Source: an optimization exercise on an open RTL-to-GDS flow (aim: small area). Production flows keep margins and buffers that such runs may drop. In this exercise RTL edits were held to simulation tests only and were not proved equivalent to the original.

<file path="design/flow/constraint.sdc">
create_clock -name core_clock -period 6.0 [get_ports {clk}]
set_input_delay 1.2000 -clock core_clock [delete_from_list [all_inputs] [get_ports {clk}]]
set_output_delay 1.2000 -clock core_clock [all_outputs]
set_load 0.01 [all_outputs]
</file>
<file path="design/flow/run.sh">
#!/bin/bash
# synth_recipe.tcl (not shown) runs the flow's synth.tcl, then flattens the netlist and writes it again
# the make line also repeats each setting of config.mk as NAME=value (left out here)
make -C /OpenROAD-flow-scripts/flow DESIGN_CONFIG=/design/flow/config.mk WORK_HOME=/design/flow/orfs CLKGATE_MAP_FILE= SYNTH_SCRIPT=/design/flow/synth_recipe.tcl finish
</file>
<file path="design/flow/design.v">
module flip_bus (in, out);
    parameter WIDTH = 8;
    parameter BHC = 10;
    input [WIDTH-1:0] in;
    output wire [WIDTH-1:0] out;
    assign out = ~in;
endmodule
module net_dff #(parameter WIDTH=8, parameter BHC=10) 
    (input wire [WIDTH-1:0] d, 
    output reg [WIDTH-1:0] q,
    input wire clk);
always @ (posedge clk)
begin
    q <= d;
end
endmodule
module bus_compare_equal (a, b, bus_equal);
    parameter WIDTH = 8;
    parameter BHC = 10;
    input [WIDTH-1:0] a, b;
    output wire bus_equal;
    assign bus_equal = (a==b) ? 1'b1 : 1'b0;
endmodule
module one_of_eight(in0,in1,in2,in3,in4,in5,in6,in7,sel,out);
    parameter WIDTH = 8;
    parameter BHC = 10;
    input [2:0] sel;
    input [WIDTH-1:0] in0,in1,in2,in3,in4,in5,in6,in7;
    output reg [WIDTH-1:0] out;
    always@ (*)
    begin
        out={WIDTH{1'b0}};
        case(sel)
            3'd0:out=in0;
            3'd1:out=in1;
            3'd2:out=in2;
            3'd3:out=in3;
            3'd4:out=in4;
            3'd5:out=in5;
            3'd6:out=in6;
            3'd7:out=in7;
            default:;  
        endcase
    end
endmodule
module one_of_five(in0,in1,in2,in3,in4,sel,out);
    parameter WIDTH = 8;
    parameter BHC = 10;
    input [2:0] sel;
    input [WIDTH-1:0] in0,in1,in2,in3,in4;
    output reg [WIDTH-1:0] out;
    always@(*)
    begin
        out={WIDTH{1'b0}};
        case(sel)
            3'd0:out=in0;
            3'd1:out=in1;
            3'd2:out=in2;
            3'd3:out=in3;
            3'd4:out=in4;
            default:;  
        endcase
    end
endmodule
module network_input_blk_multi_out 
   #(parameter LOG2_NUMBER_FIFO_ELEMENTS = 2)
(
   input wire clk, 
   input wire reset,
   input wire [64-1:0] data_in, 
   input wire valid_in, 
   input wire thanks_in,
   output wire yummy_out, 
   output wire [64-1:0] data_val, 
   output wire [64-1:0] data_val1, 
   output wire data_avail 
);
reg [64-1:0] storage_data_f [0:(1<<LOG2_NUMBER_FIFO_ELEMENTS)-1];
reg [LOG2_NUMBER_FIFO_ELEMENTS-1:0] head_ptr_f;
reg [LOG2_NUMBER_FIFO_ELEMENTS-1:0] tail_ptr_f;
reg [LOG2_NUMBER_FIFO_ELEMENTS:0] elements_in_array_f;
reg [LOG2_NUMBER_FIFO_ELEMENTS-1:0] head_ptr_next;
reg [LOG2_NUMBER_FIFO_ELEMENTS-1:0] tail_ptr_next;
reg [LOG2_NUMBER_FIFO_ELEMENTS:0] elements_in_array_next;
reg yummy_out_f;
assign yummy_out = yummy_out_f;
assign data_val = storage_data_f[head_ptr_f];
assign data_val1 = storage_data_f[head_ptr_f];
assign data_avail = elements_in_array_f != 0;
always @ *
begin
   head_ptr_next = head_ptr_f;
   tail_ptr_next = tail_ptr_f;
   elements_in_array_next = elements_in_array_f;
   case({valid_in,thanks_in})
      2'b00:
         begin
         end
      2'b01:
         begin
            head_ptr_next = head_ptr_f + 1;
            elements_in_array_next = elements_in_array_f - 1;
         end
      2'b10:
         begin
            tail_ptr_next = tail_ptr_f + 1;
            elements_in_array_next = elements_in_array_f + 1;
         end
      2'b11:
         begin
            head_ptr_next = head_ptr_f + 1;
            tail_ptr_next = tail_ptr_f + 1;
         end
      default:
         begin
         end
   endcase
end
always @ (posedge clk)
begin
   if (reset)
   begin
      yummy_out_f <= 0;
      head_ptr_f <= 0;
      tail_ptr_f <= 0;
      elements_in_array_f <= 0;
   end
   else
   begin
      yummy_out_f <= thanks_in;  
      head_ptr_f <= head_ptr_next;
      tail_ptr_f <= tail_ptr_next;
      elements_in_array_f <= elements_in_array_next;
      if(valid_in)
      begin
         storage_data_f[tail_ptr_f] <= data_in;
      end
   end
end
endmodule
module dynamic_input_route_request_calc(route_req_n, route_req_e, route_req_s, route_req_w, route_req_p, 
                                        default_ready_n, default_ready_e, default_ready_s, default_ready_w, default_ready_p, 
                                        my_loc_x_in, my_loc_y_in, my_chip_id_in, abs_x, abs_y, abs_chip_id, final_bits, length, header_in);
output route_req_n;
output route_req_e;
output route_req_s;
output route_req_w;
output route_req_p;
output default_ready_n;
output default_ready_e;
output default_ready_s;
output default_ready_w;
output default_ready_p;
input [8-1:0] my_loc_x_in;
input [8-1:0] my_loc_y_in;
input [14-1:0] my_chip_id_in;
input [8-1:0] abs_x;
input [8-1:0] abs_y;
input [14-1:0] abs_chip_id;
input [2:0] final_bits;
input [8-1:0] length;
input header_in;
wire more_x;
wire more_y;
wire less_x;
wire less_y;
wire done_x;
wire done_y;
wire off_chip;
wire done;
wire north;
wire east;
wire south;
wire west;
wire proc;
wire north_calc;
wire south_calc;
assign off_chip = abs_chip_id != my_chip_id_in;
assign more_x = off_chip ? 0 > my_loc_x_in : abs_x > my_loc_x_in;
assign more_y = off_chip ? 0 > my_loc_y_in : abs_y > my_loc_y_in;
assign less_x = off_chip ? 0 < my_loc_x_in : abs_x < my_loc_x_in;
assign less_y = off_chip ? 0 < my_loc_y_in : abs_y < my_loc_y_in;
assign done_x = off_chip ? 0 == my_loc_x_in : abs_x == my_loc_x_in;
assign done_y = off_chip ? 0 == my_loc_y_in : abs_y == my_loc_y_in;
assign done = done_x & done_y;
assign north_calc = done_x & less_y;
assign south_calc = done_x & more_y;
assign north = north_calc | ((final_bits == 3'b101) & done);
assign south = south_calc | ((final_bits == 3'b011) & done);
assign east = more_x | ((final_bits == 3'b100) & done);
assign west = less_x | ((final_bits == 3'b010) & done);
assign proc = ((final_bits == 3'b000) & done);
assign route_req_n = header_in & north;
assign route_req_e = header_in & east;
assign route_req_s = header_in & south;
assign route_req_w = header_in & west;
assign route_req_p = header_in & proc;
assign default_ready_n = route_req_n;
assign default_ready_e = route_req_e;
assign default_ready_s = route_req_s;
assign default_ready_w = route_req_w;
assign default_ready_p = route_req_p;
endmodule
module dynamic_input_control(thanks_all_temp_out,
                             route_req_n_out, route_req_e_out, route_req_s_out, route_req_w_out, route_req_p_out,
                             default_ready_n, default_ready_e, default_ready_s, default_ready_w, default_ready_p,
                             tail_out, clk, reset,
                             my_loc_x_in, my_loc_y_in, my_chip_id_in,
                             abs_x, abs_y, abs_chip_id, final_bits, valid_in,
                             thanks_n, thanks_e, thanks_s, thanks_w, thanks_p,
                             length);
output thanks_all_temp_out;
output route_req_n_out;
output route_req_e_out;
output route_req_s_out;
output route_req_w_out;
output route_req_p_out;
output default_ready_n;
output default_ready_e;
output default_ready_s;
output default_ready_w;
output default_ready_p;
output tail_out;
input clk;
input reset;
input [8-1:0] my_loc_x_in;
input [8-1:0] my_loc_y_in;
input [14-1:0] my_chip_id_in;
input [8-1:0] abs_x;
input [8-1:0] abs_y;
input [14-1:0] abs_chip_id;
input [2:0] final_bits;
input valid_in;
input thanks_n;
input thanks_e;
input thanks_s;
input thanks_w;
input thanks_p;
input [8-1:0] length;
reg [8-1:0] count_f;
reg header_last_f;
reg thanks_all_f;
reg count_zero_f;
reg count_one_f;
reg tail_last_f;
reg [8-1:0] count_temp;
wire header_last_temp;
wire thanks_all_temp;
wire count_zero_temp;
wire count_one_temp;
wire tail_last_temp;
wire header;
wire [8-1:0] count_minus_one;
wire length_zero;  
wire tail;
reg header_temp;
assign thanks_all_temp = thanks_n | thanks_e | thanks_s | thanks_w | thanks_p;
assign header = valid_in & header_temp;
assign count_zero_temp = count_temp == 0;
assign count_one_temp = count_temp == 1;
assign thanks_all_temp_out = thanks_all_temp;
assign tail_out = tail;
assign count_minus_one = count_f - 1;
assign length_zero = length == 0;
assign header_last_temp = header_temp;
assign tail = (header & length_zero) | ((~thanks_all_f) & tail_last_f) | (thanks_all_f & count_one_f);
assign tail_last_temp = tail;
dynamic_input_route_request_calc tail_calc(.route_req_n(route_req_n_out),
                                           .route_req_e(route_req_e_out),
                                           .route_req_s(route_req_s_out),
                                           .route_req_w(route_req_w_out),
                                           .route_req_p(route_req_p_out),
                                           .default_ready_n(default_ready_n),
                                           .default_ready_e(default_ready_e),
                                           .default_ready_s(default_ready_s),
                                           .default_ready_w(default_ready_w),
                                           .default_ready_p(default_ready_p),
                                           .my_loc_x_in(my_loc_x_in),
                                           .my_loc_y_in(my_loc_y_in),
                                           .my_chip_id_in(my_chip_id_in),
                                           .abs_x(abs_x),
                                           .abs_y(abs_y),
                                           .abs_chip_id(abs_chip_id),
                                           .final_bits(final_bits),
                                           .length(length),
                                           .header_in(header));
always @ (header_last_f or thanks_all_f or count_zero_f)
begin
        case({header_last_f, count_zero_f, thanks_all_f})
        3'b000: header_temp <= 1'b0;
        3'b001: header_temp <= 1'b0;
        3'b010: header_temp <= 1'b0;
        3'b011: header_temp <= 1'b1;
        3'b100: header_temp <= 1'b1;
        3'b101: header_temp <= 1'b0;
        3'b110: header_temp <= 1'b1;
        3'b111: header_temp <= 1'b1;
        default:
                header_temp <= 1'b1;
        endcase
end
always @ (header or thanks_all_f or count_f or count_minus_one or length)
begin
        if(header)
        begin
                count_temp <= length;
        end
        else
        begin
                if(thanks_all_f)
                begin
                        count_temp <= count_minus_one;
                end
                else
                begin
                        count_temp <= count_f;
                end
        end
end
always @ (posedge clk)
begin
        if(reset)
        begin
                count_f <= 5'd0;
                header_last_f <= 1'b1;
                thanks_all_f <= 1'b0;
                count_zero_f <= 1'b1;  
                count_one_f <= 1'b0;
                tail_last_f <= 1'b0;
        end
        else
        begin
                count_f <= count_temp;
                header_last_f <= header_last_temp;
                thanks_all_f <= thanks_all_temp;
                count_zero_f <= count_zero_temp;
                count_one_f <= count_one_temp;
                tail_last_f <= tail_last_temp;
        end
end
endmodule
module dynamic_input_top_4(route_req_n_out, route_req_e_out, route_req_s_out, route_req_w_out, route_req_p_out,
                           default_ready_n_out, default_ready_e_out, default_ready_s_out, default_ready_w_out, default_ready_p_out,
                           tail_out, yummy_out, data_out, valid_out, clk, reset,
                           my_loc_x_in, my_loc_y_in, my_chip_id_in,  valid_in, data_in,
                           thanks_n, thanks_e, thanks_s, thanks_w, thanks_p);
output route_req_n_out;
output route_req_e_out;
output route_req_s_out;
output route_req_w_out;
output route_req_p_out;
output default_ready_n_out;
output default_ready_e_out;
output default_ready_s_out;
output default_ready_w_out;
output default_ready_p_out;
output tail_out;
output yummy_out;
output [64-1:0] data_out;
output valid_out;
input clk;
input reset;
input [8-1:0] my_loc_x_in;
input [8-1:0] my_loc_y_in;
input [14-1:0] my_chip_id_in;
input valid_in;
input [64-1:0] data_in;
input thanks_n;
input thanks_e;
input thanks_s;
input thanks_w;
input thanks_p;
wire thanks_all_temp;
wire [64-1:0] data_internal;
wire valid_out_internal;
assign valid_out = valid_out_internal;
network_input_blk_multi_out #(.LOG2_NUMBER_FIFO_ELEMENTS(2)) NIB(.clk(clk),
                                      .reset(reset),
                                      .data_in(data_in),
                                      .valid_in(valid_in),
                                      .yummy_out(yummy_out),
                                      .thanks_in(thanks_all_temp),
                                      .data_val(data_out),
                                      .data_val1(data_internal),  
                                      .data_avail(valid_out_internal));
dynamic_input_control control(.thanks_all_temp_out(thanks_all_temp),
                              .route_req_n_out(route_req_n_out), 
                              .route_req_e_out(route_req_e_out), 
                              .route_req_s_out(route_req_s_out), 
                              .route_req_w_out(route_req_w_out), 
                              .route_req_p_out(route_req_p_out),
                              .default_ready_n(default_ready_n_out), 
                              .default_ready_e(default_ready_e_out), 
                              .default_ready_s(default_ready_s_out), 
                              .default_ready_w(default_ready_w_out), 
                              .default_ready_p(default_ready_p_out),
                              .tail_out(tail_out),
                              .clk(clk), .reset(reset),
                              .my_loc_x_in(my_loc_x_in), 
                              .my_loc_y_in(my_loc_y_in), 
                              .my_chip_id_in(my_chip_id_in),
                              .abs_x(data_internal[64-14-1:64-14-8]), 
                              .abs_y(data_internal[64-14-8-1:64-14-2*8]), 
                              .abs_chip_id(data_internal[64-1:64-14]),
                              .final_bits(data_internal[64-14-2*8-2:64-14-2*8-4]),
                              .valid_in(valid_out_internal),
                              .thanks_n(thanks_n), .thanks_e(thanks_e), .thanks_s(thanks_s), .thanks_w(thanks_w), .thanks_p(thanks_p),
                              .length(data_internal[64-14-2*8-5:64-14-2*8-4-8]));
endmodule
module space_avail_top (valid,
		    yummy,
		    spc_avail,
		    clk,
		    reset);
parameter BUFFER_SIZE = 4;
parameter BUFFER_BITS = 3;
input valid;			 
input yummy;			 
output spc_avail;		 
input clk;
input reset;
reg yummy_f;
reg valid_f;
reg [BUFFER_BITS-1:0] count_f;
reg is_one_f;
reg is_two_or_more_f;
wire [BUFFER_BITS-1:0] count_plus_1;
wire [BUFFER_BITS-1:0] count_minus_1;
wire up;
wire down;
reg [BUFFER_BITS-1:0] count_temp;
assign count_plus_1 = count_f + 1'b1;
assign count_minus_1 = count_f - 1'b1;
assign spc_avail = (is_two_or_more_f | yummy_f | (is_one_f & ~valid_f));
assign up = yummy_f & ~valid_f;
assign down = ~yummy_f & valid_f;
always @ (count_f or count_plus_1 or count_minus_1 or up or down)
begin
	case (count_f)
	0:
		begin
			if(up)
			begin
				count_temp <= count_plus_1;
			end
			else
			begin
				count_temp <= count_f;
			end
		end
	BUFFER_SIZE:
		begin
			if(down)
			begin
				count_temp <= count_minus_1;
			end
			else
			begin
				count_temp <= count_f;
			end
		end
	default:
		begin
			case ({up, down})
				2'b10:	count_temp <= count_plus_1;
				2'b01:	count_temp <= count_minus_1;
				default:	count_temp <= count_f;
			endcase
		end
	endcase
end
wire top_bits_zero_temp = ~| count_temp[BUFFER_BITS-1:1];
always @ (posedge clk)
begin
	if(reset)
	begin
	   count_f <= BUFFER_SIZE;
	   yummy_f <= 1'b0;
	   valid_f <= 1'b0;
	   is_one_f <= (BUFFER_SIZE == 1);
	   is_two_or_more_f <= (BUFFER_SIZE >= 2);
	end
	else
	begin
	   count_f <= count_temp;
	   yummy_f <= yummy;
	   valid_f <= valid;
	   is_one_f         <= top_bits_zero_temp & count_temp[0];
   	   is_two_or_more_f <= ~top_bits_zero_temp;
	end
end
endmodule
module dynamic_output_datapath(data_out, valid_out_temp, data_a_in, data_b_in, data_c_in, data_d_in, data_x_in, valid_a_in, valid_b_in, valid_c_in, valid_d_in, valid_x_in, current_route_in);
output [64-1:0] data_out;
output valid_out_temp;
input [64-1:0] data_a_in;
input [64-1:0] data_b_in;
input [64-1:0] data_c_in;
input [64-1:0] data_d_in;
input [64-1:0] data_x_in;
input valid_a_in;
input valid_b_in;
input valid_c_in;
input valid_d_in;
input valid_x_in;
input [2:0] current_route_in;
one_of_five #(64) data_mux(.in0(data_a_in), .in1(data_b_in), .in2(data_c_in), .in3(data_d_in), .in4(data_x_in), .sel(current_route_in), .out(data_out));
one_of_five #(1) valid_mux(.in0(valid_a_in), .in1(valid_b_in), .in2(valid_c_in), .in3(valid_d_in), .in4(valid_x_in), .sel(current_route_in), .out(valid_out_temp));
endmodule
module dynamic_output_control(thanks_a, thanks_b, thanks_c, thanks_d, thanks_x, valid_out, current_route, ec_wants_to_send_but_cannot, clk, reset, route_req_a_in, route_req_b_in, route_req_c_in, route_req_d_in, route_req_x_in, tail_a_in, tail_b_in, tail_c_in, tail_d_in, tail_x_in, valid_out_temp, default_ready, space_avail);
output thanks_a;
output thanks_b;
output thanks_c;
output thanks_d;
output thanks_x;
output valid_out;
output [2:0] current_route;
output    ec_wants_to_send_but_cannot;
input clk;
input reset;
input route_req_a_in;
input route_req_b_in;
input route_req_c_in;
input route_req_d_in;
input route_req_x_in;
input tail_a_in;
input tail_b_in;
input tail_c_in;
input tail_d_in;
input tail_x_in;
input valid_out_temp;
input default_ready;
input space_avail;
reg [2:0]current_route_f;
reg planned_f;
wire [2:0] current_route_temp;
wire planned_or_default;
wire route_req_all_or_with_planned;
wire route_req_all_but_default;
wire valid_out_internal;
reg new_route_needed;
reg planned_temp;
reg [2:0] new_route;
reg tail_current_route;
reg route_req_a_mask;
reg route_req_b_mask;
reg route_req_c_mask;
reg route_req_d_mask;
reg route_req_x_mask;
reg thanks_a;
reg thanks_b;
reg thanks_c;
reg thanks_d;
reg thanks_x;
reg    ec_wants_to_send_but_cannot;
assign planned_or_default = planned_f | default_ready;
assign valid_out_internal = valid_out_temp & planned_or_default & space_avail;
always @(posedge clk)
  begin
     ec_wants_to_send_but_cannot <= valid_out_temp & planned_or_default & ~space_avail;
  end
assign current_route_temp = (new_route_needed) ? new_route : current_route_f;
assign current_route = current_route_f;
assign route_req_all_or_with_planned = (route_req_a_in & route_req_a_mask) | (route_req_b_in & route_req_b_mask) | (route_req_c_in & route_req_c_mask) | (route_req_d_in & route_req_d_mask) | (route_req_x_in & route_req_x_mask);
assign route_req_all_but_default = route_req_b_in | route_req_c_in | route_req_d_in | route_req_x_in;
assign valid_out = valid_out_internal;
always @ (current_route_f or tail_a_in or tail_b_in or tail_c_in or tail_d_in or tail_x_in)
begin
	case(current_route_f)  
	3'b000:
	begin
		tail_current_route <= tail_a_in;
	end
	3'b001:
	begin
		tail_current_route <= tail_b_in;
	end
	3'b010:
	begin
		tail_current_route <= tail_c_in;
	end
	3'b011:
	begin
		tail_current_route <= tail_d_in;
	end
	3'b100:
	begin
		tail_current_route <= tail_x_in;
	end
	default:
	begin
		tail_current_route <= 1'bx;  
	end
	endcase
end
always @ (current_route_f or valid_out_internal)
begin
	case(current_route_f)
	3'b000:
	begin
		thanks_a <= valid_out_internal;
		thanks_b <= 1'b0;
		thanks_c <= 1'b0;
		thanks_d <= 1'b0;
		thanks_x <= 1'b0;
	end
	3'b001:
	begin
		thanks_a <= 1'b0;
		thanks_b <= valid_out_internal;
		thanks_c <= 1'b0;
		thanks_d <= 1'b0;
		thanks_x <= 1'b0;
	end
	3'b010:
	begin
		thanks_a <= 1'b0;
		thanks_b <= 1'b0;
		thanks_c <= valid_out_internal;
		thanks_d <= 1'b0;
		thanks_x <= 1'b0;
	end
	3'b011:
	begin
		thanks_a <= 1'b0;
		thanks_b <= 1'b0;
		thanks_c <= 1'b0;
		thanks_d <= valid_out_internal;
		thanks_x <= 1'b0;
	end
	3'b100:
	begin
		thanks_a <= 1'b0;
		thanks_b <= 1'b0;
		thanks_c <= 1'b0;
		thanks_d <= 1'b0;
		thanks_x <= valid_out_internal;
	end
	default:
	begin
		thanks_a <= 1'bx;
		thanks_b <= 1'bx;
		thanks_c <= 1'bx;
		thanks_d <= 1'bx;
		thanks_x <= 1'bx;
	end
	endcase
end
always @(current_route_f or route_req_a_in or route_req_b_in or route_req_c_in or route_req_d_in or route_req_x_in)
begin
	case(current_route_f)
	3'b000:
	begin
		new_route <= (route_req_b_in)?3'b001:((route_req_c_in)?3'b010:((route_req_d_in)?3'b011:((route_req_x_in)?3'b100:3'b000)));
	end
	3'b001:
	begin
		new_route <= (route_req_c_in)?3'b010:((route_req_d_in)?3'b011:((route_req_x_in)?3'b100:((route_req_a_in)?3'b000:3'b000)));
	end
	3'b010:
	begin
		new_route <= (route_req_d_in)?3'b011:((route_req_x_in)?3'b100:((route_req_a_in)?3'b000:((route_req_b_in)?3'b001:3'b000)));
	end
	3'b011:
	begin
		new_route <= (route_req_x_in)?3'b100:((route_req_a_in)?3'b000:((route_req_b_in)?3'b001:((route_req_c_in)?3'b010:3'b000)));
	end
	3'b100:
	begin
		new_route <= (route_req_a_in)?3'b000:((route_req_b_in)?3'b001:((route_req_c_in)?3'b010:((route_req_d_in)?3'b011:3'b000)));
	end
	default:
	begin
		new_route <= 3'b000;
	end
	endcase
end
always @(current_route_f or planned_f)
begin
	if(planned_f)
	begin
		case(current_route_f)
		3'b000:	
			begin
				route_req_a_mask <= 1'b0;
				route_req_b_mask <= 1'b1;
				route_req_c_mask <= 1'b1;
				route_req_d_mask <= 1'b1;
				route_req_x_mask <= 1'b1;
			end
		3'b001:
			begin
				route_req_a_mask <= 1'b1;
				route_req_b_mask <= 1'b0;
				route_req_c_mask <= 1'b1;
				route_req_d_mask <= 1'b1;
				route_req_x_mask <= 1'b1;
			end
		3'b010:
			begin
				route_req_a_mask <= 1'b1;
				route_req_b_mask <= 1'b1;
				route_req_c_mask <= 1'b0;
				route_req_d_mask <= 1'b1;
				route_req_x_mask <= 1'b1;
			end
		3'b011:
			begin
				route_req_a_mask <= 1'b1;
				route_req_b_mask <= 1'b1;
				route_req_c_mask <= 1'b1;
				route_req_d_mask <= 1'b0;
				route_req_x_mask <= 1'b1;
			end
		3'b100:
			begin
				route_req_a_mask <= 1'b1;
				route_req_b_mask <= 1'b1;
				route_req_c_mask <= 1'b1;
				route_req_d_mask <= 1'b1;
				route_req_x_mask <= 1'b0;
			end
		default:
			begin
				route_req_a_mask <= 1'b1;
				route_req_b_mask <= 1'b1;
				route_req_c_mask <= 1'b1;
				route_req_d_mask <= 1'b1;
				route_req_x_mask <= 1'b1;
			end
		endcase
	end
	else
	begin
		route_req_a_mask <= 1'b1;
		route_req_b_mask <= 1'b1;
		route_req_c_mask <= 1'b1;
		route_req_d_mask <= 1'b1;
		route_req_x_mask <= 1'b1;
	end
end
always @ (planned_f or tail_current_route or valid_out_internal or default_ready)
begin
	case({default_ready, valid_out_internal, tail_current_route, planned_f})  
	4'b0000:	new_route_needed <= 1'b1;
	4'b0001:	new_route_needed <= 1'b0;
	4'b0010:	new_route_needed <= 1'b1;
	4'b0011:	new_route_needed <= 1'b0;
	4'b0100:	new_route_needed <= 1'b0;	 
	4'b0101:	new_route_needed <= 1'b0;	 
	4'b0110:	new_route_needed <= 1'b1;
	4'b0111:	new_route_needed <= 1'b1;
	4'b1000:	new_route_needed <= 1'b1;
	4'b1001:	new_route_needed <= 1'b0;
	4'b1010:	new_route_needed <= 1'b1;	 
	4'b1011:	new_route_needed <= 1'b0;
	4'b1100:	new_route_needed <= 1'b0;
	4'b1101:	new_route_needed <= 1'b0;
	4'b1110:	new_route_needed <= 1'b1;
	4'b1111:	new_route_needed <= 1'b1;
	default:	new_route_needed <= 1'b1;
	endcase
end
always @ (planned_f or tail_current_route or valid_out_internal or default_ready or route_req_all_or_with_planned or route_req_all_but_default)
begin
	case({route_req_all_or_with_planned, default_ready, valid_out_internal, tail_current_route, planned_f})  
	5'b00000:	planned_temp <= 1'b0;
	5'b00001:	planned_temp <= 1'b1;
	5'b00010:	planned_temp <= 1'b0;
	5'b00011:	planned_temp <= 1'b1;
	5'b00100:	planned_temp <= 1'b0;	 
	5'b00101:	planned_temp <= 1'b1;
	5'b00110:	planned_temp <= 1'b0;	 
	5'b00111:	planned_temp <= 1'b0;
	5'b01000:	planned_temp <= 1'b0;	 
	5'b01001:	planned_temp <= 1'b1;
	5'b01010:	planned_temp <= 1'b0;	 
	5'b01011:	planned_temp <= 1'b1;
	5'b01100:	planned_temp <= 1'b0;	 
	5'b01101:	planned_temp <= 1'b1;
	5'b01110:	planned_temp <= 1'b0;	 
	5'b01111:	planned_temp <= 1'b0;	 
	5'b10000:	planned_temp <= 1'b1;
	5'b10001:	planned_temp <= 1'b1;
	5'b10010:	planned_temp <= 1'b1;
	5'b10011:	planned_temp <= 1'b1;
	5'b10100:	planned_temp <= 1'b1;
	5'b10101:	planned_temp <= 1'b1;
	5'b10110:	planned_temp <= 1'b1;
	5'b10111:	planned_temp <= 1'b1;
	5'b11000:	planned_temp <= 1'b1;
	5'b11001:	planned_temp <= 1'b1;
	5'b11010:	planned_temp <= 1'b1;
	5'b11011:	planned_temp <= 1'b1;
	5'b11100:	planned_temp <= 1'b1;
	5'b11101:	planned_temp <= 1'b1;
	5'b11110:	planned_temp <= route_req_all_but_default;
	5'b11111:	planned_temp <= 1'b1;
	default:	planned_temp <= 1'b0;
	endcase
end
always @(posedge clk)
begin
	if(reset)
	begin
		current_route_f <= 3'd0;
		planned_f <= 1'd0;
	end
	else
	begin
		current_route_f <= current_route_temp;
		planned_f <= planned_temp;
	end
end
endmodule
module dynamic_output_top(data_out, thanks_a_out, thanks_b_out, thanks_c_out, thanks_d_out, thanks_x_out, valid_out, popped_interrupt_mesg_out, popped_memory_ack_mesg_out, popped_memory_ack_mesg_out_sender, ec_wants_to_send_but_cannot, clk, reset, route_req_a_in, route_req_b_in, route_req_c_in, route_req_d_in, route_req_x_in, tail_a_in, tail_b_in, tail_c_in, tail_d_in, tail_x_in, data_a_in, data_b_in, data_c_in, data_d_in, data_x_in, valid_a_in, valid_b_in, valid_c_in, valid_d_in, valid_x_in, default_ready_in, yummy_in);
parameter KILL_HEADERS = 1'b0;
output [64-1:0] data_out;
output thanks_a_out;
output thanks_b_out;
output thanks_c_out;
output thanks_d_out;
output thanks_x_out;
output valid_out;
output popped_interrupt_mesg_out;
output popped_memory_ack_mesg_out;
output [9:0] popped_memory_ack_mesg_out_sender;
output ec_wants_to_send_but_cannot;
input clk;
input reset;
input route_req_a_in;
input route_req_b_in;
input route_req_c_in;
input route_req_d_in;
input route_req_x_in;
input tail_a_in;
input tail_b_in;
input tail_c_in;
input tail_d_in;
input tail_x_in;
input [64-1:0] data_a_in;
input [64-1:0] data_b_in;
input [64-1:0] data_c_in;
input [64-1:0] data_d_in;
input [64-1:0] data_x_in;
input valid_a_in;
input valid_b_in;
input valid_c_in;
input valid_d_in;
input valid_x_in;
input default_ready_in;
input yummy_in;
wire valid_out_temp_connection;
wire [2:0] current_route_connection;
wire space_avail_connection;
wire valid_out_pre;
wire data_out_len_zero;
wire data_out_interrupt_user_bits_set;
wire data_out_memory_ack_user_bits_set;
wire [64-1:0] data_out_internal;
wire valid_out_internal;
reg current_route_req;
assign valid_out_internal = valid_out_pre & ~(KILL_HEADERS & current_route_req);
assign data_out_len_zero = data_out_internal[64-14-2*8-4:64-14-2*8-3-8] == 8'd0;
assign data_out_interrupt_user_bits_set = data_out_internal[23:20] == 4'b1111;
assign data_out_memory_ack_user_bits_set = data_out_internal[23:20] == 4'b1110;
assign popped_interrupt_mesg_out = data_out_interrupt_user_bits_set & data_out_len_zero & valid_out_pre & (KILL_HEADERS & current_route_req);
assign popped_memory_ack_mesg_out = data_out_memory_ack_user_bits_set & data_out_len_zero & valid_out_pre & (KILL_HEADERS & current_route_req);
assign popped_memory_ack_mesg_out_sender = data_out_internal[19:10] & { 10 { KILL_HEADERS} };
assign data_out = data_out_internal;
assign valid_out = valid_out_internal;
space_avail_top space(.valid(valid_out_internal), .clk(clk), .reset(reset), .yummy(yummy_in),.spc_avail(space_avail_connection));
dynamic_output_datapath datapath(.data_out(data_out_internal), .valid_out_temp(valid_out_temp_connection), .data_a_in(data_a_in), .data_b_in(data_b_in), .data_c_in(data_c_in), .data_d_in(data_d_in), .data_x_in(data_x_in), .valid_a_in(valid_a_in), .valid_b_in(valid_b_in), .valid_c_in(valid_c_in), .valid_d_in(valid_d_in), .valid_x_in(valid_x_in), .current_route_in(current_route_connection));
dynamic_output_control control(.thanks_a(thanks_a_out), .thanks_b(thanks_b_out), .thanks_c(thanks_c_out), .thanks_d(thanks_d_out), .thanks_x(thanks_x_out), .valid_out(valid_out_pre), .current_route(current_route_connection), .ec_wants_to_send_but_cannot(ec_wants_to_send_but_cannot), .clk(clk), .reset(reset), .route_req_a_in(route_req_a_in), .route_req_b_in(route_req_b_in), .route_req_c_in(route_req_c_in), .route_req_d_in(route_req_d_in), .route_req_x_in(route_req_x_in), .tail_a_in(tail_a_in), .tail_b_in(tail_b_in), .tail_c_in(tail_c_in), .tail_d_in(tail_d_in), .tail_x_in(tail_x_in), .valid_out_temp(valid_out_temp_connection), .default_ready(default_ready_in), .space_avail(space_avail_connection));
always @ (current_route_connection or route_req_a_in or route_req_b_in or route_req_c_in or route_req_d_in or route_req_x_in)
begin
	case(current_route_connection)
	3'b000:	current_route_req <= route_req_a_in;
	3'b001:	current_route_req <= route_req_b_in;
	3'b010:	current_route_req <= route_req_c_in;
	3'b011:	current_route_req <= route_req_d_in;
	3'b100:	current_route_req <= route_req_x_in;
	default:	current_route_req <= 1'bx;
	endcase
end
endmodule
module dynamic_node_top(clk,
		    reset_in,
		    dataIn_N,
		    dataIn_E,
		    dataIn_S,
		    dataIn_W,
		    dataIn_P,
		    validIn_N,
		    validIn_E,
		    validIn_S,
		    validIn_W,
		    validIn_P,
		    yummyIn_N,
		    yummyIn_E,
		    yummyIn_S,
		    yummyIn_W,
		    yummyIn_P,
		    myLocX,
		    myLocY,
            myChipID,
		    store_meter_partner_address_X,
		    store_meter_partner_address_Y,
		    ec_cfg,
		    dataOut_N,
		    dataOut_E,
		    dataOut_S,
		    dataOut_W,
		    dataOut_P,
		    validOut_N,
		    validOut_E,
		    validOut_S,
		    validOut_W,
		    validOut_P,
		    yummyOut_N,
		    yummyOut_E,
		    yummyOut_S,
		    yummyOut_W,
		    yummyOut_P,
		    thanksIn_P,
		    external_interrupt,
		    store_meter_ack_partner,
		    store_meter_ack_non_partner,
		    ec_out);
input clk;
input reset_in;
input [64-1:0] dataIn_N;	 
input [64-1:0] dataIn_E;
input [64-1:0] dataIn_S;
input [64-1:0] dataIn_W;
input [64-1:0] dataIn_P;	 
input validIn_N;		 
input validIn_E;
input validIn_S;
input validIn_W;
input validIn_P;		 
input yummyIn_N;		 
input yummyIn_E;
input yummyIn_S;
input yummyIn_W;
input yummyIn_P;		 
input [8-1:0] myLocX;		 
input [8-1:0] myLocY;
input [14-1:0] myChipID;
input [4:0] store_meter_partner_address_X;
input [4:0] store_meter_partner_address_Y;
input [14:0] ec_cfg;             
output [64-1:0] dataOut_N;	 
output [64-1:0] dataOut_E;
output [64-1:0] dataOut_S;
output [64-1:0] dataOut_W;
output [64-1:0] dataOut_P;	 
output validOut_N;		 
output validOut_E;
output validOut_S;
output validOut_W;
output validOut_P;		 
output yummyOut_N;		 
output yummyOut_E;
output yummyOut_S;
output yummyOut_W;
output yummyOut_P;		 
output thanksIn_P;		 
output external_interrupt;	 
output store_meter_ack_partner;       
output store_meter_ack_non_partner;   
output [4:0] ec_out;
wire   ec_wants_to_send_but_cannot_N,
       ec_wants_to_send_but_cannot_E,
       ec_wants_to_send_but_cannot_S,
       ec_wants_to_send_but_cannot_W,
       ec_wants_to_send_but_cannot_P;
   wire store_ack_received;
   wire store_ack_received_r;
   wire [9:0] store_ack_addr;
   wire [9:0] store_ack_addr_r;
wire north_input_tail;
wire east_input_tail;
wire south_input_tail;
wire west_input_tail;
wire proc_input_tail;
wire [64-1:0] north_input_data;
wire [64-1:0] east_input_data;
wire [64-1:0] south_input_data;
wire [64-1:0] west_input_data;
wire [64-1:0] proc_input_data;
wire north_input_valid;
wire east_input_valid;
wire south_input_valid;
wire west_input_valid;
wire proc_input_valid;
wire thanks_n_to_n;
wire thanks_n_to_e;
wire thanks_n_to_s;
wire thanks_n_to_w;
wire thanks_n_to_p;
wire thanks_e_to_n;
wire thanks_e_to_e;
wire thanks_e_to_s;
wire thanks_e_to_w;
wire thanks_e_to_p;
wire thanks_s_to_n;
wire thanks_s_to_e;
wire thanks_s_to_s;
wire thanks_s_to_w;
wire thanks_s_to_p;
wire thanks_w_to_n;
wire thanks_w_to_e;
wire thanks_w_to_s;
wire thanks_w_to_w;
wire thanks_w_to_p;
wire thanks_p_to_n;
wire thanks_p_to_e;
wire thanks_p_to_s;
wire thanks_p_to_w;
wire thanks_p_to_p;
wire route_req_n_to_n;
wire route_req_n_to_e;
wire route_req_n_to_s;
wire route_req_n_to_w;
wire route_req_n_to_p;
wire route_req_e_to_n;
wire route_req_e_to_e;
wire route_req_e_to_s;
wire route_req_e_to_w;
wire route_req_e_to_p;
wire route_req_s_to_n;
wire route_req_s_to_e;
wire route_req_s_to_s;
wire route_req_s_to_w;
wire route_req_s_to_p;
wire route_req_w_to_n;
wire route_req_w_to_e;
wire route_req_w_to_s;
wire route_req_w_to_w;
wire route_req_w_to_p;
wire route_req_p_to_n;
wire route_req_p_to_e;
wire route_req_p_to_s;
wire route_req_p_to_w;
wire route_req_p_to_p;
wire default_ready_n_to_s;
wire default_ready_e_to_w;
wire default_ready_s_to_n;
wire default_ready_s_to_p;
wire default_ready_w_to_e;
wire yummyOut_N_internal;
wire yummyOut_E_internal;
wire yummyOut_S_internal;
wire yummyOut_W_internal;
wire yummyOut_P_internal;
wire validOut_N_internal;
wire validOut_E_internal;
wire validOut_S_internal;
wire validOut_W_internal;
wire validOut_P_internal;
wire [64-1:0] dataOut_N_internal;
wire [64-1:0] dataOut_E_internal;
wire [64-1:0] dataOut_S_internal;
wire [64-1:0] dataOut_W_internal;
wire [64-1:0] dataOut_P_internal;
wire yummyOut_N_flip1_out;
wire yummyOut_E_flip1_out;
wire yummyOut_S_flip1_out;
wire yummyOut_W_flip1_out;
wire validOut_N_flip1_out;
wire validOut_E_flip1_out;
wire validOut_S_flip1_out;
wire validOut_W_flip1_out;
wire [64-1:0] dataOut_N_flip1_out;
wire [64-1:0] dataOut_E_flip1_out;
wire [64-1:0] dataOut_S_flip1_out;
wire [64-1:0] dataOut_W_flip1_out;
wire yummyIn_N_internal;
wire yummyIn_E_internal;
wire yummyIn_S_internal;
wire yummyIn_W_internal;
wire yummyIn_P_internal;
wire validIn_N_internal;
wire validIn_E_internal;
wire validIn_S_internal;
wire validIn_W_internal;
wire [64-1:0] dataIn_N_internal;
wire [64-1:0] dataIn_E_internal;
wire [64-1:0] dataIn_S_internal;
wire [64-1:0] dataIn_W_internal;
wire yummyIn_N_flip1_out;
wire yummyIn_E_flip1_out;
wire yummyIn_S_flip1_out;
wire yummyIn_W_flip1_out;
wire validIn_N_flip1_out;
wire validIn_E_flip1_out;
wire validIn_S_flip1_out;
wire validIn_W_flip1_out;
wire [64-1:0] dataIn_N_flip1_out;
wire [64-1:0] dataIn_E_flip1_out;
wire [64-1:0] dataIn_S_flip1_out;
wire [64-1:0] dataIn_W_flip1_out;
reg [8-1:0] myLocX_f;
reg [8-1:0] myLocY_f;
reg [14-1:0] myChipID_f;
wire   reset;
reg ec_thanks_n_to_n_reg, ec_thanks_n_to_e_reg, ec_thanks_n_to_s_reg, ec_thanks_n_to_w_reg, ec_thanks_n_to_p_reg;
reg ec_thanks_e_to_n_reg, ec_thanks_e_to_e_reg, ec_thanks_e_to_s_reg, ec_thanks_e_to_w_reg, ec_thanks_e_to_p_reg;
reg ec_thanks_s_to_n_reg, ec_thanks_s_to_e_reg, ec_thanks_s_to_s_reg, ec_thanks_s_to_w_reg, ec_thanks_s_to_p_reg;
reg ec_thanks_w_to_n_reg, ec_thanks_w_to_e_reg, ec_thanks_w_to_s_reg, ec_thanks_w_to_w_reg, ec_thanks_w_to_p_reg;
reg ec_thanks_p_to_n_reg, ec_thanks_p_to_e_reg, ec_thanks_p_to_s_reg, ec_thanks_p_to_w_reg, ec_thanks_p_to_p_reg;
reg ec_wants_to_send_but_cannot_N_reg, ec_wants_to_send_but_cannot_E_reg, ec_wants_to_send_but_cannot_S_reg, ec_wants_to_send_but_cannot_W_reg, ec_wants_to_send_but_cannot_P_reg;
reg ec_north_input_valid_reg, ec_east_input_valid_reg, ec_south_input_valid_reg, ec_west_input_valid_reg, ec_proc_input_valid_reg;
always @(posedge clk)
  begin
     ec_thanks_n_to_n_reg <= thanks_n_to_n; ec_thanks_n_to_e_reg <= thanks_n_to_e; ec_thanks_n_to_s_reg <= thanks_n_to_s; ec_thanks_n_to_w_reg <= thanks_n_to_w; ec_thanks_n_to_p_reg <= thanks_n_to_p;
     ec_thanks_e_to_n_reg <= thanks_e_to_n; ec_thanks_e_to_e_reg <= thanks_e_to_e; ec_thanks_e_to_s_reg <= thanks_e_to_s; ec_thanks_e_to_w_reg <= thanks_e_to_w; ec_thanks_e_to_p_reg <= thanks_e_to_p;
     ec_thanks_s_to_n_reg <= thanks_s_to_n; ec_thanks_s_to_e_reg <= thanks_s_to_e; ec_thanks_s_to_s_reg <= thanks_s_to_s; ec_thanks_s_to_w_reg <= thanks_s_to_w; ec_thanks_s_to_p_reg <= thanks_s_to_p;
     ec_thanks_w_to_n_reg <= thanks_w_to_n; ec_thanks_w_to_e_reg <= thanks_w_to_e; ec_thanks_w_to_s_reg <= thanks_w_to_s; ec_thanks_w_to_w_reg <= thanks_w_to_w; ec_thanks_w_to_p_reg <= thanks_w_to_p;
     ec_thanks_p_to_n_reg <= thanks_p_to_n; ec_thanks_p_to_e_reg <= thanks_p_to_e; ec_thanks_p_to_s_reg <= thanks_p_to_s; ec_thanks_p_to_w_reg <= thanks_p_to_w; ec_thanks_p_to_p_reg <= thanks_p_to_p;
     ec_wants_to_send_but_cannot_N_reg <= ec_wants_to_send_but_cannot_N;
     ec_wants_to_send_but_cannot_E_reg <= ec_wants_to_send_but_cannot_E;
     ec_wants_to_send_but_cannot_S_reg <= ec_wants_to_send_but_cannot_S;
     ec_wants_to_send_but_cannot_W_reg <= ec_wants_to_send_but_cannot_W;
     ec_wants_to_send_but_cannot_P_reg <= ec_wants_to_send_but_cannot_P;
     ec_north_input_valid_reg <= north_input_valid;
     ec_east_input_valid_reg  <= east_input_valid;
     ec_south_input_valid_reg <= south_input_valid;
     ec_west_input_valid_reg  <= west_input_valid;
     ec_proc_input_valid_reg  <= proc_input_valid;
  end
   wire ec_thanks_to_n = ec_thanks_n_to_n_reg | ec_thanks_e_to_n_reg | ec_thanks_s_to_n_reg | ec_thanks_w_to_n_reg | ec_thanks_p_to_n_reg;
   wire ec_thanks_to_e = ec_thanks_n_to_e_reg | ec_thanks_e_to_e_reg | ec_thanks_s_to_e_reg | ec_thanks_w_to_e_reg | ec_thanks_p_to_e_reg;
   wire ec_thanks_to_s = ec_thanks_n_to_s_reg | ec_thanks_e_to_s_reg | ec_thanks_s_to_s_reg | ec_thanks_w_to_s_reg | ec_thanks_p_to_s_reg;
   wire ec_thanks_to_w = ec_thanks_n_to_w_reg | ec_thanks_e_to_w_reg | ec_thanks_s_to_w_reg | ec_thanks_w_to_w_reg | ec_thanks_p_to_w_reg;
   wire ec_thanks_to_p = ec_thanks_n_to_p_reg | ec_thanks_e_to_p_reg | ec_thanks_s_to_p_reg | ec_thanks_w_to_p_reg | ec_thanks_p_to_p_reg;
one_of_eight #(1) ec_mux_north(.in0(ec_wants_to_send_but_cannot_N),
                        .in1(ec_thanks_p_to_n_reg),
                        .in2(ec_thanks_w_to_n_reg),
                        .in3(ec_thanks_s_to_n_reg),
                        .in4(ec_thanks_e_to_n_reg),
                        .in5(ec_thanks_n_to_n_reg),
                        .in6(ec_thanks_to_n),
                        .in7(ec_north_input_valid_reg & ~ec_thanks_to_n),
                        .sel(ec_cfg[14:12]),
                        .out(ec_out[4]));
one_of_eight #(1) ec_mux_east(.in0(ec_wants_to_send_but_cannot_E),
                       .in1(ec_thanks_p_to_e_reg),
                       .in2(ec_thanks_w_to_e_reg),
                       .in3(ec_thanks_s_to_e_reg),
                       .in4(ec_thanks_e_to_e_reg),
                       .in5(ec_thanks_n_to_e_reg),
                       .in6(ec_thanks_to_e),
                       .in7(ec_east_input_valid_reg & ~ec_thanks_to_e),
                       .sel(ec_cfg[11:9]),
                       .out(ec_out[3]));
one_of_eight #(1) ec_mux_south(.in0(ec_wants_to_send_but_cannot_S),
                        .in1(ec_thanks_p_to_s_reg),
                        .in2(ec_thanks_w_to_s_reg),
                        .in3(ec_thanks_s_to_s_reg),
                        .in4(ec_thanks_e_to_s_reg),
                        .in5(ec_thanks_n_to_s_reg),
                        .in6(ec_thanks_to_s),
                        .in7(ec_south_input_valid_reg & ~ec_thanks_to_s),
                        .sel(ec_cfg[8:6]),
                        .out(ec_out[2]));
one_of_eight #(1) ec_mux_west( .in0(ec_wants_to_send_but_cannot_W),
                        .in1(ec_thanks_p_to_w_reg),
                        .in2(ec_thanks_w_to_w_reg),
                        .in3(ec_thanks_s_to_w_reg),
                        .in4(ec_thanks_e_to_w_reg),
                        .in5(ec_thanks_n_to_w_reg),
                        .in6(ec_thanks_to_w),
                        .in7(ec_west_input_valid_reg & ~ec_thanks_to_w),
                        .sel(ec_cfg[5:3]),
                        .out(ec_out[1]));
one_of_eight #(1) ec_mux_proc( .in0(ec_wants_to_send_but_cannot_P),
                        .in1(ec_thanks_p_to_p_reg),
                        .in2(ec_thanks_w_to_p_reg),
                        .in3(ec_thanks_s_to_p_reg),
                        .in4(ec_thanks_e_to_p_reg),
                        .in5(ec_thanks_n_to_p_reg),
                        .in6(ec_thanks_to_p),
                        .in7(ec_proc_input_valid_reg & ~ec_thanks_to_p),
                        .sel(ec_cfg[2:0]),
                        .out(ec_out[0]));
net_dff #(1) REG_reset_fin(.d(reset_in), .q(reset), .clk(clk));
net_dff #(10) REG_store_ack_addr(   .d(store_ack_addr),     .q(store_ack_addr_r),     .clk(clk));
net_dff #(1) REG_store_ack_received(.d(store_ack_received), .q(store_ack_received_r), .clk(clk));
   wire is_partner_address_v_r;
   bus_compare_equal #(10) CMP_partner_address (.a(store_ack_addr_r),
                                        .b({ store_meter_partner_address_Y, store_meter_partner_address_X } ),
                                        .bus_equal(is_partner_address_v_r));
   assign store_meter_ack_partner     = is_partner_address_v_r & store_ack_received_r;
   assign store_meter_ack_non_partner = ~is_partner_address_v_r & store_ack_received_r;
always @ (posedge clk)
begin
        if(reset)
        begin
                myLocY_f <= 8'd0;
                myLocX_f <= 8'd0;
                myChipID_f <= 14'd0;
        end
        else
        begin
                myLocY_f <= myLocY;
                myLocX_f <= myLocX;
                myChipID_f <= myChipID;
        end
end
assign thanksIn_P = thanks_n_to_p | thanks_e_to_p | thanks_s_to_p | thanks_w_to_p | thanks_p_to_p;
assign validOut_P = validOut_P_internal;
assign dataOut_P = dataOut_P_internal;
assign yummyIn_P_internal = yummyIn_P;
assign yummyOut_P = yummyOut_P_internal;
flip_bus #(1, 14) yummyOut_N_flip1(yummyOut_N_internal, yummyOut_N_flip1_out);
flip_bus #(1, 14) yummyOut_E_flip1(yummyOut_E_internal, yummyOut_E_flip1_out);
flip_bus #(1, 14) yummyOut_S_flip1(yummyOut_S_internal, yummyOut_S_flip1_out);
flip_bus #(1, 14) yummyOut_W_flip1(yummyOut_W_internal, yummyOut_W_flip1_out);
flip_bus #(1, 21) yummyOut_N_flip2(yummyOut_N_flip1_out, yummyOut_N);
flip_bus #(1, 21) yummyOut_E_flip2(yummyOut_E_flip1_out, yummyOut_E);
flip_bus #(1, 21) yummyOut_S_flip2(yummyOut_S_flip1_out, yummyOut_S);
flip_bus #(1, 21) yummyOut_W_flip2(yummyOut_W_flip1_out, yummyOut_W);
flip_bus #(1, 14) validOut_N_flip1(validOut_N_internal, validOut_N_flip1_out);
flip_bus #(1, 14) validOut_E_flip1(validOut_E_internal, validOut_E_flip1_out);
flip_bus #(1, 14) validOut_S_flip1(validOut_S_internal, validOut_S_flip1_out);
flip_bus #(1, 14) validOut_W_flip1(validOut_W_internal, validOut_W_flip1_out);
flip_bus #(1, 21) validOut_N_flip2(validOut_N_flip1_out, validOut_N);
flip_bus #(1, 21) validOut_E_flip2(validOut_E_flip1_out, validOut_E);
flip_bus #(1, 21) validOut_S_flip2(validOut_S_flip1_out, validOut_S);
flip_bus #(1, 21) validOut_W_flip2(validOut_W_flip1_out, validOut_W);
flip_bus #(64, 14) dataOut_N_flip1(dataOut_N_internal, dataOut_N_flip1_out);
flip_bus #(64, 14) dataOut_E_flip1(dataOut_E_internal, dataOut_E_flip1_out);
flip_bus #(64, 14) dataOut_S_flip1(dataOut_S_internal, dataOut_S_flip1_out);
flip_bus #(64, 14) dataOut_W_flip1(dataOut_W_internal, dataOut_W_flip1_out);
flip_bus #(64, 21) dataOut_N_flip2(dataOut_N_flip1_out, dataOut_N);
flip_bus #(64, 21) dataOut_E_flip2(dataOut_E_flip1_out, dataOut_E);
flip_bus #(64, 21) dataOut_S_flip2(dataOut_S_flip1_out, dataOut_S);
flip_bus #(64, 21) dataOut_W_flip2(dataOut_W_flip1_out, dataOut_W);
flip_bus #(1, 14) yummyIn_N_flip1(yummyIn_N, yummyIn_N_flip1_out);
flip_bus #(1, 14) yummyIn_E_flip1(yummyIn_E, yummyIn_E_flip1_out);
flip_bus #(1, 14) yummyIn_S_flip1(yummyIn_S, yummyIn_S_flip1_out);
flip_bus #(1, 14) yummyIn_W_flip1(yummyIn_W, yummyIn_W_flip1_out);
flip_bus #(1, 10) yummyIn_N_flip2(yummyIn_N_flip1_out, yummyIn_N_internal);
flip_bus #(1, 10) yummyIn_E_flip2(yummyIn_E_flip1_out, yummyIn_E_internal);
flip_bus #(1, 10) yummyIn_S_flip2(yummyIn_S_flip1_out, yummyIn_S_internal);
flip_bus #(1, 10) yummyIn_W_flip2(yummyIn_W_flip1_out, yummyIn_W_internal);
flip_bus #(1, 14) validIn_N_flip1(validIn_N, validIn_N_flip1_out);
flip_bus #(1, 14) validIn_E_flip1(validIn_E, validIn_E_flip1_out);
flip_bus #(1, 14) validIn_S_flip1(validIn_S, validIn_S_flip1_out);
flip_bus #(1, 14) validIn_W_flip1(validIn_W, validIn_W_flip1_out);
flip_bus #(1, 10) validIn_N_flip2(validIn_N_flip1_out, validIn_N_internal);
flip_bus #(1, 10) validIn_E_flip2(validIn_E_flip1_out, validIn_E_internal);
flip_bus #(1, 10) validIn_S_flip2(validIn_S_flip1_out, validIn_S_internal);
flip_bus #(1, 10) validIn_W_flip2(validIn_W_flip1_out, validIn_W_internal);
flip_bus #(64, 14) dataIn_N_flip1(dataIn_N, dataIn_N_flip1_out);
flip_bus #(64, 14) dataIn_E_flip1(dataIn_E, dataIn_E_flip1_out);
flip_bus #(64, 14) dataIn_S_flip1(dataIn_S, dataIn_S_flip1_out);
flip_bus #(64, 14) dataIn_W_flip1(dataIn_W, dataIn_W_flip1_out);
flip_bus #(64, 10) dataIn_N_flip2(dataIn_N_flip1_out, dataIn_N_internal);
flip_bus #(64, 10) dataIn_E_flip2(dataIn_E_flip1_out, dataIn_E_internal);
flip_bus #(64, 10) dataIn_S_flip2(dataIn_S_flip1_out, dataIn_S_internal);
flip_bus #(64, 10) dataIn_W_flip2(dataIn_W_flip1_out, dataIn_W_internal);
dynamic_input_top_4 north_input(.route_req_n_out(route_req_n_to_n), .route_req_e_out(route_req_n_to_e), .route_req_s_out(route_req_n_to_s), .route_req_w_out(route_req_n_to_w), .route_req_p_out(route_req_n_to_p), .default_ready_n_out(), .default_ready_e_out(), .default_ready_s_out(default_ready_n_to_s), .default_ready_w_out(), .default_ready_p_out(), .tail_out(north_input_tail), .yummy_out(yummyOut_N_internal), .data_out(north_input_data), .valid_out(north_input_valid), .clk(clk), .reset(reset), .my_loc_x_in(myLocX_f), .my_loc_y_in(myLocY_f), .my_chip_id_in(myChipID_f), .valid_in(validIn_N_internal), .data_in(dataIn_N_internal), .thanks_n(thanks_n_to_n), .thanks_e(thanks_e_to_n), .thanks_s(thanks_s_to_n), .thanks_w(thanks_w_to_n), .thanks_p(thanks_p_to_n));
dynamic_input_top_4 east_input(.route_req_n_out(route_req_e_to_n), .route_req_e_out(route_req_e_to_e), .route_req_s_out(route_req_e_to_s), .route_req_w_out(route_req_e_to_w), .route_req_p_out(route_req_e_to_p), .default_ready_n_out(), .default_ready_e_out(), .default_ready_s_out(), .default_ready_w_out(default_ready_e_to_w), .default_ready_p_out(), .tail_out(east_input_tail), .yummy_out(yummyOut_E_internal), .data_out(east_input_data), .valid_out(east_input_valid), .clk(clk), .reset(reset), .my_loc_x_in(myLocX_f), .my_loc_y_in(myLocY_f), .my_chip_id_in(myChipID_f), .valid_in(validIn_E_internal), .data_in(dataIn_E_internal), .thanks_n(thanks_n_to_e), .thanks_e(thanks_e_to_e), .thanks_s(thanks_s_to_e), .thanks_w(thanks_w_to_e), .thanks_p(thanks_p_to_e));
dynamic_input_top_4 south_input(.route_req_n_out(route_req_s_to_n), .route_req_e_out(route_req_s_to_e), .route_req_s_out(route_req_s_to_s), .route_req_w_out(route_req_s_to_w), .route_req_p_out(route_req_s_to_p), .default_ready_n_out(default_ready_s_to_n), .default_ready_e_out(), .default_ready_s_out(), .default_ready_w_out(), .default_ready_p_out(default_ready_s_to_p), .tail_out(south_input_tail), .yummy_out(yummyOut_S_internal), .data_out(south_input_data), .valid_out(south_input_valid), .clk(clk), .reset(reset), .my_loc_x_in(myLocX_f), .my_loc_y_in(myLocY_f), .my_chip_id_in(myChipID_f), .valid_in(validIn_S_internal), .data_in(dataIn_S_internal), .thanks_n(thanks_n_to_s), .thanks_e(thanks_e_to_s), .thanks_s(thanks_s_to_s), .thanks_w(thanks_w_to_s), .thanks_p(thanks_p_to_s));
dynamic_input_top_4 west_input(.route_req_n_out(route_req_w_to_n), .route_req_e_out(route_req_w_to_e), .route_req_s_out(route_req_w_to_s), .route_req_w_out(route_req_w_to_w), .route_req_p_out(route_req_w_to_p), .default_ready_n_out(), .default_ready_e_out(default_ready_w_to_e), .default_ready_s_out(), .default_ready_w_out(), .default_ready_p_out(), .tail_out(west_input_tail), .yummy_out(yummyOut_W_internal), .data_out(west_input_data), .valid_out(west_input_valid), .clk(clk), .reset(reset), .my_loc_x_in(myLocX_f), .my_loc_y_in(myLocY_f), .my_chip_id_in(myChipID_f), .valid_in(validIn_W_internal), .data_in(dataIn_W_internal), .thanks_n(thanks_n_to_w), .thanks_e(thanks_e_to_w), .thanks_s(thanks_s_to_w), .thanks_w(thanks_w_to_w), .thanks_p(thanks_p_to_w));
dynamic_input_top_4 proc_input(.route_req_n_out(route_req_p_to_n), .route_req_e_out(route_req_p_to_e), .route_req_s_out(route_req_p_to_s), .route_req_w_out(route_req_p_to_w), .route_req_p_out(route_req_p_to_p), .default_ready_n_out(), .default_ready_e_out(), .default_ready_s_out(), .default_ready_w_out(), .default_ready_p_out(), .tail_out(proc_input_tail), .yummy_out(yummyOut_P_internal), .data_out(proc_input_data), .valid_out(proc_input_valid), .clk(clk), .reset(reset), .my_loc_x_in(myLocX_f), .my_loc_y_in(myLocY_f), .my_chip_id_in(myChipID_f), .valid_in(validIn_P), .data_in(dataIn_P), .thanks_n(thanks_n_to_p), .thanks_e(thanks_e_to_p), .thanks_s(thanks_s_to_p), .thanks_w(thanks_w_to_p), .thanks_p(thanks_p_to_p));
dynamic_output_top north_output(.data_out(dataOut_N_internal), .thanks_a_out(thanks_n_to_s), .thanks_b_out(thanks_n_to_w), .thanks_c_out(thanks_n_to_p), .thanks_d_out(thanks_n_to_e), .thanks_x_out(thanks_n_to_n), .valid_out(validOut_N_internal),  .popped_interrupt_mesg_out(), .popped_memory_ack_mesg_out(), .popped_memory_ack_mesg_out_sender(), .ec_wants_to_send_but_cannot(ec_wants_to_send_but_cannot_N), .clk(clk), .reset(reset), .route_req_a_in(route_req_s_to_n), .route_req_b_in(route_req_w_to_n), .route_req_c_in(route_req_p_to_n), .route_req_d_in(route_req_e_to_n), .route_req_x_in(route_req_n_to_n), .tail_a_in(south_input_tail), .tail_b_in(west_input_tail), .tail_c_in(proc_input_tail), .tail_d_in(east_input_tail), .tail_x_in(north_input_tail), .data_a_in(south_input_data), .data_b_in(west_input_data), .data_c_in(proc_input_data), .data_d_in(east_input_data), .data_x_in(north_input_data), .valid_a_in(south_input_valid), .valid_b_in(west_input_valid), .valid_c_in(proc_input_valid), .valid_d_in(east_input_valid), .valid_x_in(north_input_valid), .default_ready_in(default_ready_s_to_n), .yummy_in(yummyIn_N_internal));
dynamic_output_top east_output(.data_out(dataOut_E_internal), .thanks_a_out(thanks_e_to_w), .thanks_b_out(thanks_e_to_p), .thanks_c_out(thanks_e_to_n), .thanks_d_out(thanks_e_to_s), .thanks_x_out(thanks_e_to_e), .valid_out(validOut_E_internal),   .popped_interrupt_mesg_out(), .popped_memory_ack_mesg_out(), .popped_memory_ack_mesg_out_sender(),  .ec_wants_to_send_but_cannot(ec_wants_to_send_but_cannot_E), .clk(clk), .reset(reset), .route_req_a_in(route_req_w_to_e), .route_req_b_in(route_req_p_to_e), .route_req_c_in(route_req_n_to_e), .route_req_d_in(route_req_s_to_e), .route_req_x_in(route_req_e_to_e), .tail_a_in(west_input_tail), .tail_b_in(proc_input_tail), .tail_c_in(north_input_tail), .tail_d_in(south_input_tail), .tail_x_in(east_input_tail), .data_a_in(west_input_data), .data_b_in(proc_input_data), .data_c_in(north_input_data), .data_d_in(south_input_data), .data_x_in(east_input_data), .valid_a_in(west_input_valid), .valid_b_in(proc_input_valid), .valid_c_in(north_input_valid), .valid_d_in(south_input_valid), .valid_x_in(east_input_valid), .default_ready_in(default_ready_w_to_e), .yummy_in(yummyIn_E_internal));
dynamic_output_top south_output(.data_out(dataOut_S_internal), .thanks_a_out(thanks_s_to_n), .thanks_b_out(thanks_s_to_e), .thanks_c_out(thanks_s_to_w), .thanks_d_out(thanks_s_to_p), .thanks_x_out(thanks_s_to_s), .valid_out(validOut_S_internal),   .popped_interrupt_mesg_out(), .popped_memory_ack_mesg_out(), .popped_memory_ack_mesg_out_sender(),  .ec_wants_to_send_but_cannot(ec_wants_to_send_but_cannot_S), .clk(clk), .reset(reset), .route_req_a_in(route_req_n_to_s), .route_req_b_in(route_req_e_to_s), .route_req_c_in(route_req_w_to_s), .route_req_d_in(route_req_p_to_s), .route_req_x_in(route_req_s_to_s), .tail_a_in(north_input_tail), .tail_b_in(east_input_tail), .tail_c_in(west_input_tail), .tail_d_in(proc_input_tail), .tail_x_in(south_input_tail), .data_a_in(north_input_data), .data_b_in(east_input_data), .data_c_in(west_input_data), .data_d_in(proc_input_data), .data_x_in(south_input_data), .valid_a_in(north_input_valid), .valid_b_in(east_input_valid), .valid_c_in(west_input_valid), .valid_d_in(proc_input_valid), .valid_x_in(south_input_valid), .default_ready_in(default_ready_n_to_s), .yummy_in(yummyIn_S_internal));
dynamic_output_top west_output(.data_out(dataOut_W_internal), .thanks_a_out(thanks_w_to_e), .thanks_b_out(thanks_w_to_s), .thanks_c_out(thanks_w_to_p), .thanks_d_out(thanks_w_to_n), .thanks_x_out(thanks_w_to_w), .valid_out(validOut_W_internal),   .popped_interrupt_mesg_out(), .popped_memory_ack_mesg_out(), .popped_memory_ack_mesg_out_sender(),  .ec_wants_to_send_but_cannot(ec_wants_to_send_but_cannot_W), .clk(clk), .reset(reset), .route_req_a_in(route_req_e_to_w), .route_req_b_in(route_req_s_to_w), .route_req_c_in(route_req_p_to_w), .route_req_d_in(route_req_n_to_w), .route_req_x_in(route_req_w_to_w), .tail_a_in(east_input_tail), .tail_b_in(south_input_tail), .tail_c_in(proc_input_tail), .tail_d_in(north_input_tail), .tail_x_in(west_input_tail), .data_a_in(east_input_data), .data_b_in(south_input_data), .data_c_in(proc_input_data), .data_d_in(north_input_data), .data_x_in(west_input_data), .valid_a_in(east_input_valid), .valid_b_in(south_input_valid), .valid_c_in(proc_input_valid), .valid_d_in(north_input_valid), .valid_x_in(west_input_valid), .default_ready_in(default_ready_e_to_w), .yummy_in(yummyIn_W_internal));
dynamic_output_top #(1'b0) proc_output(.data_out(dataOut_P_internal), .thanks_a_out(thanks_p_to_s), .thanks_b_out(thanks_p_to_w), .thanks_c_out(thanks_p_to_n), .thanks_d_out(thanks_p_to_e), .thanks_x_out(thanks_p_to_p), .valid_out(validOut_P_internal),  .popped_interrupt_mesg_out(external_interrupt), .popped_memory_ack_mesg_out(store_ack_received), .popped_memory_ack_mesg_out_sender(store_ack_addr),  .ec_wants_to_send_but_cannot(ec_wants_to_send_but_cannot_P), .clk(clk), .reset(reset), .route_req_a_in(route_req_s_to_p), .route_req_b_in(route_req_w_to_p), .route_req_c_in(route_req_n_to_p), .route_req_d_in(route_req_e_to_p), .route_req_x_in(route_req_p_to_p), .tail_a_in(south_input_tail), .tail_b_in(west_input_tail), .tail_c_in(north_input_tail), .tail_d_in(east_input_tail), .tail_x_in(proc_input_tail), .data_a_in(south_input_data), .data_b_in(west_input_data), .data_c_in(north_input_data), .data_d_in(east_input_data), .data_x_in(proc_input_data), .valid_a_in(south_input_valid), .valid_b_in(west_input_valid), .valid_c_in(north_input_valid), .valid_d_in(east_input_valid), .valid_x_in(proc_input_valid), .default_ready_in(default_ready_s_to_p), .yummy_in(yummyIn_P_internal));
endmodule  
</file>
<file path="design/flow/config.mk">
export PLATFORM = sky130hd
export DESIGN_NAME = dynamic_node_top
export DESIGN_NICKNAME = dynamic_node_top
export VERILOG_FILES = /design/flow/design.v
export SDC_FILE = /design/flow/constraint.sdc
export NUM_CORES = 4
export LEC_CHECK = 0
export CAP_MARGIN = 20
export CORE_MARGIN = 2
export CORE_UTILIZATION = 40
export SLEW_MARGIN = 20
</file>
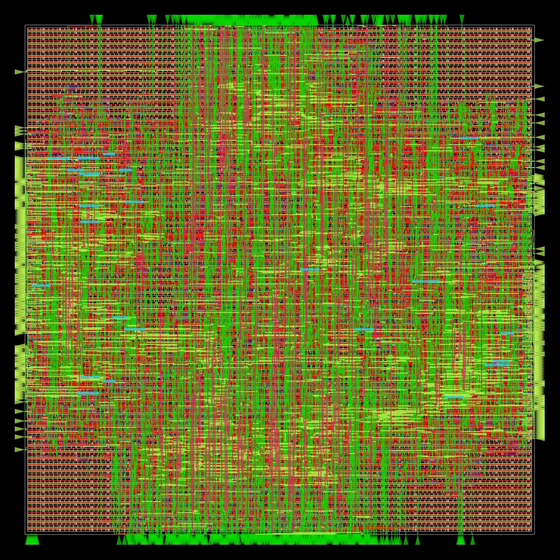
(routing view)
Global Route Usage Sum: 0.316
WL/cell: 34.4 um
met3 routed WL: 26100 um

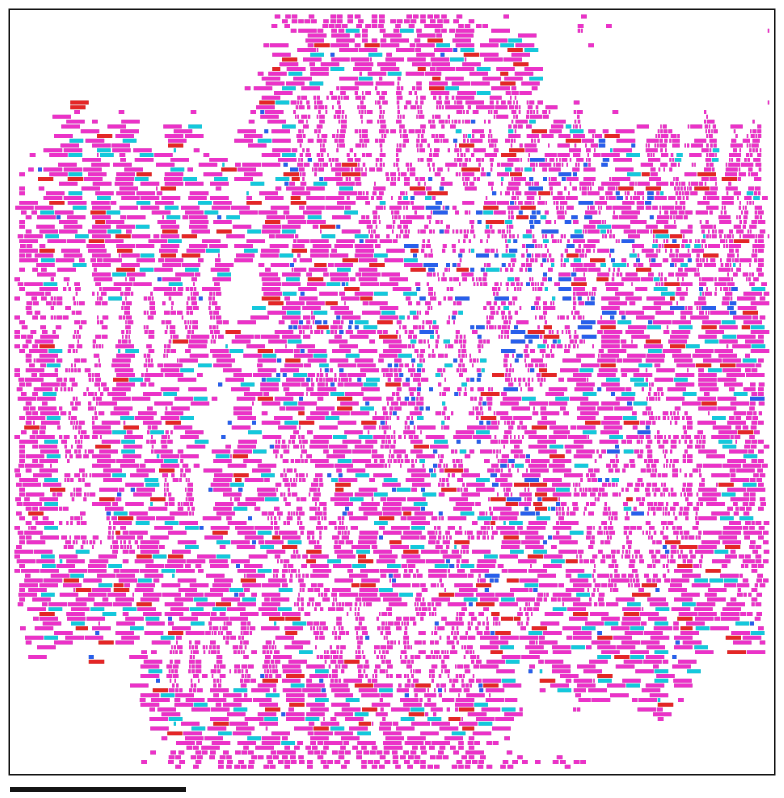
(drive-strength map)
Scale bar: 100 um.
color	size	cells	share	most used
magenta	drive 1 or less	5461	85%	edfxtp_1
blue	drive 3 to 4	272	4.3%	buf_4
cyan	drive 2	415	6.5%	mux4_2
red	drive 6 and up	240	3.8%	clkbuf_16

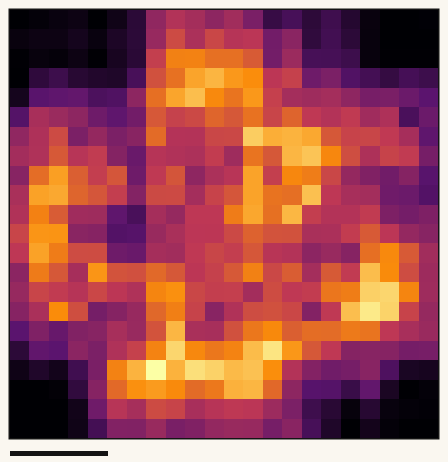
(wire density map)
Scale bar: 100 um. The die is cut into 22 by 22 equal tiles; black is low, pale yellow is high, scaled to the fullest tile. Values are wire area over tile area, all layers added.
fullest tile	0.65
mean over tiles	0.28
emptiest ninth of the die	north-west
nearly empty tiles	7.0%
tiles over half the peak	41%

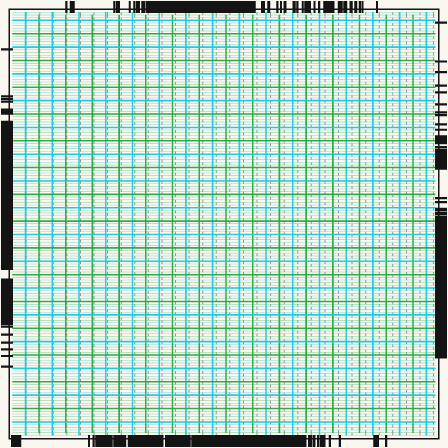
(power grid)
Pins as bars on the die edge. Tap cells in gray.
color	net
cyan	VSS
green	VDD
signal pins	726
rows	158

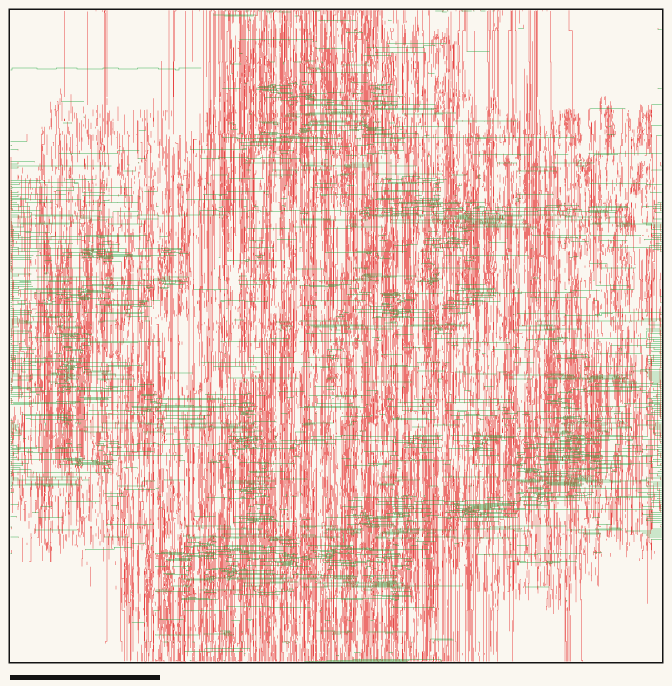
(wiring by layer)
Scale bar: 100 um. Only two layers are drawn.
color	layer	wire length
green	met3	26.1 mm
red	met2	148 mm

==> summary.txt <==
met2 usage -> 0.520
Worst-path clk slew -> 0.07 ns
vias in the first global route -> 52.4k
slowest stage cell, crit path -> mux4_2
FF-to-FF End -> south_input.NIB.elements_in_array_f[2]
invs w/o clock -> 124
top_reg_cell synth -> edfxtp_1
type of the worst setup path -> reg -> out
Worst setup SP type -> flop
dpl hpwl -> 218000 um
Max Freq -> 0.170 GHz
Synth Cell Area -> 74200 um2
die width -> 435 um
adder-cell share of the synthesized area -> 0.0275
cells after synthesis -> 5544
number of synthesized flops with an enable pin -> 1280
final core utilization -> 0.491
post-synthesis compound-gate area fraction -> 0.0899
Synth area leaders -> edfxtp_1, mux4_2, mux2i_1
status -> finished clean
clk latency of the worst-skew pair -> 0.83 ns
post-CTS setup buffers -> 52
Worst Hold End -> east_input.NIB.tail_ptr_f[1]
Inst Count DP -> 8506
YS warnings -> 12
multi-input combinational area share -> 0.324
commonest non-fill, non-tap cell in the layout -> edfxtp_1
post-synthesis mux area share -> 0.186
antenna violations before repair -> 112
Core Area -> 185000 um2
worst-path cell chain -> buf_12 > buf_4 > mux4_2 > and3b_2 > o21ai_1 > a31oi_1 > mux2i_2 > a21o_1 > buf_4 > buf_4 > inv_1 > clkdlybuf4s50_1
Final Hold Vio Count -> 0
Max-slew headroom -> 0.255
Fin Setup TNS -> 0 ns
Setup violations, final -> 0
clock sinks -> 1506
CLK BUF -> 230
Synth top area share -> 0.518
R2R setup slack -> 0.78 ns
max_cap viols -> 0
Distinct cells, synth -> 101
multi-input logic area -> 29400 um2
Initial Util -> 0.402
largest net degree at the start of global routing -> 84
Worst Path Buf+Inv -> 6
crit-path most repeated cell -> buf_4
die area -> 189000 um2
cell count along the critical path -> 12
asr flop ratio synth -> 0
TAP cells -> 2480
min-delay src -> east_input.NIB.tail_ptr_f[1]
routed vias/inst -> 6.18
sw frac -> 0.368

## static timing again, ports no longer ideal
The results above use ideal ports. As a check the final layout listed here was re-extracted and re-timed, cells and wires unchanged. Step 1, drivers: a clkbuf_16 drives clk and a buf_2 each remaining input, both assumed. Step 2 adds t to the input delays and takes it off the output delays; t is the mean of the earliest and latest rising clock arrival at the registers after step 1. Input paths then give back, and output paths get back, about the clock's delay inside the block. Three values: no drivers, after step 1, after step 2; two values: the first two.
t (ns): 0.903
setup slack, ns: 0.119 / 0.032 / 0.776
worst setup path at the end: register to register
slew at the worst register clock pin (ns): 0.07 / 0.07
pins driven straight from the clock port: 1
After both steps setup and hold are still met in this run. For this run, drivers alone change the setup slack by -0.087 ns; drivers and shift together by +0.657 ns.
